This design comes from an exercise in tuning for small area, a short achievable clock period and few clock cycles on the open sky130 flow, not from production work.
Where RTL was checked, it was by simulation tests only, not by an equivalence proof against the original.
Some runs may be left out. An edit can pass the tests and still lose a function that they never use.
For runs 4 to 9, only the layout was checked, not whether the RTL still works.
No activity file was given, so power comes from the tool's default toggle rates.

<file path="design/flow/config.mk">
export PLATFORM = sky130hd
export DESIGN_NAME = AxisCrcChecker
export DESIGN_NICKNAME = AxisCrcChecker
export VERILOG_FILES = /design/flow/design.v
export SDC_FILE = /design/flow/constraint.sdc
export NUM_CORES = 8
export LEC_CHECK = 0
export CAP_MARGIN = 40
export CORE_MARGIN = 2
export CORE_UTILIZATION = 60
export CTS_BUF_LIST = sky130_fd_sc_hd__clkbuf_16
export CTS_CLUSTER_DIAMETER = 100
export CTS_CLUSTER_SIZE = 30
export PLACE_DENSITY = 0.7
export SLEW_MARGIN = 40
export SYNTH_MEMORY_MAX_BITS = 16384
</file>
<file path="design/flow/constraint.sdc">
create_clock -name core_clock -period 15.0 [get_ports {clock}]
set_input_delay 3.0000 -clock core_clock [delete_from_list [all_inputs] [get_ports {clock}]]
set_output_delay 3.0000 -clock core_clock [all_outputs]
set_load 0.01 [all_outputs]
</file>
<file path="design/flow/design.v">
module calc_crc (
    input [7:0] CRC_I,
    input [7:0] DATA_I,
    output [7:0] CRC_O
);
    assign CRC_O[0] = CRC_I[0] ^ CRC_I[6] ^ CRC_I[7] ^ DATA_I[0] ^ DATA_I[6] ^ DATA_I[7];
    assign CRC_O[1] = CRC_I[0] ^ CRC_I[1] ^ CRC_I[6] ^ DATA_I[0] ^ DATA_I[1] ^ DATA_I[6];
    assign CRC_O[2] = CRC_I[0] ^ CRC_I[1] ^ CRC_I[2] ^ CRC_I[6] ^ DATA_I[0] ^ DATA_I[1] ^ DATA_I[2] ^ DATA_I[6];
    assign CRC_O[3] = CRC_I[1] ^ CRC_I[2] ^ CRC_I[3] ^ CRC_I[7] ^ DATA_I[1] ^ DATA_I[2] ^ DATA_I[3] ^ DATA_I[7];
    assign CRC_O[4] = CRC_I[2] ^ CRC_I[3] ^ CRC_I[4] ^ DATA_I[2] ^ DATA_I[3] ^ DATA_I[4];
    assign CRC_O[5] = CRC_I[3] ^ CRC_I[4] ^ CRC_I[5] ^ DATA_I[3] ^ DATA_I[4] ^ DATA_I[5];
    assign CRC_O[6] = CRC_I[4] ^ CRC_I[5] ^ CRC_I[6] ^ DATA_I[4] ^ DATA_I[5] ^ DATA_I[6];
    assign CRC_O[7] = CRC_I[5] ^ CRC_I[6] ^ CRC_I[7] ^ DATA_I[5] ^ DATA_I[6] ^ DATA_I[7];
endmodule
module AxisCrcChecker(
  input        clock,
  input        reset,
  output       io_AxisSlv_ready,
  input        io_AxisSlv_valid,
  input        io_AxisSlv_bits_Tlast,
  input  [7:0] io_AxisSlv_bits_Tdata,
  input        io_AxisMst_ready,
  output       io_AxisMst_valid,
  output       io_AxisMst_bits_Tlast,
  output [7:0] io_AxisMst_bits_Tdata
);
  localparam N  = 1024;           
  localparam LW = 5;              
  localparam LR = 5;              
  localparam KW = N >> LW;        
  localparam KR = N >> LR;        
  localparam [LR-1:0] RC = {LR{1'b1}};  
  localparam QD = 8;              
  localparam QL = 3;
  reg        in_rdy;
  wire       acc = io_AxisSlv_valid & in_rdy;
  reg  [7:0] crc;
  wire [7:0] crc_n;
  calc_crc u_calc_crc (.CRC_I(crc), .DATA_I(io_AxisSlv_bits_Tdata), .CRC_O(crc_n));
  wire       in_g = (crc_n == 8'h00);
  always @(posedge clock) begin
    if (reset) crc <= 8'hff;
    else if (acc) crc <= io_AxisSlv_bits_Tlast ? 8'hff : crc_n;
  end
  reg [9:0] bq0, bq1;             
  reg       b_wp, b_rp;
  reg [1:0] b_cnt;
  wire      b_ne = (b_cnt != 2'd0);
  wire [9:0] b_head = b_rp ? bq1 : bq0;
  wire [7:0] w_d = b_head[7:0];
  wire       w_l = b_head[8];
  wire       w_g = b_head[9];
  always @(posedge clock) begin
    if (acc & ~b_wp) bq0 <= {in_g, io_AxisSlv_bits_Tlast, io_AxisSlv_bits_Tdata};
    if (acc &  b_wp) bq1 <= {in_g, io_AxisSlv_bits_Tlast, io_AxisSlv_bits_Tdata};
  end
  reg  [9:0]  T;                  
  reg  [9:0]  wp;                 
  reg  [10:0] w_id;               
  reg  [10:0] r_id;               
  reg  [10:0] pk_start;           
  reg  [9:0]  pk_len;             
  reg  [9:0]  rp;                 
  reg         r_al;               
  reg         cur_v;              
  reg  [9:0]  rem;                
  reg         lastb;              
  reg [20:0]   qq [0:QD-1];
  reg [QL-1:0] q_wp, q_rp;
  reg [QL:0]   q_cnt;
  wire [20:0]  q_head = qq[q_rp];
  wire         q_ne = (q_cnt != 0);
  reg        c_v, c_g;
  reg [9:0]  c_len;
  wire full   = (w_id[9:0] == r_id[9:0]) & (w_id[10] != r_id[10]);
  wire w_al   = (wp[LW-1:0] == 0);
  wire q_room = (q_cnt + c_v) < QD;
  wire wr     = b_ne & w_al & ~full & (~w_l | ~w_g | q_room);
  wire empty  = (w_id == r_id) & ~cur_v & ~q_ne & ~c_v;
  wire hold   = empty & w_al & ~b_ne;
  wire [9-LW:0] w_tap = wp[9:LW];
  reg        credit;
  reg  [2:0] f_used;              
  reg        x_v;
  wire       rd    = cur_v & r_al & credit;
  wire       next  = ~cur_v | (rd & lastb);
  wire       load  = next & q_ne;
  wire [9:0] rp_ld = T + 10'd1 - q_head[19:10];
  reg  [8*N-1:0] ring;
  wire [8*N-1:0] rot = {ring[8*N-9:0], ring[8*N-1:8*N-8]};
  integer k;
  always @(posedge clock) begin
    ring <= rot;
    for (k = 0; k < KW; k = k + 1)
      if (wr && w_tap == k) ring[8*(k<<LW) +: 8] <= w_d;
  end
  wire [8*KR-1:0] taps;
  genvar g;
  generate
    for (g = 0; g < KR; g = g + 1) begin : g_tap
      assign taps[8*g +: 8] = ring[8*((g<<LR)+RC) +: 8];
    end
  endgenerate
  reg [7:0] x_d;
  reg       x_l;
  always @(posedge clock) begin
    x_v <= ~reset & rd;
    x_d <= taps[8*rp[9:LR] +: 8];
    x_l <= lastb;
  end
  reg pop_q;
  wire [2:0] f_next = f_used + x_v - pop_q;
  always @(posedge clock) begin
    if (reset) begin
      T <= 10'd0;
      wp <= 10'd0;
      w_id <= 11'd1;
      r_id <= 11'd1;
      pk_start <= 11'd1;
      pk_len <= 10'd0;
      cur_v <= 1'b0;
      rem <= 10'd0;
      lastb <= 1'b0;
      rp <= 10'd0;
      r_al <= 1'b0;
      b_wp <= 1'b0; b_rp <= 1'b0; b_cnt <= 2'd0;
      q_wp <= 0; q_rp <= 0; q_cnt <= 0;
      c_v <= 1'b0; c_g <= 1'b0; c_len <= 10'd0;
      in_rdy <= 1'b1;
      f_used <= 3'd0;
      credit <= 1'b0;
    end else begin
      if (~hold) T <= T + 10'd1;
      if (acc) b_wp <= ~b_wp;
      if (wr)  b_rp <= ~b_rp;
      b_cnt <= b_cnt + acc - wr;
      in_rdy <= ({1'b0, b_cnt} + in_rdy - wr) <= 3'd1;
      if (wr) begin
        w_id <= w_id + 11'd1;
        pk_len <= w_l ? 10'd0 : pk_len + 10'd1;
      end else if (~hold) wp <= wp + 10'd1;
      c_v <= wr & w_l;
      c_g <= w_g;
      c_len <= pk_len;
      if (c_v) pk_start <= w_id;
      if (c_v & c_g) begin
        qq[q_wp] <= {pk_start, c_len};
        q_wp <= q_wp + 1'b1;
      end
      q_cnt <= q_cnt + (c_v & c_g) - load;
      if (load) q_rp <= q_rp + 1'b1;
      if (load) begin
        cur_v <= 1'b1;
        r_id <= q_head[20:10];
        rem <= q_head[9:0];
        lastb <= (q_head[9:0] == 10'd0);
        rp <= rp_ld;
        r_al <= (rp_ld[LR-1:0] == RC);
      end else begin
        if (next) cur_v <= 1'b0;
        if (rd) begin
          r_id <= r_id + 11'd1;
          rem <= rem - 10'd1;
          lastb <= (rem == 10'd1);
        end else begin
          if (~cur_v) r_id <= pk_start;
          rp <= rp + 10'd1;
          r_al <= (rp[LR-1:0] == RC - 1'b1);
        end
      end
      f_used <= f_next;
      credit <= ({1'b0, f_next} + rd) <= 4'd3;
    end
  end
  reg       o_v;
  reg [7:0] o_d;
  reg       o_l;
  reg [8:0] oq [0:2];
  reg [1:0] oq_wp, oq_rp, oq_cnt;
  wire      o_load = ~o_v | io_AxisMst_ready;
  wire      oq_ne  = (oq_cnt != 2'd0);
  wire [8:0] oq_head = oq[oq_rp];
  wire      oq_pop  = o_load & oq_ne;
  wire      oq_push = x_v & ~(o_load & ~oq_ne);
  always @(posedge clock) begin
    if (oq_push) oq[oq_wp] <= {x_l, x_d};
    if (reset) begin
      o_v <= 1'b0;
      oq_wp <= 2'd0; oq_rp <= 2'd0; oq_cnt <= 2'd0;
      pop_q <= 1'b0;
    end else begin
      pop_q <= o_v & io_AxisMst_ready;
      if (o_load) begin
        o_v <= oq_ne | x_v;
        {o_l, o_d} <= oq_ne ? oq_head : {x_l, x_d};
      end
      if (oq_push) oq_wp <= (oq_wp == 2'd2) ? 2'd0 : oq_wp + 2'd1;
      if (oq_pop)  oq_rp <= (oq_rp == 2'd2) ? 2'd0 : oq_rp + 2'd1;
      oq_cnt <= oq_cnt + oq_push - oq_pop;
    end
  end
  assign io_AxisSlv_ready      = in_rdy;
  assign io_AxisMst_valid      = o_v;
  assign io_AxisMst_bits_Tdata = o_d;
  assign io_AxisMst_bits_Tlast = o_l;
endmodule
</file>
<file path="design/flow/flow/run.sh">
#!/bin/bash
# Standard layout, with a fast buffer on every port instead of the default choice.
set -euo pipefail
export BUFFER_PORTS_ARGS="-buffer_cell sky130_fd_sc_hd__buf_4"
bash standard.sh > standard.log 2>&1
</file>
<file path="design/flow/standard.sh">
#!/bin/bash
# synth_recipe.tcl (not shown) runs the flow's synth.tcl, then flattens the netlist and writes it again
# the make line also repeats each setting of config.mk as NAME=value (left out here)
make -C /OpenROAD-flow-scripts/flow DESIGN_CONFIG=/design/flow/config.mk WORK_HOME=/design/flow/orfs CLKGATE_MAP_FILE= SYNTH_SCRIPT=/design/flow/synth_recipe.tcl "${@:-finish}"
</file>
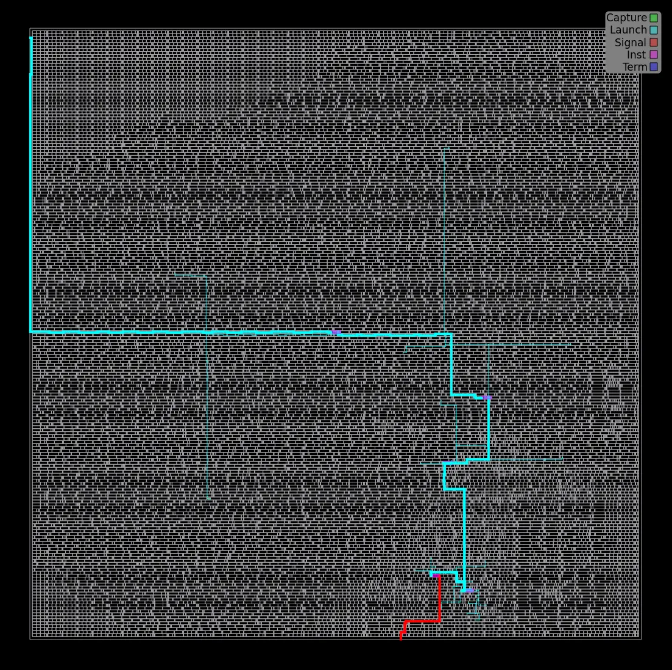
*Critical path on the layout, run 1*
Post-Route Setup TNS: 0 ps
Post-Layout Cell Count: 14,307
final worst setup slack: 10,480 ps
post-layout util: 64.8%
Tmin final: 4520 ps

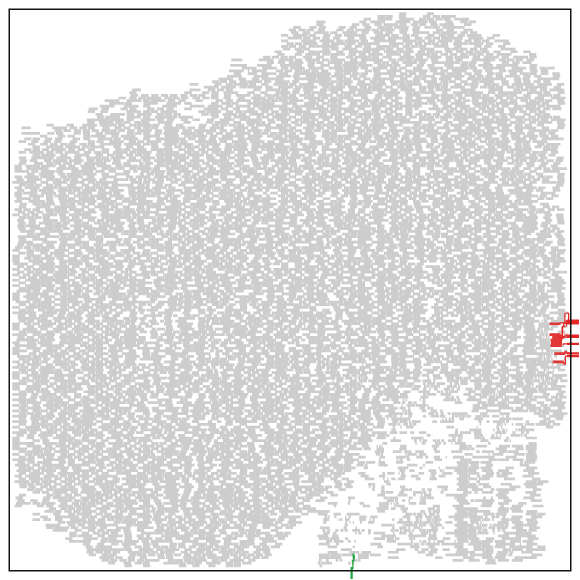
*I/O nets highlighted, run 1*
(1 px per um)
[io_AxisMst_bits_Tdata] red | direction: output | edge: east | end cells: 8 | buffers: 8 | wire: 123 um
[io_AxisSlv_valid] green | direction: input | edge: south | end cells: 2 | buffers: 1 | wire: 17.2 um

==> impl_metrics.toml, run 1 <==
[status]
status = "finished clean"

[yosys]
avgSynthCellArea_sq_um = 18.8
synth_edf_count = 224
synthCells = 9853
async_flop_share_pct = 0
seq_area_frac_synth_pct = 93.7
syn-num-nets = 9906
synthFlopType = "dfxtp_1"
ys.warnings.count = 1
synthDistinctLibCells = 73
yosysTopAreaCellShare_pct = 90.0
ys_ff_latch = 8564
syn-cell-area_sq_um = 185000
synth_area_leaders = "dfxtp_1 (90%), edfxtp_1 (3.6%), mux4_2 (1.5%)"
synth_top_area_cell = "dfxtp_1"

[clock_tree]
clock_sinks = 8564
cts-buffers-inserted = 327
post_cts_resized = 0
postCtsSetupBuffers = 0
clockRootBuffer = "clkbuf_16"
clock_latency_ps = 930
ctsLongestPathBuffers = 4
clkTransAtPathRegs_ps = 110
postCtsHoldBufs = 0
cts_tree = "done"
htreeDepth = 5

[detailed_routing]
remaining_drc_errors = 0
routedWlPerCell_um = 17.5
drtIter0Drc = 3494
drt_wl_total_mm = 250
vias = 63713
drt_pass1_iterations = 5
via_per_inst = 4.45
detail-route-antenna-nets = 0

[critical_path]
critPathTopFamily = "flip-flops"
startpoint = "in_rdy"
slowest_delay_ps = 450
crit_type = "reg -> out"
critPathSlowestCell = "dfxtp_1"
critPathBufInv = 1
start_kind = "register"
reg2reg_to = "ring[4867]"
cp_cell_sequence = "buf_4"
reg2reg_from = "c_v"
required_ps = 12000
r2r_slack_ps = 11310
cp-end-kind = "output port"
worstPathArrival_ps = 1520
crit_fanout = 4
r2r_cells = 8

[power]
pwr-share-comb_pct = 3.8
pwr-share-seq_pct = 66.8
swShare_pct = 20.8
clockPowerShare_pct = 29.3
p_leak_nw = 78.4
internal-power_w = 0.0279
p_per_area_nw_per_um2 = 176
switchingPower_w = 0.00732
irDropWorstVdd_v = 0.000118

[place]
io_buffers = 23
hpwlAfterDp_mm = 146
gp_congestion = 0.771
place_inst = 13916
preCtsSetupSlack_ps = 10040

[sta]
slew_headroom_pct = 46.4
post-route-period-util_pct = 30.1
rsz0062_at_grt = "no"
slew_violations = 0
max_slew.worst_pin.slew_ps = 804
fmax_mhz = 221
setup_viol = 0
hold_violations = 0
skew_ps = 45.5

[floorplan]
rows = 204
initial_core_util_pct = 60.2
die_h_um = 560
die_w_um = 560
io_pins = 24
core_sq_um = 308000
dieArea_sq_um = 314000

[final_layout]
synthToLayoutAreaGrowth_pct = 7.65
final_common_cell = "dfxtp_1"
fillers = 20308
nNetsFinal = 10178
drive_above_1_share_pct = 8.62
mostFrequentLayoutCells = "dfxtp_1 (8,334), clkbuf_16 (334), edfxtp_1 (224), mux2_2 (213), nor2_1 (138)"

[global_routing]
grt_max_degree = 84
grt_first_pass_wirelength_mm = 381
overflow = 0
grt_pass1_vias = 65000
antenna_found_initial = 34
grt_usage_pct = 15.8

[hold_path]
min_from = "ring[619]"
hp-class = "reg -> reg"
min_to = "ring[627]"
hold_depth = 0

[flow_run]
maxCapViolCount = 0
Testbench counts for the RTL of run 1, summed over its fixed seeds: cycles 46,188.
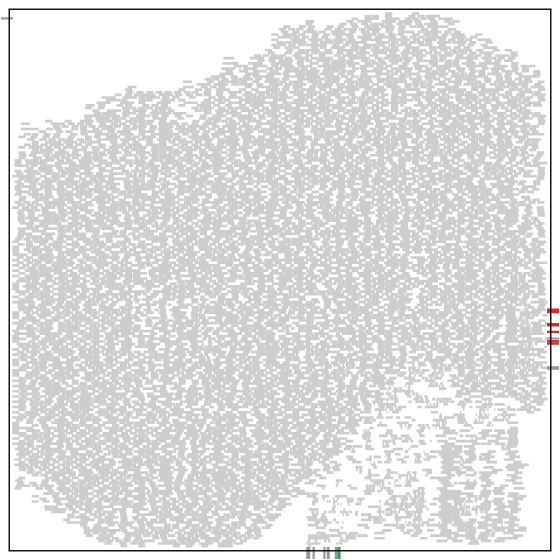
*Pin map, run 1*
Pins as bars across the die edge, other pins in grey.
[io_AxisSlv_valid] green | pins: 1 | direction: input | edge: south
[io_AxisMst_bits_Tdata] red | pins: 8 | direction: output | edge: east

run 1: worst register-to-register path: stages (launching register included):
cell and delay, ps:
dfxtp_2 630, and4_1 260, o21ai_0 190, a221oi_4 410, nand2_4 200, inv_4 240, buf_6 630, nand4_2 600
mux2_2 440
run 1: synthesized netlist by cell type, types with 4 or more instances:
| cell type | count |
|---|---|
| a21o_1 | 8 |
| xor2_1 | 46 |
| nand2b_1 | 15 |
| a311oi_1 | 4 |
| nand3_2 | 20 |
| edfxtp_1 | 224 |
| mux2_4 | 56 |
| dfxtp_1 | 8340 |
| xnor2_1 | 55 |
| o22ai_1 | 8 |
| buf_2 | 13 |
| a211oi_1 | 15 |
| nand3_1 | 30 |
| mux2i_1 | 39 |
| o21ai_0 | 37 |
| mux4_2 | 122 |
| inv_1 | 29 |
| nor2_1 | 141 |
| and3_1 | 15 |
| mux2_2 | 221 |
| buf_1 | 15 |
| or3_1 | 4 |
| nand4_1 | 17 |
| nor3b_1 | 7 |
| nor3_1 | 21 |
| nand2_1 | 65 |
| fa_1 | 4 |
| nor4_1 | 8 |
| ha_1 | 36 |
| nor2b_1 | 29 |
| nand3_4 | 10 |
| a32o_1 | 7 |
| a21oi_1 | 44 |
| clkbuf_1 | 81 |
| or4_1 | 6 |
run 1: registers in the layout, indices dropped and copies added (netlist names), 8 cells and up, named ones only:
signal and count:
crc 8, c_len 10, rp 10, x_d 8, bq0 10, o_d 8, T 10, oq 27
qq 168, r_id 11, wp 10, pk_len 10, rem 10, w_id 11, ring 8192, pk_start 11
bq1 10
run 1: kinds of logic after synthesis:
kind of cell	Yosys count	share of synthesized area [%]
buffers and inverters	144	0.318
AO/OA/AOI/OAI	159	0.567
AND/OR/NAND/NOR	406	1.19
XOR/XNOR	101	0.477
flip-flops	8564	93.7
adder cells (fa/ha/maj)	40	0.286
multiplexers	439	3.49
run 1: how the worst max path moves through the flow:
stage                            end  slack, ps  depth (start not counted)
finish              io_AxisSlv_ready      10480                          1
global route        io_AxisSlv_ready      10390                          1
CTS                 io_AxisSlv_ready      10370                          1
detailed placement             wp[2]      10040                          6
global placement               wp[2]       9770                          6
floorplan                   qq[0][0]       9530                          3
run 1: final cells by class:
type	count	area, sq um	area share [%]
clock inverter	39	479	0.240
tap	4120	5150	2.58
clock buffer	334	8360	4.19
sequential	8564	174000	87.0
multi-input combinational	1145	11300	5.67
inverter	32	123	0.0614
timing repair buffer	55	445	0.223
antenna	18	45.0	0.0226
run 1: power groups by stage:
| stage | logic (W) | clock network, W | registers (W) |
|---|---|---|---|
| 6_report | 0.00136 | 0.0103 | 0.0235 |
| 5_1_grt | 0.00146 | 0.0114 | 0.0236 |
| 4_1_cts | 0.00138 | 0.0106 | 0.0235 |
| 3_5_place_dp | 0.00138 | 0 | 0.0241 |
| 3_3_place_gp | 0.00133 | 0 | 0.0240 |
| 2_1_floorplan | 0.000922 | 0 | 0.0239 |
run 1: metrics by stage:
stage                     hold WS (ps)  area (sq um)  total power [W]  util, %
after floorplan                    310        185000           0.0248        -
after global placement             310        191000           0.0254     61.9
after detailed placement           312        191000           0.0254     61.9
after CTS                          284        200000           0.0355     64.8
after global routing               287        200000           0.0364     64.8
final                              298        200000           0.0352     64.8
run 1: routing by layer:
| layer | GRT usage, % | part of all wire [%] |
|---|---|---|
| met3 | 2.00 | 3.7 |
| met2 | 24.4 | 44 |
| met4 | 4.95 | 2.9 |
| met5 | 0 | 0.0080 |
| met1 | 23.5 | 50 |
### Routed metal per tile, run 1

(0.5 px per um) 28 x 28 tiles, from black (low) to pale yellow (high), scaled to the fullest tile. Values are wire area over tile area, all layers added.
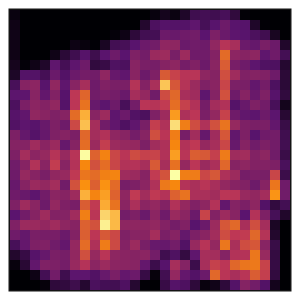

==> run 2: changes to the inputs <==
==> design/flow/run.sh (new file) <==
#!/bin/bash
# synth_recipe.tcl (not shown) runs the flow's synth.tcl, then flattens the netlist and writes it again
# the make line also repeats each setting of config.mk as NAME=value (left out here)
make -C /OpenROAD-flow-scripts/flow DESIGN_CONFIG=/design/flow/config.mk WORK_HOME=/design/flow/orfs CLKGATE_MAP_FILE= SYNTH_SCRIPT=/design/flow/synth_recipe.tcl finish
removed: design/flow/flow/run.sh
removed: design/flow/standard.sh
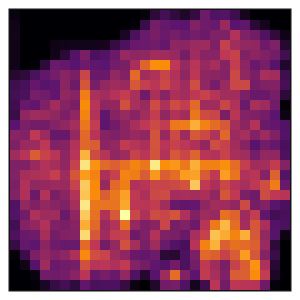
*Routed metal per tile, run 2*
(0.5 px per um) 28 x 28 tiles, from black (low) to pale yellow (high), scaled to the fullest tile. Values are wire area over tile area, all layers added.
mean over tiles: 0.12
tiles over half the peak: 25%
nearly empty tiles: 8.2%
densest ninth of the die: centre
fullest tile: 0.32

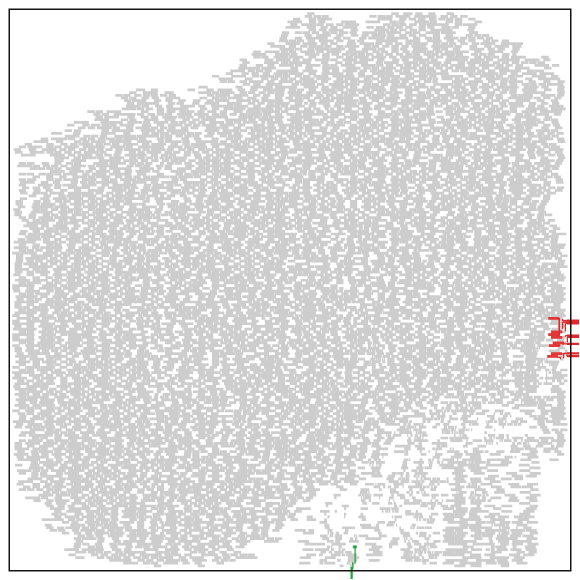
*I/O nets highlighted, run 2*
(1 px per um)
[io_AxisMst_bits_Tdata] red | direction: output | edge: east | end cells: 8 | buffers: 8 | wire: 106 um
[io_AxisSlv_valid] green | direction: input | edge: south | end cells: 2 | buffers: 1 | wire: 27.0 um
Boundary Pins: 24
port bufs: 23

==> run 2 against run 1 <==
Net effect: highest routed layer unchanged; global-route usage shrank 0.18 points; critical path type unchanged; synthesized cell count is the same; sequential share of layout area is essentially flat; register-to-register slack lost 420 ps; clock-buffer cell count shrank 2; utilization is essentially flat.
==> impl_metrics.toml, run 2 <==
[critical_path]
critPathSlowestCell = "clkdlybuf4s50_1"
required_ps = 12000
crit_type = "reg -> out"
crit_fanout = 4
critPathTopFamily = "buffers and inverters"
start_kind = "register"
cp_cell_sequence = "clkdlybuf4s50_1"
cp-end-kind = "output port"
slowest_delay_ps = 580
worstPathArrival_ps = 1890
critPathBufInv = 1

[final_layout]
mostFrequentLayoutCells = "dfxtp_1 (8,336), clkbuf_16 (332), edfxtp_1 (224), mux2_2 (213), nor2_1 (138)"
largestRegisters = "ring (8192), qq (168), oq (27)"
drive_above_1_share_pct = 8.40
nNetsFinal = 10176
multiInputGateArea_sq_um = 11300
seq_area_sq_um = 174000
final_common_cell = "dfxtp_1"
largest_register_ffs = 8192
top_register = "ring"
fillers = 20411
synthToLayoutAreaGrowth_pct = 7.68

[yosys]
ys_ff_latch = 8564
synthFlopType = "dfxtp_1"
synthCells = 9853
syn-cell-area_sq_um = 185000
synth_area_leaders = "dfxtp_1 (90%), edfxtp_1 (3.6%), mux4_2 (1.5%)"
yosysTopAreaCellShare_pct = 90.0
async_flop_share_pct = 0
synth_top_area_cell = "dfxtp_1"
synthTopCellsByCount = "dfxtp_1 (8,340), edfxtp_1 (224), mux2_2 (221)"
synthDistinctLibCells = 73
ys.warnings.count = 1
synth_most_common_cell = "dfxtp_1"
syn-num-nets = 9906
synth_edf_count = 224
seq_area_frac_synth_pct = 93.7
avgSynthCellArea_sq_um = 18.8

[clock_tree]
clkTransAtPathRegs_ps = 100
ctsLongestPathBuffers = 4
post_cts_resized = 0
postCtsHoldBufs = 0
clockRootBuffer = "clkbuf_16"
htreeDepth = 5
cts_tree = "done"
clock_latency_ps = 930
cts-buffers-inserted = 327
clock_sinks = 8564
postCtsSetupBuffers = 0

[status]
status = "finished clean"

[detailed_routing]
vias = 63621
drt_wl_total_mm = 247
drtIter0Drc = 3917
routedWlPerCell_um = 17.3
drt_pass1_iterations = 5
detail-route-antenna-nets = 0
remaining_drc_errors = 0
via_per_inst = 4.45

[global_routing]
antenna_found_initial = 25
grt_first_pass_wirelength_mm = 379
grt_usage_pct = 15.6
overflow = 0
grt_max_degree = 90
grt_pass1_vias = 64659

[power]
switchingPower_w = 0.00735
internal-power_w = 0.0279
pwr-share-comb_pct = 3.9
pwr-share-seq_pct = 66.8
p_leak_nw = 78.3
irDropWorstVdd_v = 0.000116
p_per_area_nw_per_um2 = 176
clockPowerShare_pct = 29.3
swShare_pct = 20.9

[place]
hpwlAfterDp_mm = 145
gp_congestion = 0.765

[sta]
setup_viol = 0
hold_violations = 0
fmax_mhz = 205
hold_ws_ps = 289
slew_headroom_pct = 43.1
max_slew.worst_pin.slew_ps = 854
rsz0062_at_grt = "no"
skew_ps = 53.5
slew_violations = 0
post-route-period-util_pct = 32.6
tns_ps = 0

[floorplan]
die_h_um = 560
dieArea_sq_um = 314000
core_sq_um = 308000
initial_core_util_pct = 60.2
die_w_um = 560
rows = 204

[flow_run]
maxCapViolCount = 0

[hold_path]
hp-class = "reg -> reg"
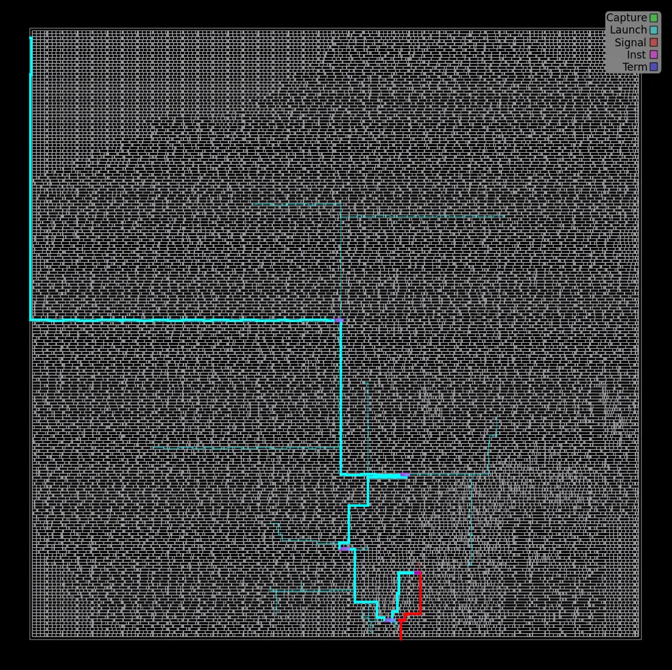
*Critical path on the layout, run 2*
final worst setup slack: 10,110 ps
Tmin final: 4890 ps

-- run 2: layout make-up --
cell class / instances / area share (%)
sequential: 8564 / 87.0
multi-input combinational: 1145 / 5.66
clock buffer: 332 / 4.16
tap: 4120 / 2.58
clock inverter: 42 / 0.268
timing repair buffer: 53 / 0.249
inverter: 32 / 0.0608
antenna: 16 / 0.0201
-- run 2: path summary, 6_finish.rpt --
kind,start,endpoint,slack (ps),cells after the start
worst max register to register,q_cnt[1],ring[768],10890,9
worst min-delay path,ring[5446],ring[5454],290,0
worst max-delay path,in_rdy,io_AxisSlv_ready,10110,1
worst min register to register,ring[5446],ring[5454],290,0
-- run 2: routing by layer --
layer  wire length (um)  track usage [%]  up-vias
met5                  7                0        -
met4               5620             3.85        2
met3               8550             2.30      388
met2             108000             24.0      780
met1             125000             23.6    30790
li1                   -                -    31661
-- run 2: logic make-up (layout without fill, tap and decap cells) --
| kind of cell | after synthesis | count (layout) | synth area share, % |
|---|---|---|---|
| and+or+nand+nor | 406 | 406 | 1.19 |
| adders and majority gates | 40 | 40 | 0.286 |
| DFF | 8564 | 8564 | 93.7 |
| AOI/OAI and AO/OA | 159 | 159 | 0.567 |
| xor gates and xnor gates | 101 | 101 | 0.477 |
| other | 0 | 16 | 0 |
| buffers and inverters | 144 | 459 | 0.318 |
| muxes | 439 | 439 | 3.49 |
-- run 2: power by group through the flow --
stage               Clock, W  Combinational (W)  Sequential [W]
CTS                   0.0106            0.00140          0.0235
detailed placement         0            0.00140          0.0241
finish                0.0103            0.00137          0.0235
global route          0.0114            0.00148          0.0236
floorplan                  0           0.000922          0.0239
global placement           0            0.00133          0.0241
-- run 2: per-stage QoR --
step,util [%],cell area [sq um],worst slack (ps),total power (W),std cells
4_1_cts,64.8,200000,9970,0.0355,14288
3_5_place_dp,61.9,191000,9800,0.0255,13914
3_3_place_gp,61.9,191000,9570,0.0254,13911
6_report,64.8,200000,10110,0.0352,14304
5_1_grt,64.8,200000,9990,0.0365,14289
2_1_floorplan,-,185000,9530,0.0248,9853
### The metal 2 layer, run 2

(1 px per um) Cells faint in the background.
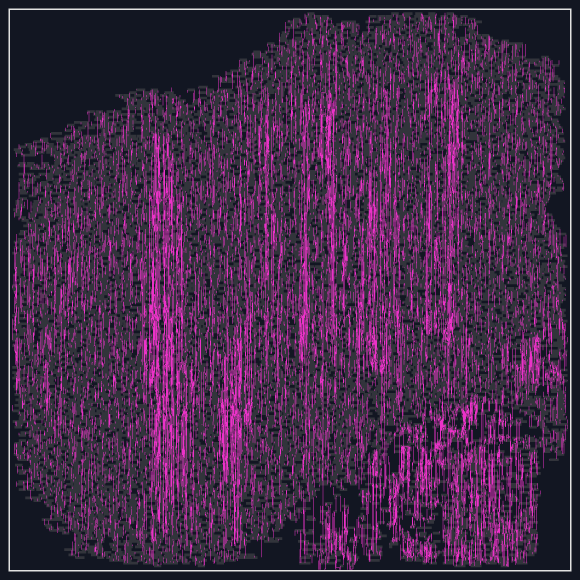

==> run 3: changes to the inputs <==
==> design/flow/flow/run.sh (new file) <==
#!/bin/bash
# Standard layout, with a fast buffer on every port and timing repair aimed
# below the 15 ns constraint.
set -euo pipefail
export BUFFER_PORTS_ARGS="-buffer_cell sky130_fd_sc_hd__buf_4"
export SETUP_SLACK_MARGIN=11
bash standard.sh > standard.log 2>&1
==> design/flow/standard.sh (new file) <==
#!/bin/bash
# synth_recipe.tcl (not shown) runs the flow's synth.tcl, then flattens the netlist and writes it again
# the make line also repeats each setting of config.mk as NAME=value (left out here)
make -C /OpenROAD-flow-scripts/flow DESIGN_CONFIG=/design/flow/config.mk WORK_HOME=/design/flow/orfs CLKGATE_MAP_FILE= SYNTH_SCRIPT=/design/flow/synth_recipe.tcl "${@:-finish}"
removed: design/flow/run.sh
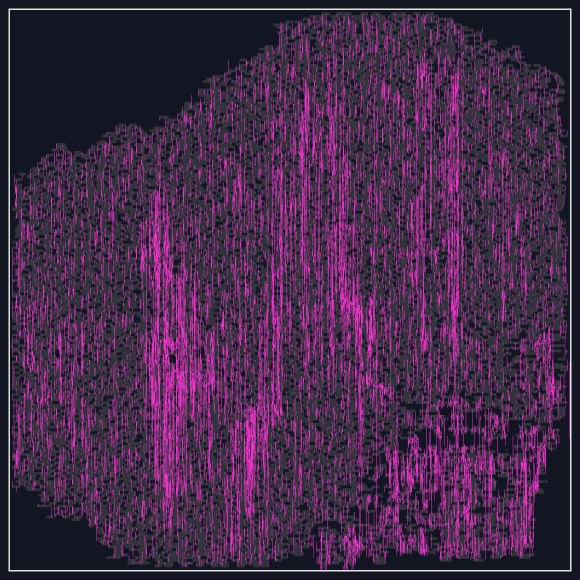
*The metal 2 layer, run 3*
(1 px per um) Cells faint in the background.
longest straight run: 192 um
wire length on this layer: 109 mm
share of all routed wire: 44%
main direction: vertical
final wirelength: 248 mm
via count: 63,507
M2 GR Usage: 24.3%

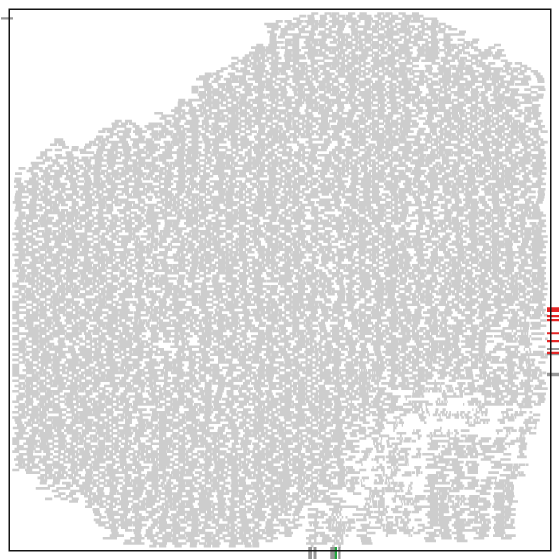
*Pin map, run 3*
Pins as bars across the die edge, other pins in grey.
Chip Height: 560 um
Die Wd: 560 um

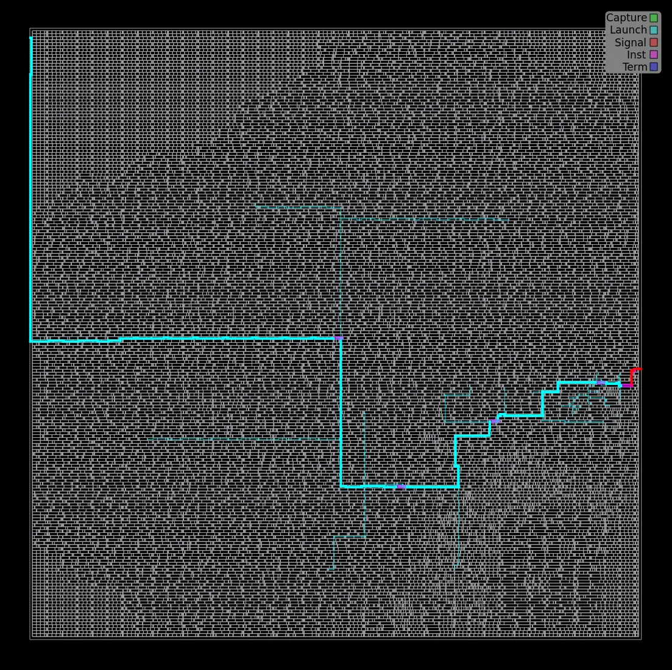
*Critical path on the layout, run 3*
Tmin final: 4450 ps
final worst setup slack: 10,550 ps
Post-Layout Cell Count: 14,295
post-layout util: 64.9%

==> run 3 against run 2 <==
Net effect: still clean on timing, DRC and antenna; worst hold slack worse by 20 ps; clock power barely moved; utilization is 0.054 points higher; fmax up 9.9%; routed wire length grew 0.28%; area after synthesis stayed put; flip-flop and latch count did not move; register-to-register slack gained 450 ps; combinational power hardly changed; sequential power barely moved; setup slack gained 440 ps; global-route usage is 0.077 points higher.
==> impl_metrics.toml, run 3 <==
[yosys]
synthDistinctLibCells = 73
avgSynthCellArea_sq_um = 18.8
synthTopCellsByCount = "dfxtp_1 (8,340), edfxtp_1 (224), mux2_2 (221)"
syn-cell-area_sq_um = 185000
syn-num-nets = 9906
seq_area_frac_synth_pct = 93.7
ys_ff_latch = 8564
ys.warnings.count = 1
async_flop_share_pct = 0
synth_top_area_cell = "dfxtp_1"
synth_most_common_cell = "dfxtp_1"
synth_area_leaders = "dfxtp_1 (90%), edfxtp_1 (3.6%), mux4_2 (1.5%)"
synthFlopType = "dfxtp_1"
yosysTopAreaCellShare_pct = 90.0
synthCells = 9853
synth_edf_count = 224

[critical_path]
r2r_cells = 11
worstPathArrival_ps = 1450
reg2reg_from = "c_v"
reg2reg_to = "in_rdy"
cp_cell_sequence = "buf_4"
critPathBufInv = 1
crit_type = "reg -> out"
critPathTopFamily = "flip-flops"
start_kind = "register"
slowest_delay_ps = 390
critPathSlowestCell = "edfxtp_1"
r2r_slack_ps = 11340
required_ps = 12000
crit_fanout = 1

[final_layout]
drive_above_1_share_pct = 8.84
largest_register_ffs = 8192
mostFrequentLayoutCells = "dfxtp_1 (8,332), clkbuf_16 (333), edfxtp_1 (224), mux2_2 (213), nor2_1 (130)"
largestRegisters = "ring (8192), qq (168), oq (27)"
synthToLayoutAreaGrowth_pct = 7.77
fillers = 20288
final_common_cell = "dfxtp_1"
top_register = "ring"
multiInputGateArea_sq_um = 11600
seq_area_sq_um = 174000
nNetsFinal = 10173

[clock_tree]
clock_latency_ps = 940
cts-buffers-inserted = 326
htreeDepth = 5
cts_tree = "done"
clock_sinks = 8564
clockRootBuffer = "clkbuf_16"
postCtsHoldBufs = 0
clkTransAtPathRegs_ps = 100
ctsLongestPathBuffers = 4

[global_routing]
grt_first_pass_wirelength_mm = 380
antenna_found_initial = 19
overflow = 0

[sta]
rsz0062_at_grt = "yes"
setup_viol = 0
slew_violations = 0
post-route-period-util_pct = 29.6
tns_ps = 0
slew_headroom_pct = 43.5
skew_ps = 69.1
max_slew.worst_pin.slew_ps = 847

[place]
hpwlAfterDp_mm = 143
place_inst = 13910
gp_congestion = 0.775
io_buffers = 23

[detailed_routing]
remaining_drc_errors = 0
routedWlPerCell_um = 17.3
detail-route-antenna-nets = 0
via_per_inst = 4.44
drtIter0Drc = 3720
drt_pass1_iterations = 5

[floorplan]
core_sq_um = 308000
rows = 204
initial_core_util_pct = 60.2
io_pins = 24
dieArea_sq_um = 314000

[power]
p_per_area_nw_per_um2 = 176
irDropWorstVdd_v = 0.000118
p_leak_nw = 78.4

[status]
status = "finished clean"

[hold_path]
hold_depth = 0
min_to = "ring[465]"
hp-class = "reg -> reg"
min_from = "ring[457]"

[flow_run]
maxCapViolCount = 0
[run 3: final cells by class]
| type | count | area share, % |
|---|---|---|
| Antenna cell | 12 | 0.0150 |
| Clock buffer | 333 | 4.17 |
| Clock inverter | 38 | 0.246 |
| Inverter | 32 | 0.0639 |
| Multi-Input combinational cell | 1145 | 5.78 |
| Sequential cell | 8564 | 86.9 |
| Tap cell | 4120 | 2.58 |
| Timing Repair Buffer | 51 | 0.217 |
[run 3: worst max-delay path by stage]
stage               startpoint                  endpoint  slack (ps)  cells past startpoint
floorplan                reset                  qq[0][0]       10480                      3
global placement         reset                     wp[2]        9910                      5
finish                  o_d[6]  io_AxisMst_bits_Tdata[6]       10550                      1
global route            o_d[5]  io_AxisMst_bits_Tdata[5]       10440                      1
CTS                     o_d[6]  io_AxisMst_bits_Tdata[6]       10440                      1
detailed placement       reset                     wp[2]       10160                      5
[run 3: routing by layer]
layer | GRT usage [%] | routed length (um)
met1 | 23.4 | 125000
met2 | 24.3 | 109000
met3 | 2.51 | 9060
met4 | 3.79 | 5290
met5 | 0 | 0
[run 3: cells by family after synthesis]
group | after synthesis | share of synthesized area [%]
AOI/OAI and AO/OA | 159 | 0.567
xor gates and xnor gates | 101 | 0.477
adders and majority gates | 40 | 0.286
buffers and inverters | 144 | 0.318
DFF | 8564 | 93.7
muxes | 439 | 3.49
and+or+nand+nor | 406 | 1.19
[run 3: where the power goes]
part / switching, W / internal [W]
Clock: 0.00622 / 0.00408
Combinational: 0.000827 / 0.000509
Sequential: 0.000282 / 0.0233
Total: 0.00733 / 0.0279
[run 3: stage by stage]
step                utilization, %  hold slack [ps]  worst slack (ps)  total power [W]  area (sq um)
CTS                           64.8              272             10440           0.0355        200000
floorplan                        -              310             10480           0.0248        186000
finish                        64.9              269             10550           0.0352        200000
global route                  64.9              283             10440           0.0364        200000
global placement              61.9              310              9910           0.0254        191000
detailed placement            62.0              312             10160           0.0254        191000
[run 3: repair_timing]
action | 4_1_cts | 5_1_grt
setup buffers | 1 | 0
endpoints found under the setup margin | 50 | 12
endpoints found under the hold margin | 0 | 0
gates resized for setup | 8 | 3
### I/O nets highlighted, run 3

(1 px per um)
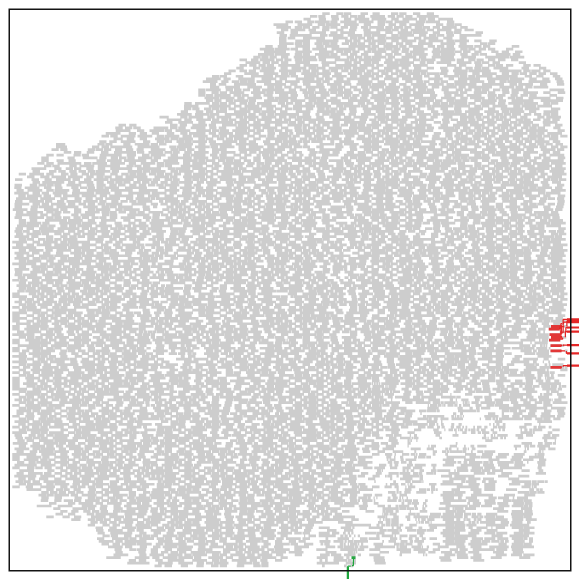

## Run 4: files that changed since run 3, shown whole
removed: design/flow/flow/run.sh
removed: design/flow/standard.sh
==> design/flow/design.v <==
module calc_crc (
    input [7:0] CRC_I,
    input [7:0] DATA_I,
    output [7:0] CRC_O
);
    assign CRC_O[0] = CRC_I[0] ^ CRC_I[6] ^ CRC_I[7] ^ DATA_I[0] ^ DATA_I[6] ^ DATA_I[7];
    assign CRC_O[1] = CRC_I[0] ^ CRC_I[1] ^ CRC_I[6] ^ DATA_I[0] ^ DATA_I[1] ^ DATA_I[6];
    assign CRC_O[2] = CRC_I[0] ^ CRC_I[1] ^ CRC_I[2] ^ CRC_I[6] ^ DATA_I[0] ^ DATA_I[1] ^ DATA_I[2] ^ DATA_I[6];
    assign CRC_O[3] = CRC_I[1] ^ CRC_I[2] ^ CRC_I[3] ^ CRC_I[7] ^ DATA_I[1] ^ DATA_I[2] ^ DATA_I[3] ^ DATA_I[7];
    assign CRC_O[4] = CRC_I[2] ^ CRC_I[3] ^ CRC_I[4] ^ DATA_I[2] ^ DATA_I[3] ^ DATA_I[4];
    assign CRC_O[5] = CRC_I[3] ^ CRC_I[4] ^ CRC_I[5] ^ DATA_I[3] ^ DATA_I[4] ^ DATA_I[5];
    assign CRC_O[6] = CRC_I[4] ^ CRC_I[5] ^ CRC_I[6] ^ DATA_I[4] ^ DATA_I[5] ^ DATA_I[6];
    assign CRC_O[7] = CRC_I[5] ^ CRC_I[6] ^ CRC_I[7] ^ DATA_I[5] ^ DATA_I[6] ^ DATA_I[7];
endmodule
module AxisCrcChecker(
  input        clock,
  input        reset,
  output       io_AxisSlv_ready,
  input        io_AxisSlv_valid,
  input        io_AxisSlv_bits_Tlast,
  input  [7:0] io_AxisSlv_bits_Tdata,
  input        io_AxisMst_ready,
  output       io_AxisMst_valid,
  output       io_AxisMst_bits_Tlast,
  output [7:0] io_AxisMst_bits_Tdata
);
  localparam N  = 1024;           
  localparam LW = 4;              
  localparam LR = 4;              
  localparam KW = N >> LW;        
  localparam KR = N >> LR;        
  localparam RC = (1 << LR) - 1;  
  localparam QD = 8;              
  localparam QL = 3;
  reg       in_rdy;
  reg       i_v;
  reg [7:0] i_d;
  reg       i_l;
  always @(posedge clock) begin
    i_v <= ~reset & io_AxisSlv_valid & in_rdy;
    i_d <= io_AxisSlv_bits_Tdata;
    i_l <= io_AxisSlv_bits_Tlast;
  end
  reg  [7:0] crc;
  wire [7:0] crc_n;
  calc_crc u_calc_crc (.CRC_I(crc), .DATA_I(i_d), .CRC_O(crc_n));
  always @(posedge clock) begin
    if (reset) crc <= 8'hff;
    else if (i_v) crc <= i_l ? 8'hff : crc_n;
  end
  wire i_g = (crc_n == 8'h00);
  reg [9:0] bq [0:3];             
  reg [1:0] b_wp, b_rp;
  reg [2:0] b_cnt;
  wire      b_ne = (b_cnt != 3'd0);
  wire [9:0] b_head = bq[b_rp];
  wire [7:0] w_d = b_head[7:0];
  wire       w_l = b_head[8];
  wire       w_g = b_head[9];
  always @(posedge clock) begin
    if (i_v) bq[b_wp] <= {i_g, i_l, i_d};
  end
  reg  [9:0]  T;                  
  reg  [9:0]  wp;                 
  reg  [10:0] w_id;               
  reg  [10:0] r_id;               
  reg  [10:0] pk_start;           
  reg  [9:0]  rp;                 
  reg         cur_v;              
  reg  [9:0]  cur_end;            
  reg [20:0]   qq [0:QD-1];       
  reg [QL-1:0] q_wp, q_rp;
  reg [QL:0]   q_cnt;
  wire [20:0]  q_head = qq[q_rp];
  wire         q_ne = (q_cnt != 0);
  reg        c_v, c_g;
  reg [10:0] c_end;
  wire full   = (w_id[9:0] == r_id[9:0]) & (w_id[10] != r_id[10]);
  wire w_al   = (wp[LW-1:0] == 0);
  wire q_room = (q_cnt + c_v) < QD;
  wire wr     = b_ne & w_al & ~full & (~w_l | ~w_g | q_room);
  wire [9-LW:0] w_tap = wp[9:LW];
  wire r_al   = (rp[LR-1:0] == RC);
  reg  [2:0] f_used;              
  reg        x_v;
  wire       credit = ({1'b0, f_used} + x_v) < 4'd4;
  wire       rd     = cur_v & r_al & credit;
  wire       lastb  = (r_id[9:0] == cur_end);
  wire       next   = ~cur_v | (rd & lastb);
  wire       load   = next & q_ne;
  reg  [8*N-1:0] ring;
  wire [8*N-1:0] rot = {ring[8*N-9:0], ring[8*N-1:8*N-8]};
  integer k;
  always @(posedge clock) begin
    ring <= rot;
    for (k = 0; k < KW; k = k + 1)
      if (wr && w_tap == k) ring[8*(k<<LW) +: 8] <= w_d;
  end
  wire [8*KR-1:0] taps;
  genvar g;
  generate
    for (g = 0; g < KR; g = g + 1) begin : g_tap
      assign taps[8*g +: 8] = ring[8*((g<<LR)+RC) +: 8];
    end
  endgenerate
  reg [7:0] x_d;
  reg       x_l;
  always @(posedge clock) begin
    x_v <= ~reset & rd;
    x_d <= taps[8*rp[9:LR] +: 8];
    x_l <= lastb;
  end
  reg pop_q;
  always @(posedge clock) begin
    if (reset) begin
      T <= 10'd0;
      wp <= 10'd0;
      w_id <= 11'd1;
      r_id <= 11'd1;
      pk_start <= 11'd1;
      cur_v <= 1'b0;
      cur_end <= 10'd0;
      rp <= 10'd0;
      b_wp <= 2'd0; b_rp <= 2'd0; b_cnt <= 3'd0;
      q_wp <= 0; q_rp <= 0; q_cnt <= 0;
      c_v <= 1'b0; c_g <= 1'b0; c_end <= 11'd0;
      in_rdy <= 1'b0;
      f_used <= 3'd0;
    end else begin
      T <= T + 10'd1;
      if (i_v) b_wp <= b_wp + 2'd1;
      if (wr)  b_rp <= b_rp + 2'd1;
      b_cnt <= b_cnt + i_v - wr;
      in_rdy <= ({1'b0, b_cnt} + i_v + in_rdy - wr) <= 4'd3;
      if (wr) w_id <= w_id + 11'd1;
      else    wp <= wp + 10'd1;
      c_v <= wr & w_l;
      c_g <= w_g;
      c_end <= w_id;
      if (c_v) pk_start <= c_end + 11'd1;
      if (c_v & c_g) begin
        qq[q_wp] <= {pk_start, c_end[9:0]};
        q_wp <= q_wp + 1'b1;
      end
      q_cnt <= q_cnt + (c_v & c_g) - load;
      if (load) q_rp <= q_rp + 1'b1;
      if (load) begin
        cur_v <= 1'b1;
        r_id <= q_head[20:10];
        cur_end <= q_head[9:0];
        rp <= T + 10'd1 - q_head[19:10];
      end else begin
        if (next) cur_v <= 1'b0;
        if (rd) r_id <= r_id + 11'd1;
        else if (~cur_v) r_id <= pk_start;
        if (~rd) rp <= rp + 10'd1;
      end
      f_used <= f_used + x_v - pop_q;
    end
  end
  reg       o_v;
  reg [7:0] o_d;
  reg       o_l;
  reg [8:0] oq [0:2];
  reg [1:0] oq_wp, oq_rp, oq_cnt;
  wire      o_load = ~o_v | io_AxisMst_ready;
  wire      oq_ne  = (oq_cnt != 2'd0);
  wire [8:0] oq_head = oq[oq_rp];
  wire      oq_pop  = o_load & oq_ne;
  wire      oq_push = x_v & ~(o_load & ~oq_ne);
  always @(posedge clock) begin
    if (oq_push) oq[oq_wp] <= {x_l, x_d};
    if (reset) begin
      o_v <= 1'b0;
      oq_wp <= 2'd0; oq_rp <= 2'd0; oq_cnt <= 2'd0;
      pop_q <= 1'b0;
    end else begin
      pop_q <= o_v & io_AxisMst_ready;
      if (o_load) begin
        o_v <= oq_ne | x_v;
        {o_l, o_d} <= oq_ne ? oq_head : {x_l, x_d};
      end
      if (oq_push) oq_wp <= (oq_wp == 2'd2) ? 2'd0 : oq_wp + 2'd1;
      if (oq_pop)  oq_rp <= (oq_rp == 2'd2) ? 2'd0 : oq_rp + 2'd1;
      oq_cnt <= oq_cnt + oq_push - oq_pop;
    end
  end
  assign io_AxisSlv_ready      = in_rdy;
  assign io_AxisMst_valid      = o_v;
  assign io_AxisMst_bits_Tdata = o_d;
  assign io_AxisMst_bits_Tlast = o_l;
endmodule
==> design/flow/run.sh <==
#!/bin/bash
# synth_recipe.tcl (not shown) runs the flow's synth.tcl, then flattens the netlist and writes it again
# the make line also repeats each setting of config.mk as NAME=value (left out here)
make -C /OpenROAD-flow-scripts/flow DESIGN_CONFIG=/design/flow/config.mk WORK_HOME=/design/flow/orfs CLKGATE_MAP_FILE= SYNTH_SCRIPT=/design/flow/synth_recipe.tcl finish
==> design/flow/config.mk <==
export PLATFORM = sky130hd
export DESIGN_NAME = AxisCrcChecker
export DESIGN_NICKNAME = AxisCrcChecker
export VERILOG_FILES = /design/flow/design.v
export SDC_FILE = /design/flow/constraint.sdc
export NUM_CORES = 8
export LEC_CHECK = 0
export CAP_MARGIN = 40
export CORE_MARGIN = 2
export CORE_UTILIZATION = 30
export PLACE_DENSITY = 0.5
export SLEW_MARGIN = 40
export SYNTH_MEMORY_MAX_BITS = 16384
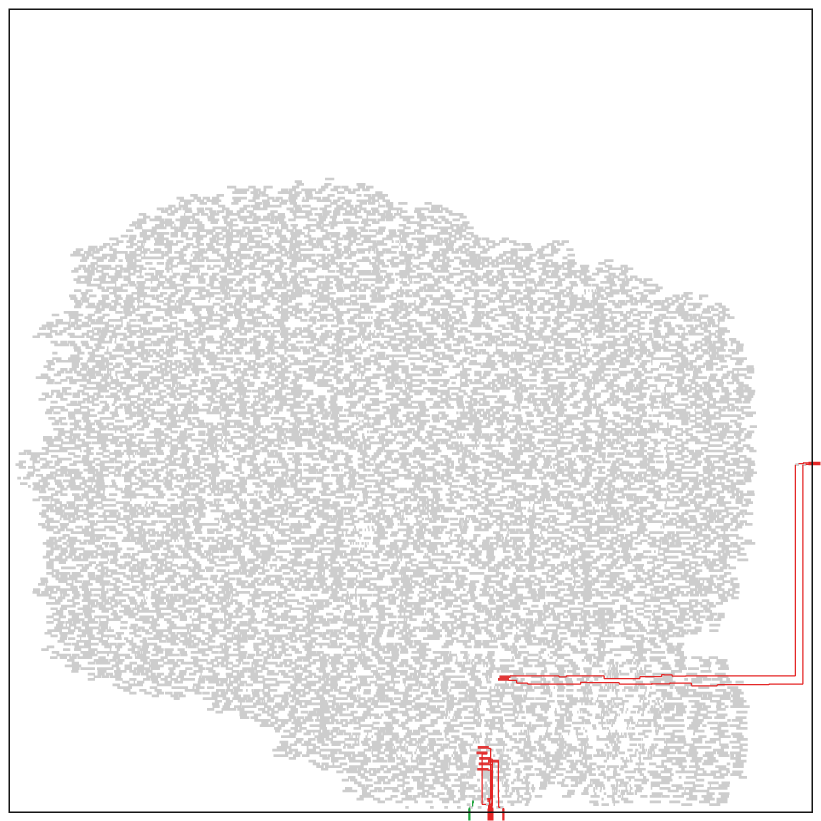
*I/O nets highlighted, run 4*
(1 px per um)

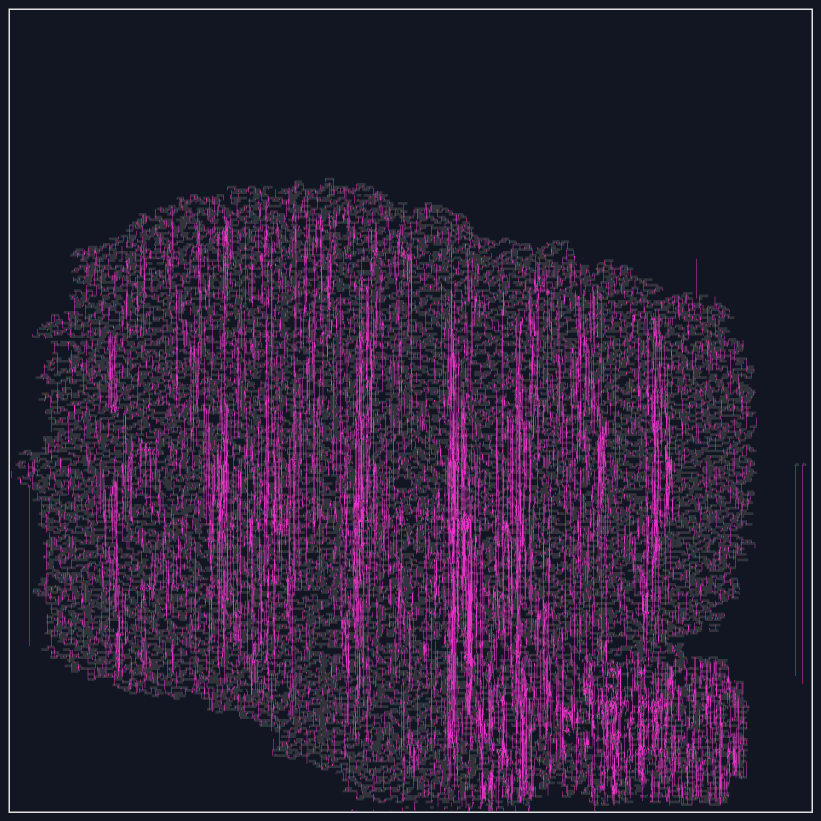
*The metal 2 layer, run 4*
(1 px per um) Cells faint in the background.
share of all routed wire: 41%
wire length on this layer: 127 mm
nets with wire on the layer: 9,918
longest straight run: 281 um
main direction: vertical
M2 GR Usage: 13.6%
final wirelength: 311 mm
via count: 73,629

==> run 4 against run 3 <==
Net effect: still clean on timing, DRC and antenna; power increased by 28%; non-clock buffer count increased by 30; final cell count is 42% higher; fmax down 20%; setup slack worse by 1100 ps; utilization is 29 points lower; cell area up 13%; sequential power about the same; critical path type unchanged; largest cell class unchanged.
==> impl_metrics.toml, run 4 <==
[place]
hpwlAfterDp_mm = 184
preCtsSetupSlack_ps = 9770
io_buffers = 23

[hold_path]
hp-class = "reg -> reg"

[sta]
rsz0062_at_grt = "no"
hold_ws_ps = 286
max_slew.worst_pin.slew_ps = 894
setup_viol = 0
slew_headroom_pct = 40.4

[critical_path]
start_kind = "register"
slowest_delay_ps = 780
critPathTopFamily = "flip-flops"
cp_cell_sequence = "clkdlybuf4s50_1"
critPathBufInv = 1

[yosys]
syn-num-nets = 10814
avgSynthCellArea_sq_um = 17.7
ys_ff_latch = 8587
synth_area_leaders = "dfxtp_1 (88%), edfxtp_1 (3.8%), mux4_2 (2.5%)"
seq_area_frac_synth_pct = 91.4
synthCells = 10757
async_flop_share_pct = 0
syn-cell-area_sq_um = 191000

[floorplan]
rows = 292
die_w_um = 801

[clock_tree]
ctsLongestPathBuffers = 4
postCtsSetupBuffers = 0
cts_tree = "done"
clock_latency_ps = 1090
clockRootBuffer = "clkbuf_16"
clkTransAtPathRegs_ps = 60

[final_layout]
fillers = 59335
drive_above_1_share_pct = 14.3
largestRegisters = "ring (8192), qq (168), bq (40)"

[detailed_routing]
drt_pass1_iterations = 5
routedWlPerCell_um = 15.3
detail-route-antenna-nets = 0
drtIter0Drc = 3905
via_per_inst = 3.62

[status]
status = "finished clean"

[flow_run]
maxCapViolCount = 0

[power]
p_leak_nw = 87.5
irDropWorstVdd_v = 0.000117
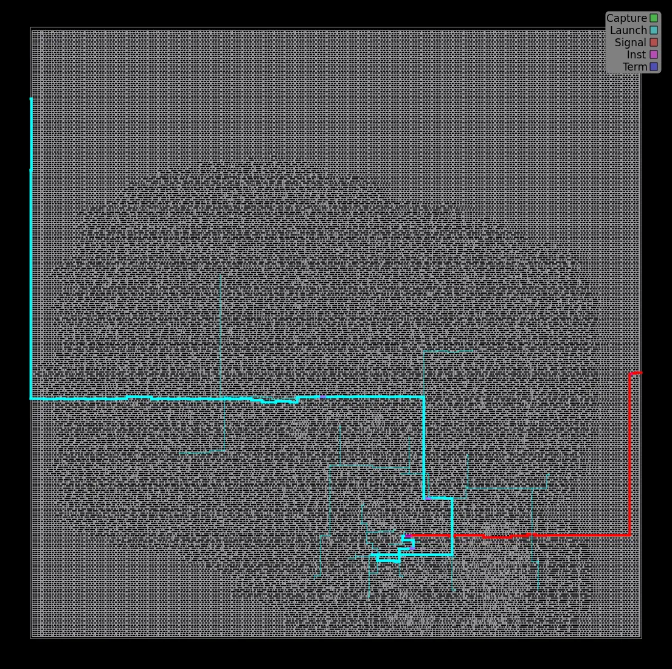
*Critical path on the layout, run 4*
Tmin final: 5560 ps
final worst setup slack: 9440 ps
Post-Layout Cell Count: 20,343
post-layout util: 35.8%

run 4: report_power, final:
part	switching (W)	internal (W)	total, W	leakage [nW]
logic	0.00123	0.000595	0.00183	5.48
registers	0.000359	0.0235	0.0238	69.5
clock network	0.00807	0.0112	0.0193	12.6
total	0.00966	0.0353	0.0450	87.5
run 4: per-stage QoR:
step | std cells | cell area [sq um]
floorplan | 10757 | 191000
global placement | 18961 | 201000
detailed placement | 18971 | 201000
CTS | 20325 | 227000
global route | 20326 | 227000
finish | 20343 | 227000
run 4: cell families (layout without fill, tap and decap cells):
group	count (synthesis)	after routing	synth area share (%)
buf+inv	280	1469	0.651
compound gates	521	521	1.47
mux	416	416	3.71
xor+xnor	108	108	0.504
flops	8587	8587	91.4
other cells	0	18	0
simple gates	801	801	1.96
fa+ha+maj	44	44	0.304
run 4: cell type report:
type                            instances  area [sq um]  area share [%]
Multi-Input combinational cell       1890         15400            6.79
Clock inverter                        250          3400            1.50
Antenna cell                           18          45.0          0.0199
Inverter                               34           130          0.0574
Clock buffer                         1104         22200            9.77
Timing Repair Buffer                   81           791           0.349
Tap cell                             8379         10500            4.62
Sequential cell                      8587        174000            76.9
run 4: path summary, 6_finish.rpt:
kind                                  from                        to  slack, ps  cells past startpoint
worst max-delay path                o_d[1]  io_AxisMst_bits_Tdata[1]       9440                      1
worst min-delay path            ring[2911]                ring[2919]        290                      0
worst max register to register   f_used[1]                  q_cnt[2]      10670                     15
worst min register to register  ring[2911]                ring[2919]        290                      0
run 4: layer usage:
metal / share of wire, % / track usage, % / vias to the layer above
li1: - / - / 36012
met1: 52 / 14.1 / 35715
met2: 41 / 13.6 / 1273
met3: 4.7 / 1.85 / 629
met4: 2.8 / 3.15 / 0
met5: 0 / 0 / -
### Pin map, run 4

(0.5 px per um) Pins as bars across the die edge, other pins in grey.
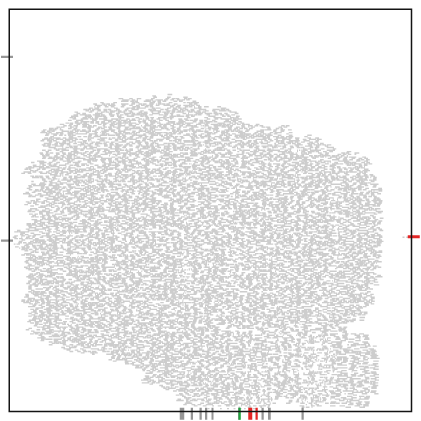

==> run 5: changes to the inputs <==
--- a/design/flow/config.mk
+++ b/design/flow/config.mk
@@ -8,6 +8,8 @@
 export CAP_MARGIN = 40
 export CORE_MARGIN = 2
-export CORE_UTILIZATION = 30
-export PLACE_DENSITY = 0.5
+export CORE_UTILIZATION = 60
+export CTS_BUF_LIST = sky130_fd_sc_hd__clkbuf_8
+export CTS_CLUSTER_SIZE = 40
+export PLACE_DENSITY = 0.7
 export SLEW_MARGIN = 40
 export SYNTH_MEMORY_MAX_BITS = 16384
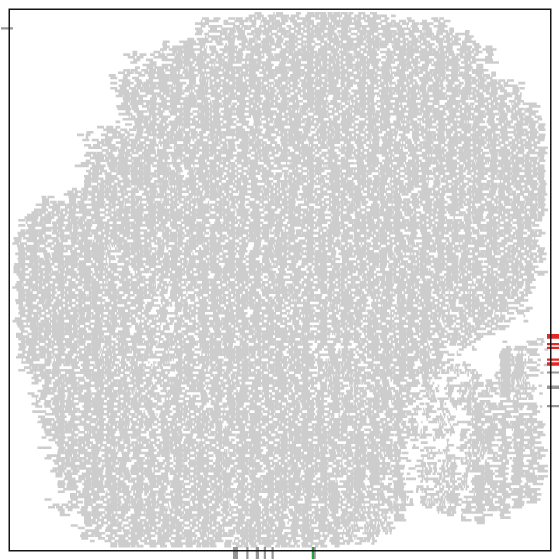
*Pin map, run 5*
Pins as bars across the die edge, other pins in grey.
[io_AxisMst_bits_Tdata] red | pins: 8 | direction: output | edge: east
[io_AxisSlv_valid] green | pins: 1 | direction: input | edge: south
all pins by edge: 12 east, 11 south, 1 west

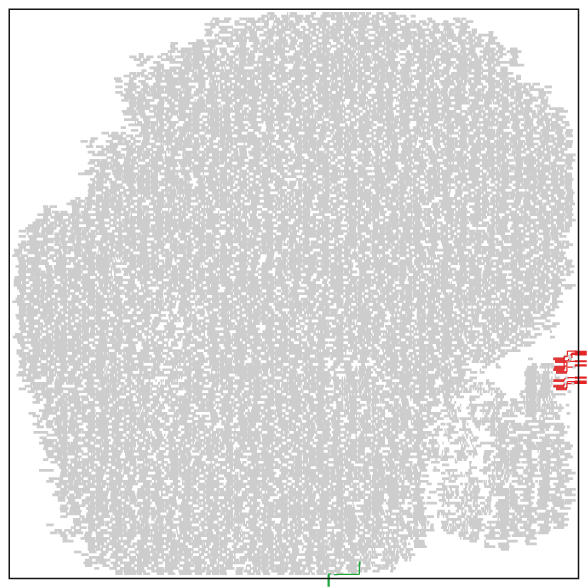
*I/O nets highlighted, run 5*
(1 px per um)

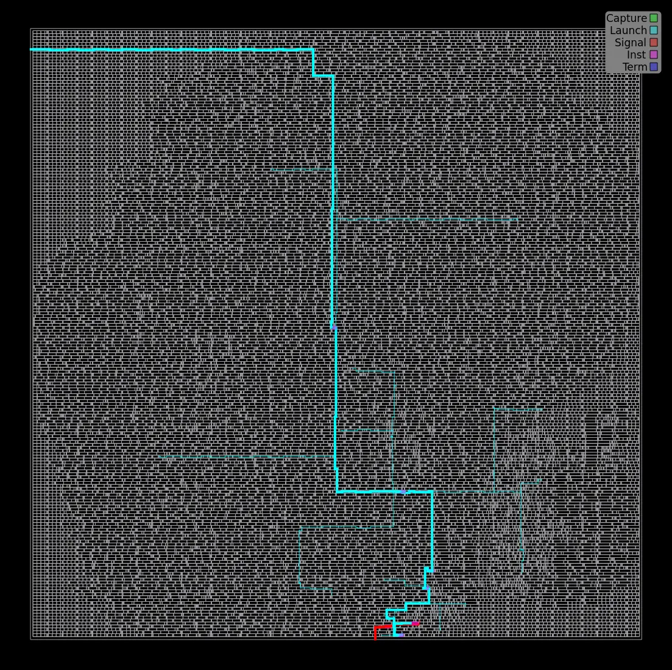
*Critical path on the layout, run 5*
Tmin final: 5210 ps
final worst setup slack: 9790 ps

==> run 5 against run 4 <==
Net effect: now fails the layout checks on antenna rules; largest cell class unchanged; power shrank 4.5%; utilization grew 33 points; routed wire length grew 4.1%; sequential power is essentially flat; clock skew grew 27 ps; critical path depth is the same; area after synthesis is the same; setup slack gained 350 ps; largest power group unchanged; non-clock buffer count shrank 5; final cell count shrank 17%; synthesized cell count is the same.
==> impl_metrics.toml, run 5 <==
[status]
status = "failed layout checks"
violations = "antenna rules"

[yosys]
synth_mux_area_share_pct = 3.71
ys_ff_latch = 8587
synth_top_family_by_area = "multiplexers"
synthCells = 10757
async_flop_share_pct = 0
syn-cell-area_sq_um = 191000
synth_edf_count = 244
synth_area_leaders = "dfxtp_1 (88%), edfxtp_1 (3.8%), mux4_2 (2.5%)"
yosysTopAreaCellShare_pct = 87.6
synthTopCellsByCount = "dfxtp_1 (8,343), nand2_1 (437), o21ai_1 (304)"
synth-xor-area-share_pct = 0.504
ys.warnings.count = 1
yosys.area_share.simple_pct = 1.96
synth_top_area_cell = "dfxtp_1"
syn-num-nets = 10814
seq_area_frac_synth_pct = 91.4
synthDistinctLibCells = 60
synthAdderAreaFrac_pct = 0.304
avgSynthCellArea_sq_um = 17.7
synth-compound-area-share_pct = 1.47

[sta]
fmax_mhz = 192
rsz0062_at_grt = "no"
slew_violations = 0
max_slew.worst_pin.slew_ps = 949
slew_headroom_pct = 36.6
skew_ps = 98.9
hold_violations = 0
setup_viol = 0

[global_routing]
antenna_found_initial = 38
overflow = 0
grt_pass1_vias = 81993
grt_usage_pct = 20.4

[detailed_routing]
drt_wl_total_mm = 324
drt_pass1_iterations = 6
drtIter0Drc = 5100
vias = 77326
detail-route-antenna-nets = 1
via_per_inst = 4.58
routedWlPerCell_um = 19.2

[critical_path]
required_ps = 12000
worstPathArrival_ps = 2210
slowest_delay_ps = 570
critPathBufInv = 1
crit_fanout = 3
cp_cell_sequence = "clkdlybuf4s50_1"
crit_type = "reg -> out"
start_kind = "register"
critPathTopFamily = "buffers and inverters"

[power]
p_per_area_nw_per_um2 = 196
clockPowerShare_pct = 40.4
pwr-share-comb_pct = 4.2
irDropWorstVdd_v = 0.000120
internal-power_w = 0.0334
swShare_pct = 22.2
pwr-share-seq_pct = 55.5
switchingPower_w = 0.00954
p_leak_nw = 88.6

[clock_tree]
clock_latency_ps = 1260
clockRootBuffer = "clkbuf_8"
ctsLongestPathBuffers = 5
clkTransAtPathRegs_ps = 70
cts_tree = "done"
post_cts_resized = 0
clock_sinks = 8587
postCtsHoldBufs = 0
cts-buffers-inserted = 1234
postCtsSetupBuffers = 0

[floorplan]
die_w_um = 568
dieArea_sq_um = 322000
die_h_um = 568
initial_core_util_pct = 60.1
io_pins = 24
rows = 207
core_sq_um = 317000

[final_layout]
drive_above_1_share_pct = 17.0
synthToLayoutAreaGrowth_pct = 15.1
nNetsFinal = 11880
largest_register_ffs = 8192
largestRegisters = "ring (8192), qq (168), bq (40)"
mostFrequentLayoutCells = "dfxtp_1 (8,335), clkbuf_8 (1,508), inv_1 (435), nand2_1 (434), o21ai_1 (296)"
fillers = 19008
final_common_cell = "dfxtp_1"

[place]
io_buffers = 23
hpwlAfterDp_mm = 186

[hold_path]
hp-class = "reg -> reg"

[flow_run]
maxCapViolCount = 0
-- run 5: cell types whose count changed in the layout (fill, tap and decap cells not counted), moves of 23 or more --
cell and delta:
inv_1 +404, clkbuf_16 -760, clkbuf_8 +1323, bufinv_16 -38, clkinv_2 -23, clkbuf_1 -159
-- run 5: kinds of logic after synthesis --
kind of cell,Yosys count
flip-flops,8587
AND/OR/NAND/NOR,801
AO/OA/AOI/OAI,521
multiplexers,416
buffers and inverters,280
XOR/XNOR,108
adder cells (fa/ha/maj),44
-- run 5: layout make-up --
cell class | count | area [sq um] | area share, %
antenna | 32 | 80.1 | 0.0365
tap | 4180 | 5230 | 2.38
multi-input combinational | 1890 | 15300 | 6.99
clock buffer | 1508 | 20800 | 9.46
clock inverter | 560 | 2860 | 1.30
sequential | 8587 | 174000 | 79.4
inverter | 34 | 131 | 0.0599
timing repair buffer | 76 | 701 | 0.319
-- run 5: final timing paths --
kind | to | slack [ps] | depth (start not counted) | startpoint
setup / recovery | io_AxisSlv_ready | 9790 | 1 | in_rdy
hold / removal | ring[841] | 260 | 0 | ring[833]
setup reg to reg | q_cnt[2] | 10530 | 14 | f_used[1]
hold reg to reg | ring[841] | 260 | 0 | ring[833]
-- run 5: metrics by stage --
stage          std cells  util, %  area (sq um)  setup WS [ps]  hold WS, ps
6_report           16867     69.2        219000           9790          263
5_1_grt            16840     69.2        219000           9640          256
4_1_cts            16834     69.1        219000           9630          252
3_5_place_dp       14766     61.7        196000           9780          312
3_3_place_gp       14764     61.7        196000           9600          309
2_1_floorplan      10757        -        191000           9100          310
-- run 5: power groups by stage --
stage | Combinational (W) | Sequential (W) | Clock [W]
after global routing | 0.00188 | 0.0239 | 0.0187
after CTS | 0.00177 | 0.0238 | 0.0177
after global placement | 0.00170 | 0.0243 | 0
after floorplan | 0.00110 | 0.0241 | 0
final | 0.00179 | 0.0238 | 0.0173
after detailed placement | 0.00176 | 0.0243 | 0
-- run 5: layer usage --
metal	vias up	global-route usage, %	part of all wire, %
li1	37114	-	-
met1	37845	28.9	48
met2	1856	29.9	44
met3	505	5.58	5.2
met4	6	8.21	2.3
met5	-	0	0.042
### Routed metal per tile, run 5

(0.5 px per um) 28 x 28 tiles, from black (low) to pale yellow (high), scaled to the fullest tile. Values are wire area over tile area, all layers added.
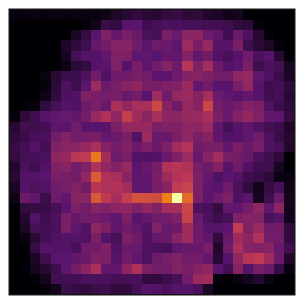

==> run 6: changes to the inputs <==
--- a/design/flow/config.mk
+++ b/design/flow/config.mk
@@ -9,6 +9,6 @@
 export CORE_MARGIN = 2
 export CORE_UTILIZATION = 60
-export CTS_BUF_LIST = sky130_fd_sc_hd__clkbuf_8
-export CTS_CLUSTER_SIZE = 40
+export CTS_BUF_LIST = sky130_fd_sc_hd__clkbuf_4
+export CTS_CLUSTER_SIZE = 30
 export PLACE_DENSITY = 0.7
 export SLEW_MARGIN = 40
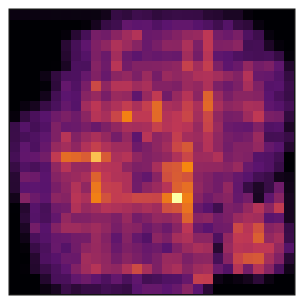
*Routed metal per tile, run 6*
(0.5 px per um) 28 x 28 tiles, from black (low) to pale yellow (high), scaled to the fullest tile. Values are wire area over tile area, all layers added.
mean over tiles: 0.16
densest ninth of the die: centre
nearly empty tiles: 11%

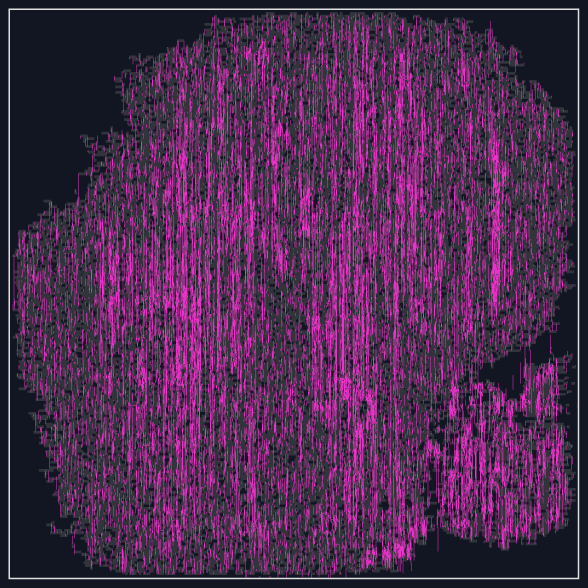
*The metal 2 layer, run 6*
(1 px per um) Cells faint in the background.
main direction: vertical
nets with wire on the layer: 11,260
wire length on this layer: 142 mm
longest straight run: 168 um
via count: 81,094
final wirelength: 319 mm
M2 GR Usage: 29.5%

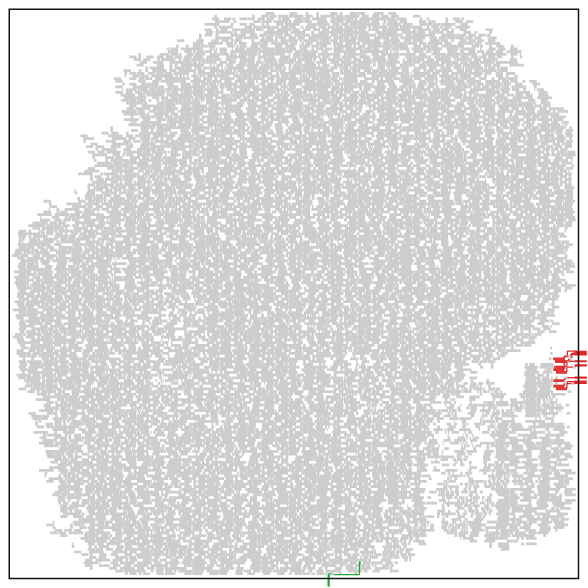
*I/O nets highlighted, run 6*
(1 px per um)
[io_AxisMst_bits_Tdata] red | direction: output | edge: east | end cells: 8 | buffers: 8 | wire: 119 um
[io_AxisSlv_valid] green | direction: input | edge: south | end cells: 1 | buffers: 1 | wire: 42.7 um

==> run 6 against run 5 <==
Net effect: now clean on timing, DRC and antenna; clock-buffer cell count increased by 1333; first-iteration DRC count is 13% lower; die area unchanged; global-route usage down 0.15 points; utilization down 0.21 points; flip-flop and latch count is the same; non-clock buffer count stayed put; register-to-register slack gained 40 ps; sequential power hardly changed; clock power down 3%; via count up 4.9%; highest routed layer unchanged.
==> impl_metrics.toml, run 6 <==
[status]
status = "finished clean"

[clock_tree]
clock_sinks = 8587
postCtsHoldBufs = 0
postCtsSetupBuffers = 0
clock_latency_ps = 1660
cts-buffers-inserted = 1884
cts_tree = "done"
clkTransAtPathRegs_ps = 70
ctsLongestPathBuffers = 5
post_cts_resized = 0

[sta]
fin_crit_ps = 5600
fmax_mhz = 178
max_slew.worst_pin.slew_ps = 891
rsz0062_at_grt = "no"
setup_viol = 0
slew_headroom_pct = 40.6
slew_violations = 0
hold_violations = 0
skew_ps = 163

[yosys]
ys.warnings.count = 1
synth_top_area_cell = "dfxtp_1"
yosysTopAreaCellShare_pct = 87.6
async_flop_share_pct = 0
ys_ff_latch = 8587
syn-num-nets = 10814
synthDistinctLibCells = 60
synth_edf_count = 244
syn-cell-area_sq_um = 191000
avgSynthCellArea_sq_um = 17.7
synthCells = 10757
seq_area_frac_synth_pct = 91.4
synthTopCellsByCount = "dfxtp_1 (8,343), nand2_1 (437), o21ai_1 (304)"

[final_layout]
mostFrequentLayoutCells = "dfxtp_1 (8,335), clkbuf_4 (2,841), nand2_1 (434), o21ai_1 (296), edfxtp_1 (244)"
largestRegisters = "ring (8192), qq (168), bq (40)"
synthToLayoutAreaGrowth_pct = 14.7
largest_register_ffs = 8192
drive_above_1_share_pct = 24.9
final_common_cell = "dfxtp_1"
nNetsFinal = 12530

[floorplan]
die_h_um = 568
core_sq_um = 317000
dieArea_sq_um = 322000
io_pins = 24
die_w_um = 568
rows = 207

[flow_run]
maxCapViolCount = 0

[critical_path]
crit_type = "reg -> out"
slowest_delay_ps = 570
critPathBufInv = 1
worstPathArrival_ps = 2600
start_kind = "register"
cp_cell_sequence = "clkdlybuf4s50_1"
required_ps = 12000
crit_fanout = 3
critPathTopFamily = "buffers and inverters"

[global_routing]
overflow = 0
grt_usage_pct = 20.3
antenna_found_initial = 34
grt_pass1_vias = 86467

[hold_path]
hp-class = "reg -> reg"

[detailed_routing]
routedWlPerCell_um = 17.8
detail-route-antenna-nets = 0
drt_pass1_iterations = 5
via_per_inst = 4.52
drtIter0Drc = 4422

[power]
p_leak_nw = 88.7
finalPower_w = 0.0423
irDropWorstVdd_v = 0.000116
p_per_area_nw_per_um2 = 193

[place]
io_buffers = 23
hpwlAfterDp_mm = 186
-- run 6: cell counts after synthesis --
Identical to the previous run, type by type.
-- run 6: area by class of cell --
class | count | area, sq um
Clock buffer | 2841 | 21300
Timing Repair Buffer | 76 | 701
Tap cell | 4180 | 5230
Sequential cell | 8587 | 174000
Multi-Input combinational cell | 1890 | 15300
Fill cell | 19876 | 98500
Antenna cell | 31 | 77.6
Clock inverter | 308 | 1640
Inverter | 34 | 131
-- run 6: cells by family (layout without fill, tap and decap cells) --
family | after synthesis | after routing | share of synthesized area (%)
AOI/OAI and AO/OA | 521 | 521 | 1.47
xor gates and xnor gates | 108 | 108 | 0.504
adders and majority gates | 44 | 44 | 0.304
buffers and inverters | 280 | 3259 | 0.651
DFF | 8587 | 8587 | 91.4
muxes | 416 | 416 | 3.71
other | 0 | 31 | 0
and+or+nand+nor | 801 | 801 | 1.96
-- run 6: metrics by stage --
step | hold slack, ps | setup WS, ps | utilization (%) | cell area (sq um) | std cells
finish | 195 | 9400 | 69.0 | 219000 | 17947
global route | 196 | 9120 | 69.0 | 219000 | 17929
CTS | 186 | 9140 | 68.9 | 219000 | 17915
detailed placement | 312 | 9780 | 61.7 | 196000 | 14766
global placement | 309 | 9600 | 61.7 | 196000 | 14764
floorplan | 310 | 9100 | - | 191000 | 10757
-- run 6: metal layers --
metal / vias to the layer above / GRT usage, % / part of all wire (%)
met5: - / 0 / 0.0082
met4: 4 / 8.48 / 1.9
met3: 444 / 6.65 / 5.4
met2: 1978 / 29.5 / 44
met1: 39284 / 28.0 / 48
li1: 39384 / - / -
-- run 6: path summary, 6_finish.rpt --
path,startpoint,end,slack (ps),cells after the start
worst max-delay path,in_rdy,io_AxisSlv_ready,9400,1
worst min-delay path,ring[5634],ring[5642],190,0
worst max register to register,f_used[1],q_cnt[2],10570,14
worst min register to register,ring[5634],ring[5642],190,0
-- run 6: report_power, final --
part	internal (W)	switching (W)
Clock	0.00877	0.00793
Sequential	0.0235	0.000342
Combinational	0.000582	0.00119
### Pin map, run 6

Pins as bars across the die edge, other pins in grey.
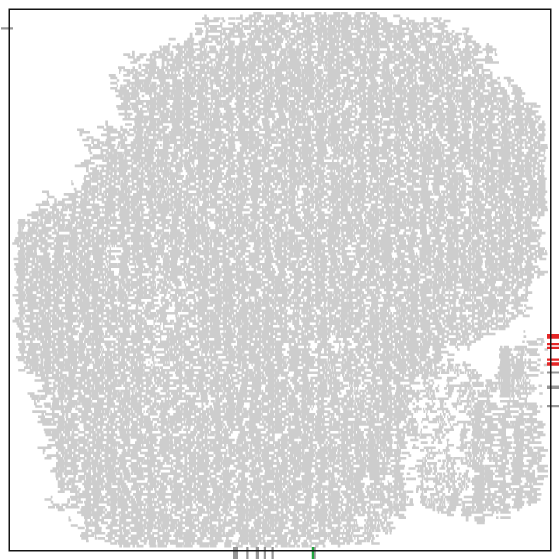

==> run 7: changes to the inputs <==
--- a/design/flow/config.mk
+++ b/design/flow/config.mk
@@ -9,5 +9,6 @@
 export CORE_MARGIN = 2
 export CORE_UTILIZATION = 60
-export CTS_BUF_LIST = sky130_fd_sc_hd__clkbuf_4
+export CTS_BUF_LIST = sky130_fd_sc_hd__clkbuf_16
+export CTS_CLUSTER_DIAMETER = 100
 export CTS_CLUSTER_SIZE = 30
 export PLACE_DENSITY = 0.7
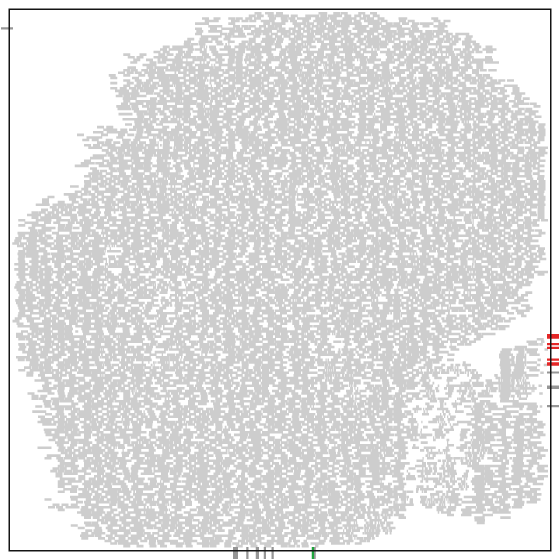
*Pin map, run 7*
Pins as bars across the die edge, other pins in grey.
[io_AxisSlv_valid] green | pins: 1 | direction: input | edge: south
[io_AxisMst_bits_Tdata] red | pins: 8 | direction: output | edge: east
all pins by edge: 12 east, 11 south, 1 west

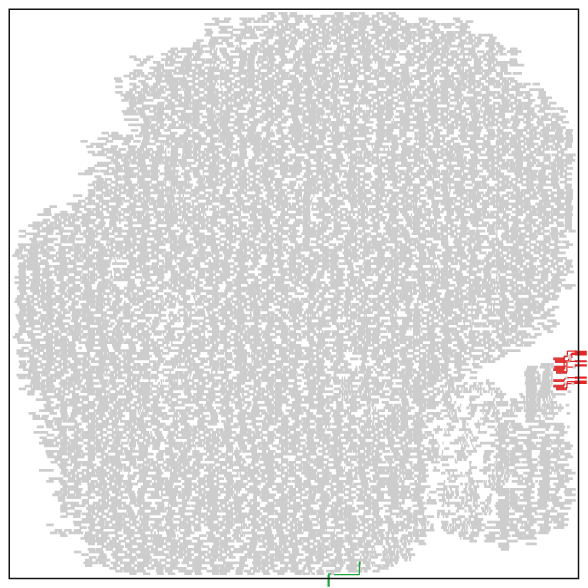
*I/O nets highlighted, run 7*
(1 px per um)
[io_AxisMst_bits_Tdata] red | direction: output | edge: east | end cells: 8 | buffers: 8 | wire: 119 um
[io_AxisSlv_valid] green | direction: input | edge: south | end cells: 1 | buffers: 1 | wire: 42.7 um

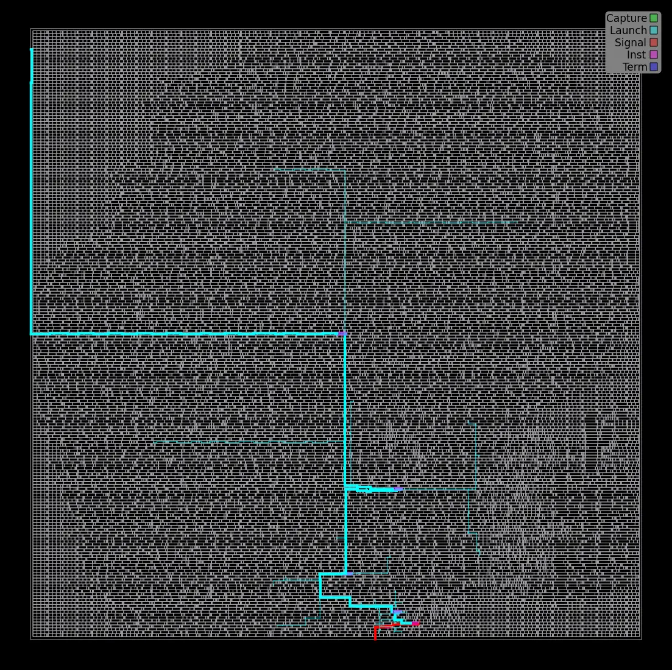
*Critical path on the layout, run 7*
post-layout util: 64.5%
final worst setup slack: 10,090 ps

==> run 7 against run 6 <==
Net effect: fmax rose by 14%; still clean; global-route usage fell by 1.9 points; clock skew fell by 110 ps; register-to-register slack got worse by 100 ps; critical path depth did not move; sequential power barely moved; die area did not move; combinational power barely moved.
==> impl_metrics.toml, run 7 <==
[global_routing]
busiest_layer = "met1"
antenna_found_initial = 31
use_met2_pct = 27.3
gr-usage-met1_pct = 28.6
grt_usage_pct = 18.3

[floorplan]
die_w_um = 568
core_sq_um = 317000
io_pins = 24
rows = 207

[detailed_routing]
vias = 70709
routedWlPerCell_um = 19.7
detail-route-antenna-nets = 0
drt_pass1_iterations = 5
via_per_inst = 4.66

[sta]
fin_crit_ps = 4910
max_slew.worst_pin.slew_ps = 896
rsz0062_at_grt = "no"
hold_violations = 0
slew_violations = 0
skew_ps = 53.9
setup_viol = 0

[final_layout]
drive_above_1_share_pct = 7.78
largest_register_ffs = 8192
largestRegisters = "ring (8192), qq (168), bq (40)"
multiInputGateArea_sq_um = 15300
final_common_cell = "dfxtp_1"
mostFrequentLayoutCells = "dfxtp_1 (8,335), nand2_1 (434), clkbuf_16 (327), o21ai_1 (296), edfxtp_1 (244)"
synthToLayoutAreaGrowth_pct = 7.27
nNetsFinal = 10971
fin_area_sq_um = 205000

[yosys]
avgSynthCellArea_sq_um = 17.7
syn-cell-area_sq_um = 191000
ys_ff_latch = 8587
synth_edf_count = 244
yosysTopAreaCellShare_pct = 87.6
synthDistinctLibCells = 60
seq_area_frac_synth_pct = 91.4
syn-num-nets = 10814
synth_top_area_cell = "dfxtp_1"
synthTopCellsByCount = "dfxtp_1 (8,343), nand2_1 (437), o21ai_1 (304)"
synthCells = 10757

[power]
pwr-share-seq_pct = 66.3
clockPowerShare_pct = 28.8
p_leak_nw = 79.3
pwr-share-comb_pct = 4.9
p_per_area_nw_per_um2 = 175
swShare_pct = 21.8

[critical_path]
required_ps = 12000
crit_type = "reg -> out"
worstPathArrival_ps = 1910
start_kind = "register"
cp_cell_sequence = "clkdlybuf4s50_1"

[clock_tree]
clkTransAtPathRegs_ps = 110
postCtsHoldBufs = 0
clock_latency_ps = 950
post_cts_resized = 0
cts_tree = "done"
cts-buffers-inserted = 325

[flow_run]
maxCapViolCount = 0

[hold_path]
hp-class = "reg -> reg"

[place]
hpwlAfterDp_mm = 186
place_area_sq_um = 196000
io_buffers = 23

[status]
status = "finished clean"
[run 7: worst paths after layout]
check / start / end / slack, ps / cells after the start
max: in_rdy / io_AxisSlv_ready / 10090 / 1
min: ring[3208] / ring[3216] / 300 / 0
max reg2reg: f_used[1] / q_cnt[2] / 10470 / 14
min reg2reg: ring[3208] / ring[3216] / 300 / 0
[run 7: routing by layer]
layer | part of all wire [%] | up-vias
met3 | 4.2 | 360
met4 | 2.0 | 0
li1 | - | 34566
met5 | 0 | -
met1 | 51 | 34638
met2 | 43 | 1145
[run 7: cell type report]
cell class	count	share of cell area [%]
inverter	34	0.0642
timing repair buffer	76	0.342
antenna	24	0.0293
multi-input combinational	1890	7.50
tap	4180	2.56
clock inverter	46	0.298
sequential	8587	85.2
clock buffer	327	4.00
[run 7: worst reg2reg max path, cell delays in order (launching register included)]
cell      delay (ps)
dfxtp_1          370
ha_1             240
o211a_1          240
o22ai_1          370
nand3_1          500
o21ai_0          450
nand2_2          380
clkinv_2         520
ha_1             340
inv_1             70
ha_1             170
inv_1             80
fa_1             430
xor2_1           180
nor2_1            60
[run 7: logic make-up (layout without fill, tap and decap cells)]
kind of cell	count (synthesis)	in the layout	synth area share, %
and+or+nand+nor	801	801	1.96
buffers and inverters	280	483	0.651
xor gates and xnor gates	108	108	0.504
adders and majority gates	44	44	0.304
other	0	24	0
AOI/OAI and AO/OA	521	521	1.47
DFF	8587	8587	91.4
muxes	416	416	3.71
[run 7: power by group through the flow]
stage	logic [W]	clock network, W	registers, W
3_5_place_dp	0.00176	0	0.0243
6_report	0.00176	0.0103	0.0238
2_1_floorplan	0.00110	0	0.0241
5_1_grt	0.00187	0.0113	0.0239
3_3_place_gp	0.00170	0	0.0243
4_1_cts	0.00177	0.0106	0.0238
[run 7: through the flow]
stage          total power [W]  util [%]  std cells  hold WS [ps]
2_1_floorplan           0.0252         -      10757           310
3_3_place_gp            0.0260      61.7      14764           309
3_5_place_dp            0.0261      61.7      14766           312
4_1_cts                 0.0361      64.5      15139           279
5_1_grt                 0.0371      64.5      15142           291
6_report                0.0359      64.5      15164           297
### The metal 2 layer, run 7

(1 px per um) Cells faint in the background.
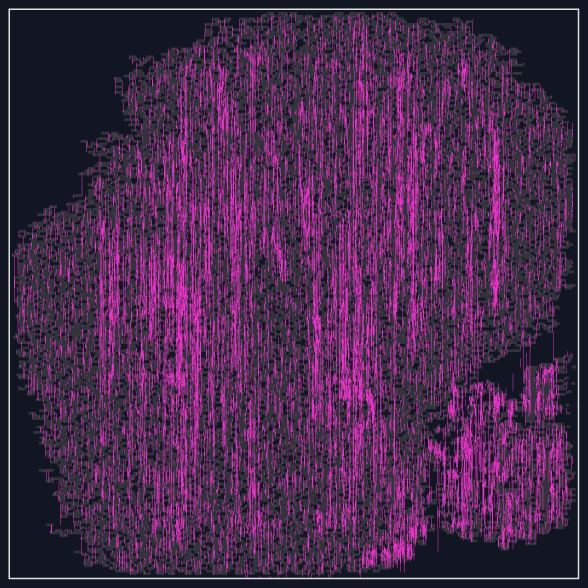

## Run 8: files that changed since run 7, shown whole
removed: design/flow/run.sh
==> design/flow/design.v <==
module calc_crc (
    input [7:0] CRC_I,
    input [7:0] DATA_I,
    output [7:0] CRC_O
);
    assign CRC_O[0] = CRC_I[0] ^ CRC_I[6] ^ CRC_I[7] ^ DATA_I[0] ^ DATA_I[6] ^ DATA_I[7];
    assign CRC_O[1] = CRC_I[0] ^ CRC_I[1] ^ CRC_I[6] ^ DATA_I[0] ^ DATA_I[1] ^ DATA_I[6];
    assign CRC_O[2] = CRC_I[0] ^ CRC_I[1] ^ CRC_I[2] ^ CRC_I[6] ^ DATA_I[0] ^ DATA_I[1] ^ DATA_I[2] ^ DATA_I[6];
    assign CRC_O[3] = CRC_I[1] ^ CRC_I[2] ^ CRC_I[3] ^ CRC_I[7] ^ DATA_I[1] ^ DATA_I[2] ^ DATA_I[3] ^ DATA_I[7];
    assign CRC_O[4] = CRC_I[2] ^ CRC_I[3] ^ CRC_I[4] ^ DATA_I[2] ^ DATA_I[3] ^ DATA_I[4];
    assign CRC_O[5] = CRC_I[3] ^ CRC_I[4] ^ CRC_I[5] ^ DATA_I[3] ^ DATA_I[4] ^ DATA_I[5];
    assign CRC_O[6] = CRC_I[4] ^ CRC_I[5] ^ CRC_I[6] ^ DATA_I[4] ^ DATA_I[5] ^ DATA_I[6];
    assign CRC_O[7] = CRC_I[5] ^ CRC_I[6] ^ CRC_I[7] ^ DATA_I[5] ^ DATA_I[6] ^ DATA_I[7];
endmodule
module AxisCrcChecker(
  input        clock,
  input        reset,
  output       io_AxisSlv_ready,
  input        io_AxisSlv_valid,
  input        io_AxisSlv_bits_Tlast,
  input  [7:0] io_AxisSlv_bits_Tdata,
  input        io_AxisMst_ready,
  output       io_AxisMst_valid,
  output       io_AxisMst_bits_Tlast,
  output [7:0] io_AxisMst_bits_Tdata
);
  localparam N  = 1024;           
  localparam LW = 5;              
  localparam LR = 5;              
  localparam KW = N >> LW;        
  localparam KR = N >> LR;        
  localparam [LR-1:0] RC = {LR{1'b1}};  
  localparam QD = 10;             
  localparam QL = 4;
  reg        in_rdy;
  wire       acc = io_AxisSlv_valid & in_rdy;
  reg  [7:0] crc;
  wire [7:0] crc_n;
  calc_crc u_calc_crc (.CRC_I(crc), .DATA_I(io_AxisSlv_bits_Tdata), .CRC_O(crc_n));
  wire       in_g = (crc_n == 8'h00);
  always @(posedge clock) begin
    if (reset) crc <= 8'hff;
    else if (acc) crc <= io_AxisSlv_bits_Tlast ? 8'hff : crc_n;
  end
  reg [9:0] bq0, bq1;             
  reg       b_wp, b_rp;
  reg [1:0] b_cnt;
  wire      b_ne = (b_cnt != 2'd0);
  wire [9:0] b_head = b_rp ? bq1 : bq0;
  wire [7:0] w_d = b_head[7:0];
  wire       w_l = b_head[8];
  wire       w_g = b_head[9];
  always @(posedge clock) begin
    if (acc & ~b_wp) bq0 <= {in_g, io_AxisSlv_bits_Tlast, io_AxisSlv_bits_Tdata};
    if (acc &  b_wp) bq1 <= {in_g, io_AxisSlv_bits_Tlast, io_AxisSlv_bits_Tdata};
  end
  reg  [9:0]  wp;
  reg  [10:0] w_id;
  reg  [10:0] r_id;
  reg  [9:0]  rp;
  reg         r_al;               
  reg  [9:0]  pk_len;             
  reg         cur_v;              
  reg  [9:0]  rem;                
  reg         lastb;              
  reg [10:0]   qq [0:QD-1];
  reg [QL-1:0] q_wp, q_rp;
  reg [QL:0]   q_cnt;
  wire [10:0]  q_head = qq[q_rp];
  wire         q_ne = (q_cnt != 0);
  wire         q_room = (q_cnt != QD);
  wire full   = (w_id[9:0] == r_id[9:0]) & (w_id[10] != r_id[10]);
  wire w_al   = (wp[LW-1:0] == 0);
  wire wr     = b_ne & w_al & ~full & (~w_l | q_room);
  wire empty  = (w_id == r_id);
  wire hold   = empty & w_al & ~wr;
  wire [9-LW:0] w_tap = wp[9:LW];
  reg        credit;
  reg  [1:0] f_used;              
  wire       rd    = cur_v & r_al & credit;
  wire       next  = ~cur_v | (rd & lastb);
  wire       load  = next & q_ne;
  wire       skip  = load & ~q_head[10];
  wire [9:0] rp_sk = rp - q_head[9:0] - rd;
  reg  [8*N-1:0] ring;
  wire [8*N-1:0] rot = {ring[8*N-9:0], ring[8*N-1:8*N-8]};
  integer k;
  always @(posedge clock) begin
    ring <= rot;
    for (k = 0; k < KW; k = k + 1)
      if (wr && w_tap == k) ring[8*(k<<LW) +: 8] <= w_d;
  end
  wire [8*KR-1:0] taps;
  genvar g;
  generate
    for (g = 0; g < KR; g = g + 1) begin : g_tap
      assign taps[8*g +: 8] = ring[8*((g<<LR)+RC) +: 8];
    end
  endgenerate
  wire [7:0] x_d = taps[8*rp[9:LR] +: 8];
  wire       x_l = lastb;
  wire       x_v = rd;
  reg pop_q;
  wire [1:0] f_next = f_used + rd - pop_q;
  always @(posedge clock) begin
    if (reset) begin
      wp <= 10'd0;
      w_id <= 11'd0;
      r_id <= 11'd0;
      rp <= 10'd1023;
      r_al <= 1'b1;
      pk_len <= 10'd0;
      cur_v <= 1'b0;
      rem <= 10'd0;
      lastb <= 1'b0;
      b_wp <= 1'b0; b_rp <= 1'b0; b_cnt <= 2'd0;
      q_wp <= 0; q_rp <= 0; q_cnt <= 0;
      in_rdy <= 1'b1;
      f_used <= 2'd0;
      credit <= 1'b0;
    end else begin
      if (acc) b_wp <= ~b_wp;
      if (wr)  b_rp <= ~b_rp;
      b_cnt <= b_cnt + acc - wr;
      in_rdy <= ({1'b0, b_cnt} + in_rdy - wr) <= 3'd1;
      if (wr) begin
        w_id <= w_id + 11'd1;
        pk_len <= w_l ? 10'd0 : pk_len + 10'd1;
      end else if (~hold) wp <= wp + 10'd1;
      if (wr & w_l) begin
        qq[q_wp] <= {w_g, pk_len};
        q_wp <= (q_wp == QD - 1) ? 0 : q_wp + 1'b1;
      end
      q_cnt <= q_cnt + (wr & w_l) - load;
      if (load) q_rp <= (q_rp == QD - 1) ? 0 : q_rp + 1'b1;
      if (next) cur_v <= load & q_head[10];
      if (load) begin
        rem <= q_head[9:0];
        lastb <= (q_head[9:0] == 10'd0);
      end else if (rd) begin
        rem <= rem - 10'd1;
        lastb <= (rem == 10'd1);
      end
      if (skip) r_id <= r_id + {1'b0, q_head[9:0]} + 11'd1 + rd;
      else if (rd) r_id <= r_id + 11'd1;
      if (skip) begin
        rp <= rp_sk;
        r_al <= (rp_sk[LR-1:0] == RC);
      end else if (~rd & ~hold) begin
        rp <= rp + 10'd1;
        r_al <= (rp[LR-1:0] == RC - 1'b1);
      end
      f_used <= f_next;
      credit <= (f_next != 2'd3);
    end
  end
  reg       o_v;
  reg [7:0] o_d;
  reg       o_l;
  reg [8:0] oq0, oq1;
  reg       oq_wp, oq_rp;
  reg [1:0] oq_cnt;
  wire      o_load = ~o_v | io_AxisMst_ready;
  wire      oq_ne  = (oq_cnt != 2'd0);
  wire [8:0] oq_head = oq_rp ? oq1 : oq0;
  wire      oq_pop  = o_load & oq_ne;
  wire      oq_push = x_v & ~(o_load & ~oq_ne);
  always @(posedge clock) begin
    if (oq_push & ~oq_wp) oq0 <= {x_l, x_d};
    if (oq_push &  oq_wp) oq1 <= {x_l, x_d};
    if (reset) begin
      o_v <= 1'b0;
      oq_wp <= 1'b0; oq_rp <= 1'b0; oq_cnt <= 2'd0;
      pop_q <= 1'b0;
    end else begin
      pop_q <= o_v & io_AxisMst_ready;
      if (o_load) begin
        o_v <= oq_ne | x_v;
        {o_l, o_d} <= oq_ne ? oq_head : {x_l, x_d};
      end
      if (oq_push) oq_wp <= ~oq_wp;
      if (oq_pop)  oq_rp <= ~oq_rp;
      oq_cnt <= oq_cnt + oq_push - oq_pop;
    end
  end
  assign io_AxisSlv_ready      = in_rdy;
  assign io_AxisMst_valid      = o_v;
  assign io_AxisMst_bits_Tdata = o_d;
  assign io_AxisMst_bits_Tlast = o_l;
endmodule
==> design/flow/flow/run.sh <==
#!/bin/bash
# Standard layout, with a fast buffer on every port and timing repair aimed
# below the 15 ns constraint.
set -euo pipefail
export BUFFER_PORTS_ARGS="-buffer_cell sky130_fd_sc_hd__buf_4"
export SETUP_SLACK_MARGIN=11
bash standard.sh > standard.log 2>&1
==> design/flow/standard.sh <==
#!/bin/bash
# synth_recipe.tcl (not shown) runs the flow's synth.tcl, then flattens the netlist and writes it again
# the make line also repeats each setting of config.mk as NAME=value (left out here)
make -C /OpenROAD-flow-scripts/flow DESIGN_CONFIG=/design/flow/config.mk WORK_HOME=/design/flow/orfs CLKGATE_MAP_FILE= SYNTH_SCRIPT=/design/flow/synth_recipe.tcl "${@:-finish}"
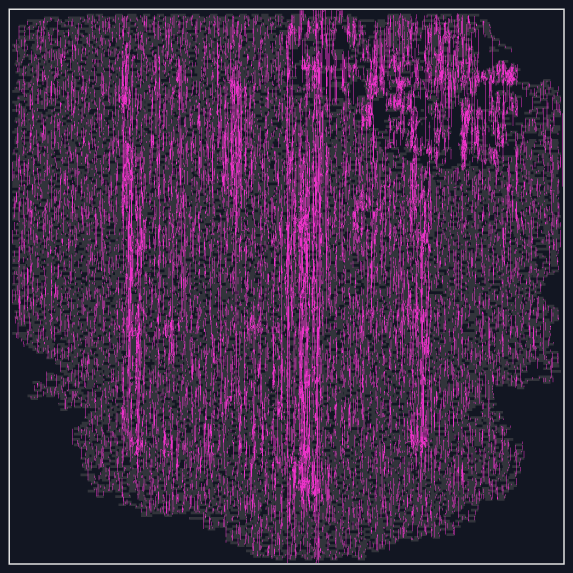
*The metal 2 layer, run 8*
(1 px per um) Cells faint in the background.
share of all routed wire: 42%
nets with wire on the layer: 9,179
wire length on this layer: 101 mm
main direction: vertical
final wirelength: 241 mm
M2 GR Usage: 23.1%

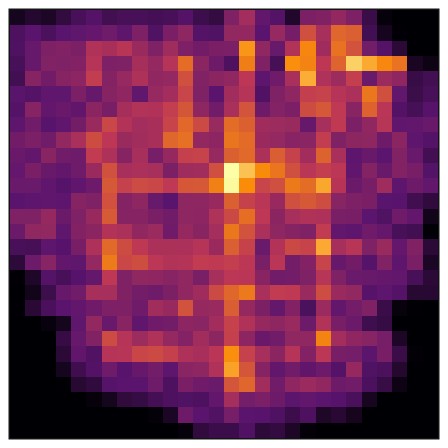
*Routed metal per tile, run 8*
28 x 28 tiles, from black (low) to pale yellow (high), scaled to the fullest tile. Values are wire area over tile area, all layers added.
Routed WL per cell: 16.9 um
GRT Overall Usage: 15.5%
via count: 63,574

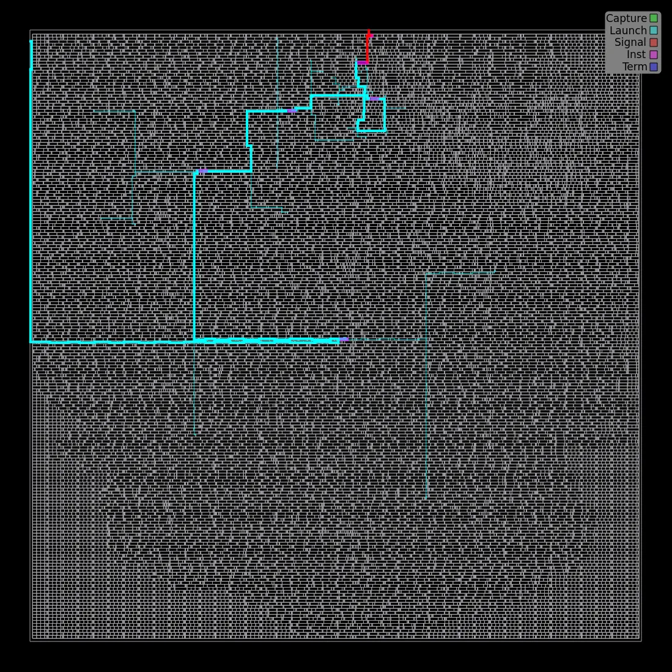
*Critical path on the layout, run 8*
final worst setup slack: 10,490 ps
post-layout util: 65.0%
Tmin final: 4510 ps
Post-Layout Cell Count: 14,240

==> run 8 against run 7 <==
Net effect: routed wire length shrank 20%; utilization up 0.55 points; setup slack improved by 400 ps; critical endpoint is now io_AxisMst_bits_Tdata[7]; worst hold slack lost 5.2 ps; cell area is 4.6% lower; non-clock buffer count decreased by 16; first-iteration DRC count down 17%; final cell count down 6.1%.
==> impl_metrics.toml, run 8 <==
[status]
status = "finished clean"

[power]
pwr-share-seq_pct = 66.6
swShare_pct = 20.9
p_leak_nw = 76.5
clockPowerShare_pct = 29.2
pwr-share-comb_pct = 4.2
p_per_area_nw_per_um2 = 178

[yosys]
synth-compound-area-share_pct = 1.19
ys_ff_latch = 8453
syn-num-nets = 10038
synth-xor-area-share_pct = 0.561
syn-cell-area_sq_um = 181000
yosys.area_share.simple_pct = 1.52
avgSynthCellArea_sq_um = 18.2
synth_mux_area_share_pct = 1.49
synthCells = 9960
synth_edf_count = 157
seq_area_frac_synth_pct = 94.4
synthAdderAreaFrac_pct = 0.470
yosysTopAreaCellShare_pct = 91.8
synthTopCellsByCount = "dfxtp_1 (8,296), nand2_1 (326), o21ai_0 (285)"
synth_most_common_cell = "dfxtp_1"
synth_top_area_cell = "dfxtp_1"
synthDistinctLibCells = 61
synth_top_family_by_area = "simple AND/OR/NAND/NOR gates"

[sta]
rsz0062_at_grt = "yes"
hold_violations = 0
setup_viol = 0
max_slew.worst_pin.slew_ps = 837

[place]
hpwlAfterDp_mm = 142
io_buffers = 23

[critical_path]
slowest_delay_ps = 420
crit_type = "reg -> out"
worstPathArrival_ps = 1510
cp_cell_sequence = "buf_6"
start_kind = "register"
required_ps = 12000

[detailed_routing]
met1Wirelength_mm = 124
via_per_inst = 4.46
wl_met3_mm = 8.51
topRoutingLayerUsed = "met5"
routed-wl-met2_mm = 101
drt_pass1_iterations = 7

[hold_path]
hp-class = "reg -> reg"

[floorplan]
die_w_um = 553
core_sq_um = 300000
rows = 201

[final_layout]
synthToLayoutAreaGrowth_pct = 7.84
drive_above_1_share_pct = 5.83
mostFrequentLayoutCells = "dfxtp_1 (8,286), clkbuf_16 (333), nand2_1 (320), o21ai_0 (284), edfxtp_1 (157)"
multiInputGateArea_sq_um = 9860
final_common_cell = "dfxtp_1"
largestRegisters = "ring (8192), qq (110)"
largest_register_ffs = 8192

[clock_tree]
cts_tree = "done"
clkTransAtPathRegs_ps = 120
clock_latency_ps = 940
cts-buffers-inserted = 322

[global_routing]
antenna_found_initial = 32

[flow_run]
maxCapViolCount = 0
## run 8: worst paths after layout
path,from,to,depth (start not counted),slack (ps)
worst max-delay path,o_d[7],io_AxisMst_bits_Tdata[7],1,10490
worst min-delay path,ring[7776],ring[7784],0,290
worst max register to register,register,r_id[10],13,11140
worst min register to register,ring[7776],ring[7784],0,290
## run 8: worst reg2reg max path, delay by kind of cell, from the launching register on
family / cells / cell delay, ps
adders and majority gates: 2 / 680
xor gates and xnor gates: 1 / 170
AOI/OAI and AO/OA: 5 / 1100
muxes: 1 / 550
buffers and inverters: 1 / 160
and+or+nand+nor: 3 / 660
DFF: 1 / 410
## run 8: area by class of cell
cell class | count | area share (%)
clock inverter | 36 | 0.213
inverter | 55 | 0.108
clock buffer | 332 | 4.26
tap | 3958 | 2.54
multi-input combinational | 1330 | 5.05
sequential | 8453 | 87.5
timing repair buffer | 60 | 0.287
antenna | 16 | 0.0205
## run 8: metal layers
metal	vias up	GRT usage, %
met4	2	4.85
met1	30592	23.8
met2	881	23.1
met3	406	1.94
li1	31693	-
met5	-	0
## run 8: stage by stage
stage | hold WS (ps) | instances | power (W) | area (sq um)
after CTS | 292 | 14223 | 0.0351 | 195000
after floorplan | 310 | 9960 | 0.0246 | 181000
after global placement | 309 | 13852 | 0.0251 | 186000
after global routing | 294 | 14225 | 0.0360 | 195000
after detailed placement | 312 | 13853 | 0.0251 | 186000
final | 292 | 14240 | 0.0348 | 195000
## run 8: timing repair
item,CTS,global route
setup endpoints to repair,18,52
pin swaps,0,1
setup buffers,1,0
gates resized for setup,17,24
cloned,1,1
## run 8: cell families after synthesis
logic type | after synthesis
AOI/OAI and AO/OA | 386
xor gates and xnor gates | 116
adders and majority gates | 65
buffers and inverters | 177
DFF | 8453
muxes | 138
and+or+nand+nor | 625
## run 8: power groups by stage
stage / Sequential, W / Clock [W] / Combinational (W)
6_report: 0.0232 / 0.0102 / 0.00147
3_3_place_gp: 0.0237 / 0 / 0.00140
3_5_place_dp: 0.0237 / 0 / 0.00142
5_1_grt: 0.0233 / 0.0112 / 0.00160
2_1_floorplan: 0.0236 / 0 / 0.000998
4_1_cts: 0.0232 / 0.0104 / 0.00145
### I/O nets highlighted, run 8

(1 px per um)
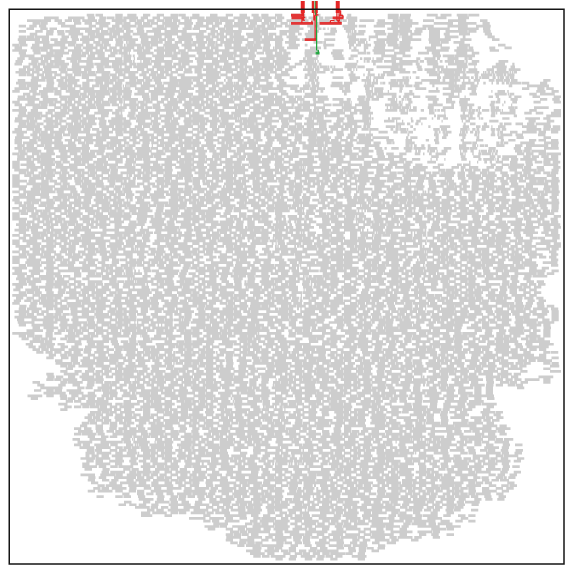

==> run 9: changes to the inputs <==
--- a/design/flow/design.v
+++ b/design/flow/design.v
@@ -171,4 +171,6 @@
     if (reset) begin
       o_v <= 1'b0;
+      o_d <= 8'd0;
+      o_l <= 1'b0;
       oq_wp <= 1'b0; oq_rp <= 1'b0; oq_cnt <= 2'd0;
       pop_q <= 1'b0;
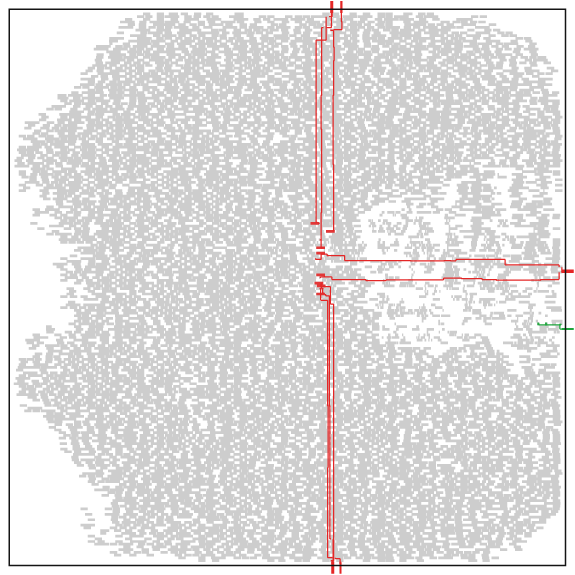
*I/O nets highlighted, run 9*
(1 px per um)

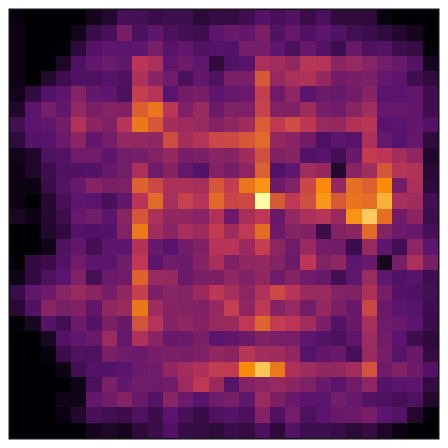
*Routed metal per tile, run 9*
28 x 28 tiles, from black (low) to pale yellow (high), scaled to the fullest tile. Values are wire area over tile area, all layers added.
nearly empty tiles: 6.4%
tiles over half the peak: 9.3%
emptiest ninth of the die: south-west
densest ninth of the die: centre
fullest tile: 0.41
mean over tiles: 0.12

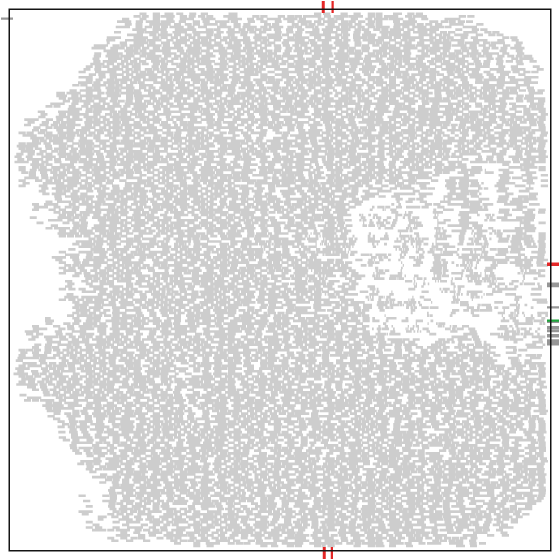
*Pin map, run 9*
Pins as bars across the die edge, other pins in grey.
[io_AxisMst_bits_Tdata] red | pins: 8 | direction: output | edge: 3 north, 3 south, 2 east
[io_AxisSlv_valid] green | pins: 1 | direction: input | edge: east
all pins by edge: 17 east, 3 north, 3 south, 1 west
Die Wd: 555 um
Chip Height: 555 um

==> run 9 against run 8 <==
Net effect: largest cell class unchanged; critical path depth stayed put; critical path type unchanged; power rose by 0.70%; critical endpoint unchanged; die area is 0.51% higher; still clean; sequential share of layout area shrank 0.61 points; flip-flop and latch count unchanged; via count is 1.7% lower; highest routed layer is now met4.
==> impl_metrics.toml, run 9 <==
[sta]
max_slew.worst_pin.slew_ps = 867
hold_violations = 0
setup_viol = 0
fin_crit_ps = 4500
hold_ws_ps = 311
rsz0062_at_grt = "yes"

[yosys]
synthCells = 9733
synth_edf_count = 148
ys_ff_latch = 8453
synth_top_area_cell = "dfxtp_1"
syn-num-nets = 9811
seq_area_frac_synth_pct = 93.8
yosysTopAreaCellShare_pct = 91.4
synth_most_common_cell = "dfxtp_1"
synthTopCellsByCount = "dfxtp_1 (8,305), mux2_2 (278), edfxtp_1 (148)"

[hold_path]
hold_depth = 0
hp-class = "reg -> reg"

[final_layout]
synthToLayoutAreaGrowth_pct = 7.99
largestRegisters = "ring (8192), qq (110)"
drive_above_1_share_pct = 9.10
largest_register_ffs = 8192
final_common_cell = "dfxtp_1"
mostFrequentLayoutCells = "dfxtp_1 (8,289), clkbuf_16 (335), mux2_2 (276), edfxtp_1 (148), mux4_2 (102)"

[clock_tree]
clkTransAtPathRegs_ps = 100
cts_tree = "done"
cts-buffers-inserted = 324
clock_latency_ps = 930

[critical_path]
cp_cell_sequence = "buf_6"
required_ps = 12000
crit_type = "reg -> out"
r2r_cells = 6
start_kind = "register"
slowest_delay_ps = 440

[flow_run]
maxCapViolCount = 0

[floorplan]
core_sq_um = 302000
rows = 202

[detailed_routing]
via_per_inst = 4.44
drt_wl_total_mm = 240
vias = 62484

[status]
status = "finished clean"

[power]
p_per_area_nw_per_um2 = 179
p_leak_nw = 77.5

[place]
io_buffers = 23
hpwlAfterDp_mm = 140

[global_routing]
grt_usage_pct = 15.5
[run 9: cell count changes after synthesis, moves of 12 or more]
cell	previous run	this run
buf_2	41	8
nand3_1	52	23
xnor2_1	57	72
nor3_1	15	32
nand2_1	326	85
mux2_2	13	278
o21ai_0	285	28
nand2_2	0	15
xor2_1	59	34
a21oi_1	22	34
[run 9: logic make-up after synthesis]
logic type | synth area share (%)
flops | 93.8
mux | 3.12
simple gates | 1.18
buf+inv | 0.336
compound gates | 0.553
xor+xnor | 0.510
fa+ha+maj | 0.468
[run 9: metrics by stage]
stage / instance area [sq um] / total power (W) / setup WS [ps] / instances / util, %
finish: 196000 / 0.0351 / 10500 / 14083 / 65.0
global route: 196000 / 0.0363 / 10440 / 14069 / 65.0
CTS: 196000 / 0.0354 / 10380 / 14063 / 64.9
detailed placement: 187000 / 0.0253 / 10300 / 13682 / 62.0
global placement: 187000 / 0.0253 / 10140 / 13676 / 61.9
floorplan: 182000 / 0.0247 / 10720 / 9733 / -
[run 9: cell type report]
| class | count | area (sq um) | area share, % |
|---|---|---|---|
| diodes | 16 | 40.0 | 0.0204 |
| repair buffers | 71 | 648 | 0.330 |
| clock buffers | 334 | 8360 | 4.25 |
| multi-input cells | 1124 | 11000 | 5.58 |
| flip-flops and latches | 8453 | 171000 | 86.9 |
| well taps | 3978 | 4980 | 2.53 |
| inverters | 64 | 260 | 0.132 |
| clock inverters | 43 | 447 | 0.227 |
[run 9: worst paths after layout]
check             start                        to  slack, ps
min          ring[6225]                ring[6233]        310
max reg2reg        b_rp                ring[5377]      11060
min reg2reg  ring[6225]                ring[6233]        310
max              o_d[7]  io_AxisMst_bits_Tdata[7]      10500
[run 9: repair_timing]
item	4_1_cts	5_1_grt
resized for setup	42	12
cloned	0	1
buffers inserted	4	2
pin swaps	1	1
endpoints found under the setup margin	24	48
[run 9: layer usage]
metal  wire length (um)  track usage, %  vias to the layer above
met5                  0               0                        -
met4               5760            4.40                        0
met3               9600            2.33                      357
met2             101000            23.0                      846
met1             124000            23.7                    30074
li1                   -               -                    31207
[run 9: power by group]
part / total (W) / internal, W / switching [W]
clock network: 0.0102 / 0.00408 / 0.00614
logic: 0.00168 / 0.000640 / 0.00104
registers: 0.0232 / 0.0229 / 0.000231
### The metal 2 layer, run 9

(1 px per um) Cells faint in the background.
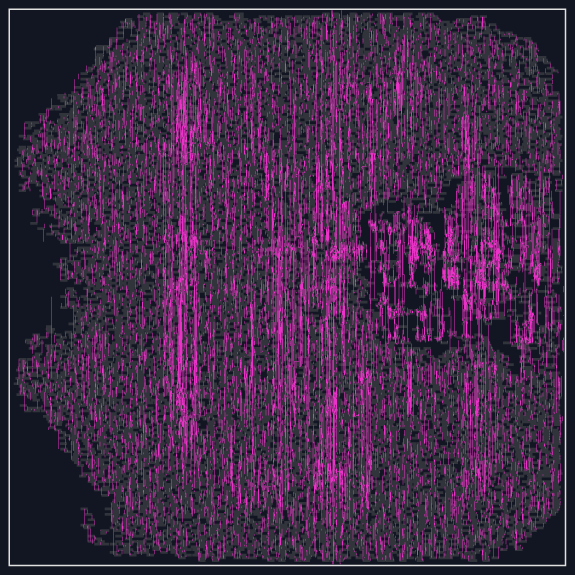

==> run 10: changes to the inputs <==
--- a/design/flow/design.v
+++ b/design/flow/design.v
@@ -33,6 +33,7 @@
   localparam QD = 10;             
   localparam QL = 4;
-  reg        in_rdy;
-  wire       acc = io_AxisSlv_valid & in_rdy;
+  reg        in_rdy;              
+  reg        rdy_i;               
+  wire       acc = io_AxisSlv_valid & rdy_i;
   reg  [7:0] crc;
   wire [7:0] crc_n;
@@ -117,4 +118,5 @@
       q_wp <= 0; q_rp <= 0; q_cnt <= 0;
       in_rdy <= 1'b1;
+      rdy_i <= 1'b1;
       f_used <= 2'd0;
       credit <= 1'b0;
@@ -124,4 +126,5 @@
       b_cnt <= b_cnt + acc - wr;
       in_rdy <= ({1'b0, b_cnt} + in_rdy - wr) <= 3'd1;
+      rdy_i <= ({1'b0, b_cnt} + rdy_i - wr) <= 3'd1;
       if (wr) begin
         w_id <= w_id + 11'd1;
@@ -155,33 +158,30 @@
     end
   end
+  reg [8:0] oq0, oq1, oq2;
+  reg [1:0] oq_wp, oq_rp, oq_cnt;
   reg       o_v;
   reg [7:0] o_d;
   reg       o_l;
-  reg [8:0] oq0, oq1;
-  reg       oq_wp, oq_rp;
-  reg [1:0] oq_cnt;
-  wire      o_load = ~o_v | io_AxisMst_ready;
-  wire      oq_ne  = (oq_cnt != 2'd0);
-  wire [8:0] oq_head = oq_rp ? oq1 : oq0;
-  wire      oq_pop  = o_load & oq_ne;
-  wire      oq_push = x_v & ~(o_load & ~oq_ne);
+  wire      o_pop  = io_AxisMst_ready & (oq_cnt != 2'd0);
+  wire [1:0] oq_rp1 = (oq_rp == 2'd2) ? 2'd0 : oq_rp + 2'd1;
+  wire [1:0] oq_rpn = o_pop ? oq_rp1 : oq_rp;
+  wire [1:0] oq_cntn = oq_cnt + x_v - o_pop;
+  wire      byp    = (oq_cnt == {1'b0, o_pop});
+  wire [8:0] oq_nh  = byp ? {x_l, x_d} : (oq_rpn == 2'd0) ? oq0 : (oq_rpn == 2'd1) ? oq1 : oq2;
   always @(posedge clock) begin
-    if (oq_push & ~oq_wp) oq0 <= {x_l, x_d};
-    if (oq_push &  oq_wp) oq1 <= {x_l, x_d};
+    if (x_v && oq_wp == 2'd0) oq0 <= {x_l, x_d};
+    if (x_v && oq_wp == 2'd1) oq1 <= {x_l, x_d};
+    if (x_v && oq_wp == 2'd2) oq2 <= {x_l, x_d};
+    {o_l, o_d} <= oq_nh;
     if (reset) begin
       o_v <= 1'b0;
-      o_d <= 8'd0;
-      o_l <= 1'b0;
-      oq_wp <= 1'b0; oq_rp <= 1'b0; oq_cnt <= 2'd0;
+      oq_wp <= 2'd0; oq_rp <= 2'd0; oq_cnt <= 2'd0;
       pop_q <= 1'b0;
     end else begin
-      pop_q <= o_v & io_AxisMst_ready;
-      if (o_load) begin
-        o_v <= oq_ne | x_v;
-        {o_l, o_d} <= oq_ne ? oq_head : {x_l, x_d};
-      end
-      if (oq_push) oq_wp <= ~oq_wp;
-      if (oq_pop)  oq_rp <= ~oq_rp;
-      oq_cnt <= oq_cnt + oq_push - oq_pop;
+      pop_q <= o_pop;
+      o_v <= (oq_cntn != 2'd0);
+      if (x_v) oq_wp <= (oq_wp == 2'd2) ? 2'd0 : oq_wp + 2'd1;
+      oq_rp <= oq_rpn;
+      oq_cnt <= oq_cntn;
     end
   end
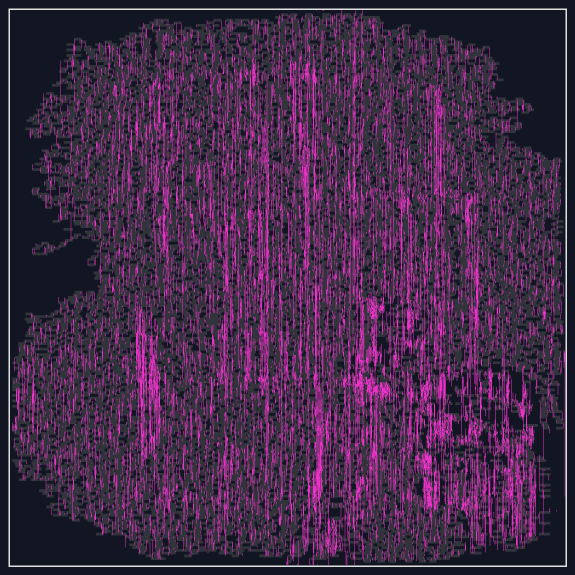
*The metal 2 layer, run 10*
(1 px per um) Cells faint in the background.
final wirelength: 244 mm
via count: 63,161
M2 GR Usage: 23.4%

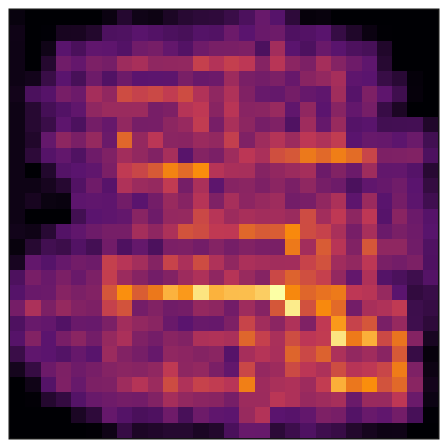
*Routed metal per tile, run 10*
28 x 28 tiles, from black (low) to pale yellow (high), scaled to the fullest tile. Values are wire area over tile area, all layers added.
tiles over half the peak: 14%
fullest tile: 0.38
mean over tiles: 0.12
Routed WL per cell: 17.3 um
GRT Overall Usage: 15.7%

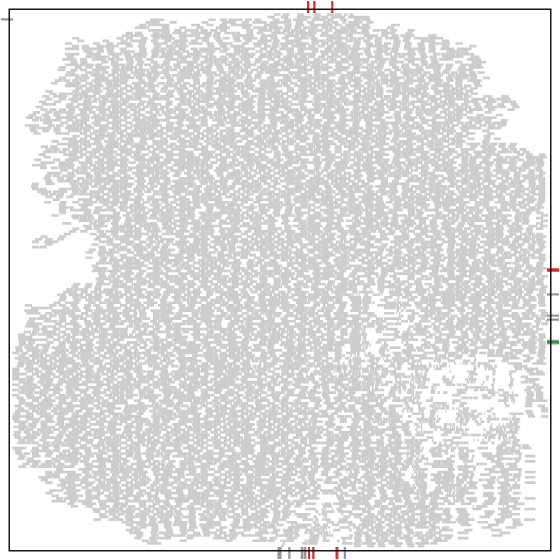
*Pin map, run 10*
Pins as bars across the die edge, other pins in grey.
Chip Height: 555 um
Die Wd: 555 um

==> run 10 against run 9 <==
Net effect: fmax up 0.96%; first-iteration DRC count rose by 0.53%; register-to-register slack better by 190 ps; largest power group unchanged.
==> impl_metrics.toml, run 10 <==
[status]
status = "finished clean"

[yosys]
yosysTopAreaCellShare_pct = 91.2
seq_area_frac_synth_pct = 93.8
synth_edf_count = 157
synthTopCellsByCount = "dfxtp_1 (8,308), mux2_2 (252), nand2_1 (162)"
synth_most_common_cell = "dfxtp_1"
synth_top_area_cell = "dfxtp_1"
ys_ff_latch = 8465
synthCells = 9815
syn-num-nets = 9895

[hold_path]
hp-class = "reg -> reg"
hold_depth = 0

[floorplan]
core_sq_um = 303000
rows = 202
io_pins = 24

[detailed_routing]
drtIter0Drc = 3787
via_per_inst = 4.47

[power]
irDropWorstVdd_v = 0.000132
finalPower_w = 0.0352
p_per_area_nw_per_um2 = 179
p_leak_nw = 77.7

[sta]
fin_crit_ps = 4460
setup_ws_ps = 10540
rsz0062_at_grt = "yes"
hold_violations = 0
max_slew.worst_pin.slew_ps = 864
setup_viol = 0

[final_layout]
largest_register_ffs = 8192
final_cells = 14138
final_common_cell = "dfxtp_1"
mostFrequentLayoutCells = "dfxtp_1 (8,290), clkbuf_16 (330), mux2_2 (247), edfxtp_1 (157), nand2_1 (148)"
synthToLayoutAreaGrowth_pct = 7.89
fin_area_sq_um = 197000
largestRegisters = "ring (8192), qq (110)"
drive_above_1_share_pct = 8.89
finish.utilization_pct = 65.0

[critical_path]
crit_end = "io_AxisMst_bits_Tdata[4]"
startpoint = "o_d[4]"
crit_type = "reg -> out"
start_kind = "register"
reg2reg_from = "b_rp"
r2r_cells = 13
reg2reg_to = "rdy_i"
r2r_slack_ps = 11250
cp_cell_sequence = "buf_6"
slowest_delay_ps = 430

[place]
preCtsSetupSlack_ps = 9630
place_area_sq_um = 188000
hpwlAfterDp_mm = 140
place_inst = 13749
io_buffers = 23

[clock_tree]
cts_tree = "done"
cts-buffers-inserted = 323
clock_latency_ps = 940
ctsLongestPathBuffers = 4
clkTransAtPathRegs_ps = 100

[flow_run]
maxCapViolCount = 0
Testbench counts for the RTL of run 10, summed over its fixed seeds: cycles 46,150.
==> run 10: power by group <==
part	internal (W)	total [W]	switching [W]
Combinational	0.000649	0.00172	0.00107
Clock	0.00403	0.0102	0.00616
Sequential	0.0230	0.0233	0.000269
==> run 10: worst min path at each step <==
stage / end / slack (ps) / startpoint
finish: ring[4077] / 290 / ring[4069]
global route: ring[4837] / 300 / ring[4829]
CTS: ring[4077] / 300 / ring[4069]
detailed placement: ring[1250] / 310 / ring[1242]
global placement: ring[1747] / 310 / ring[1739]
floorplan: ring[1000] / 310 / ring[992]
==> run 10: final cells by class <==
type	instances	area, sq um
clock inverter	42	536
tap	3978	4980
multi-input combinational	1184	11100
antenna	8	20.0
fill	19939	106000
sequential	8465	171000
inverter	67	256
timing repair buffer	66	604
clock buffer	328	8210
==> run 10: layer usage <==
layer	wire length, um	GRT usage, %	vias to the layer above
met2	103000	23.4	829
met1	124000	23.7	30500
li1	-	-	31471
met3	10100	2.67	361
met4	6160	4.48	0
met5	0	0	-
==> run 10: what timing repair did <==
action,4_1_cts,5_1_grt
setup buffers,4,2
setup endpoints to repair,113,47
pin swaps,2,1
cloned,1,2
hold buffers,0,0
gates resized for setup,42,15
==> run 10: cell families (layout without fill, tap and decap cells) <==
logic type / count (synthesis) / in the layout / share of synthesized area, %
DFF: 8465 / 8465 / 93.8
adders and majority gates: 67 / 67 / 0.484
and+or+nand+nor: 445 / 445 / 1.19
xor gates and xnor gates: 104 / 104 / 0.499
AOI/OAI and AO/OA: 186 / 187 / 0.704
muxes: 381 / 381 / 3.01
other: 0 / 8 / 0
buffers and inverters: 167 / 503 / 0.351
==> run 10: worst reg2reg max path: cells and delay by family (launching register included) <==
kind / cells / cell delay [ps]
buffers and inverters: 3 / 480
and+or+nand+nor: 3 / 390
DFF: 1 / 500
xor gates and xnor gates: 1 / 140
muxes: 1 / 380
AOI/OAI and AO/OA: 2 / 910
adders and majority gates: 3 / 850

==> screenshots <==
Routed metal per tile.
panel A
(0.5 px per um) 20 x 20 tiles, from black (low) to pale yellow (high), scaled to the fullest tile. Values are wire area over tile area, all layers added.
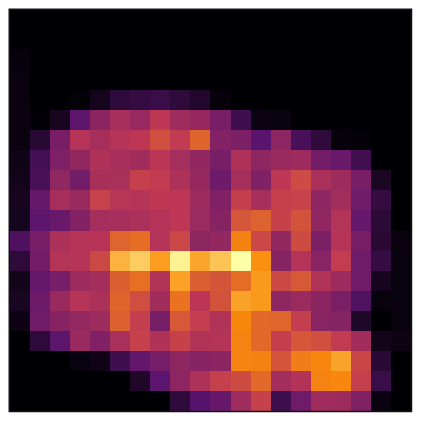
panel B
(0.5 px per um) 28 x 28 tiles, from black (low) to pale yellow (high), scaled to the fullest tile. Values are wire area over tile area, all layers added.
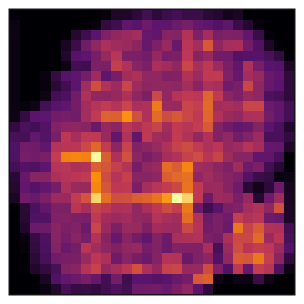
- largest die: panel A
panel B -> run 7
panel A -> run 4

Key to panel A:
mean over tiles: 0.076
fullest tile: 0.28
tiles over half the peak: 19%
emptiest ninth of the die: north-east
nearly empty tiles: 33%

[static timing again, ports no longer ideal]
No port has a modelled driver above. Below, the same layouts with a new extraction and two added sets of constraints.
Step 1: set_driving_cell puts a clkbuf_16 on clock and a buf_2 on each other input, an assumption about the parent block.
Step 2 times the ports against the registers' clock, not the clock port: input delays grow and output delays shrink by t, the midpoint of the rising clock arrivals with the driver on.
a / b / c = no drivers / after step 1 / after step 2; a / b = the first two.
run	t, ns	setup slack, ns	worst setup path after step 2	slew at the worst register clock pin (ns)	pins driven straight from the clock port
run 1	0.990	10.479 / 10.388 / 10.002	input to register	0.12 / 0.12	1
run 2	0.987	10.113 / 10.023 / 9.808	input to register	0.11 / 0.11	1
run 3	0.982	10.553 / 10.458 / 10.134	input to register	0.11 / 0.11	1
run 4	1.174	9.443 / 9.320 / 9.821	input to register	0.08 / 0.08	1
run 5	1.316	9.789 / 9.693 / 9.764	input to register	0.08 / 0.08	1
run 6	1.696	9.398 / 9.296 / 9.744	input to register	0.08 / 0.08	1
run 7	1.019	10.092 / 9.995 / 9.785	input to register	0.12 / 0.12	1
run 8	1.002	10.495 / 10.402 / 10.356	input to register	0.12 / 0.12	1
run 9	1.004	10.496 / 10.400 / 10.307	input to register	0.11 / 0.11	1
run 10	1.004	10.539 / 10.447 / 10.080	input to register	0.12 / 0.12	1
The setup slack of run 1, which loses most, moves by -0.091 ns with the drivers and by -0.477 ns with both steps.
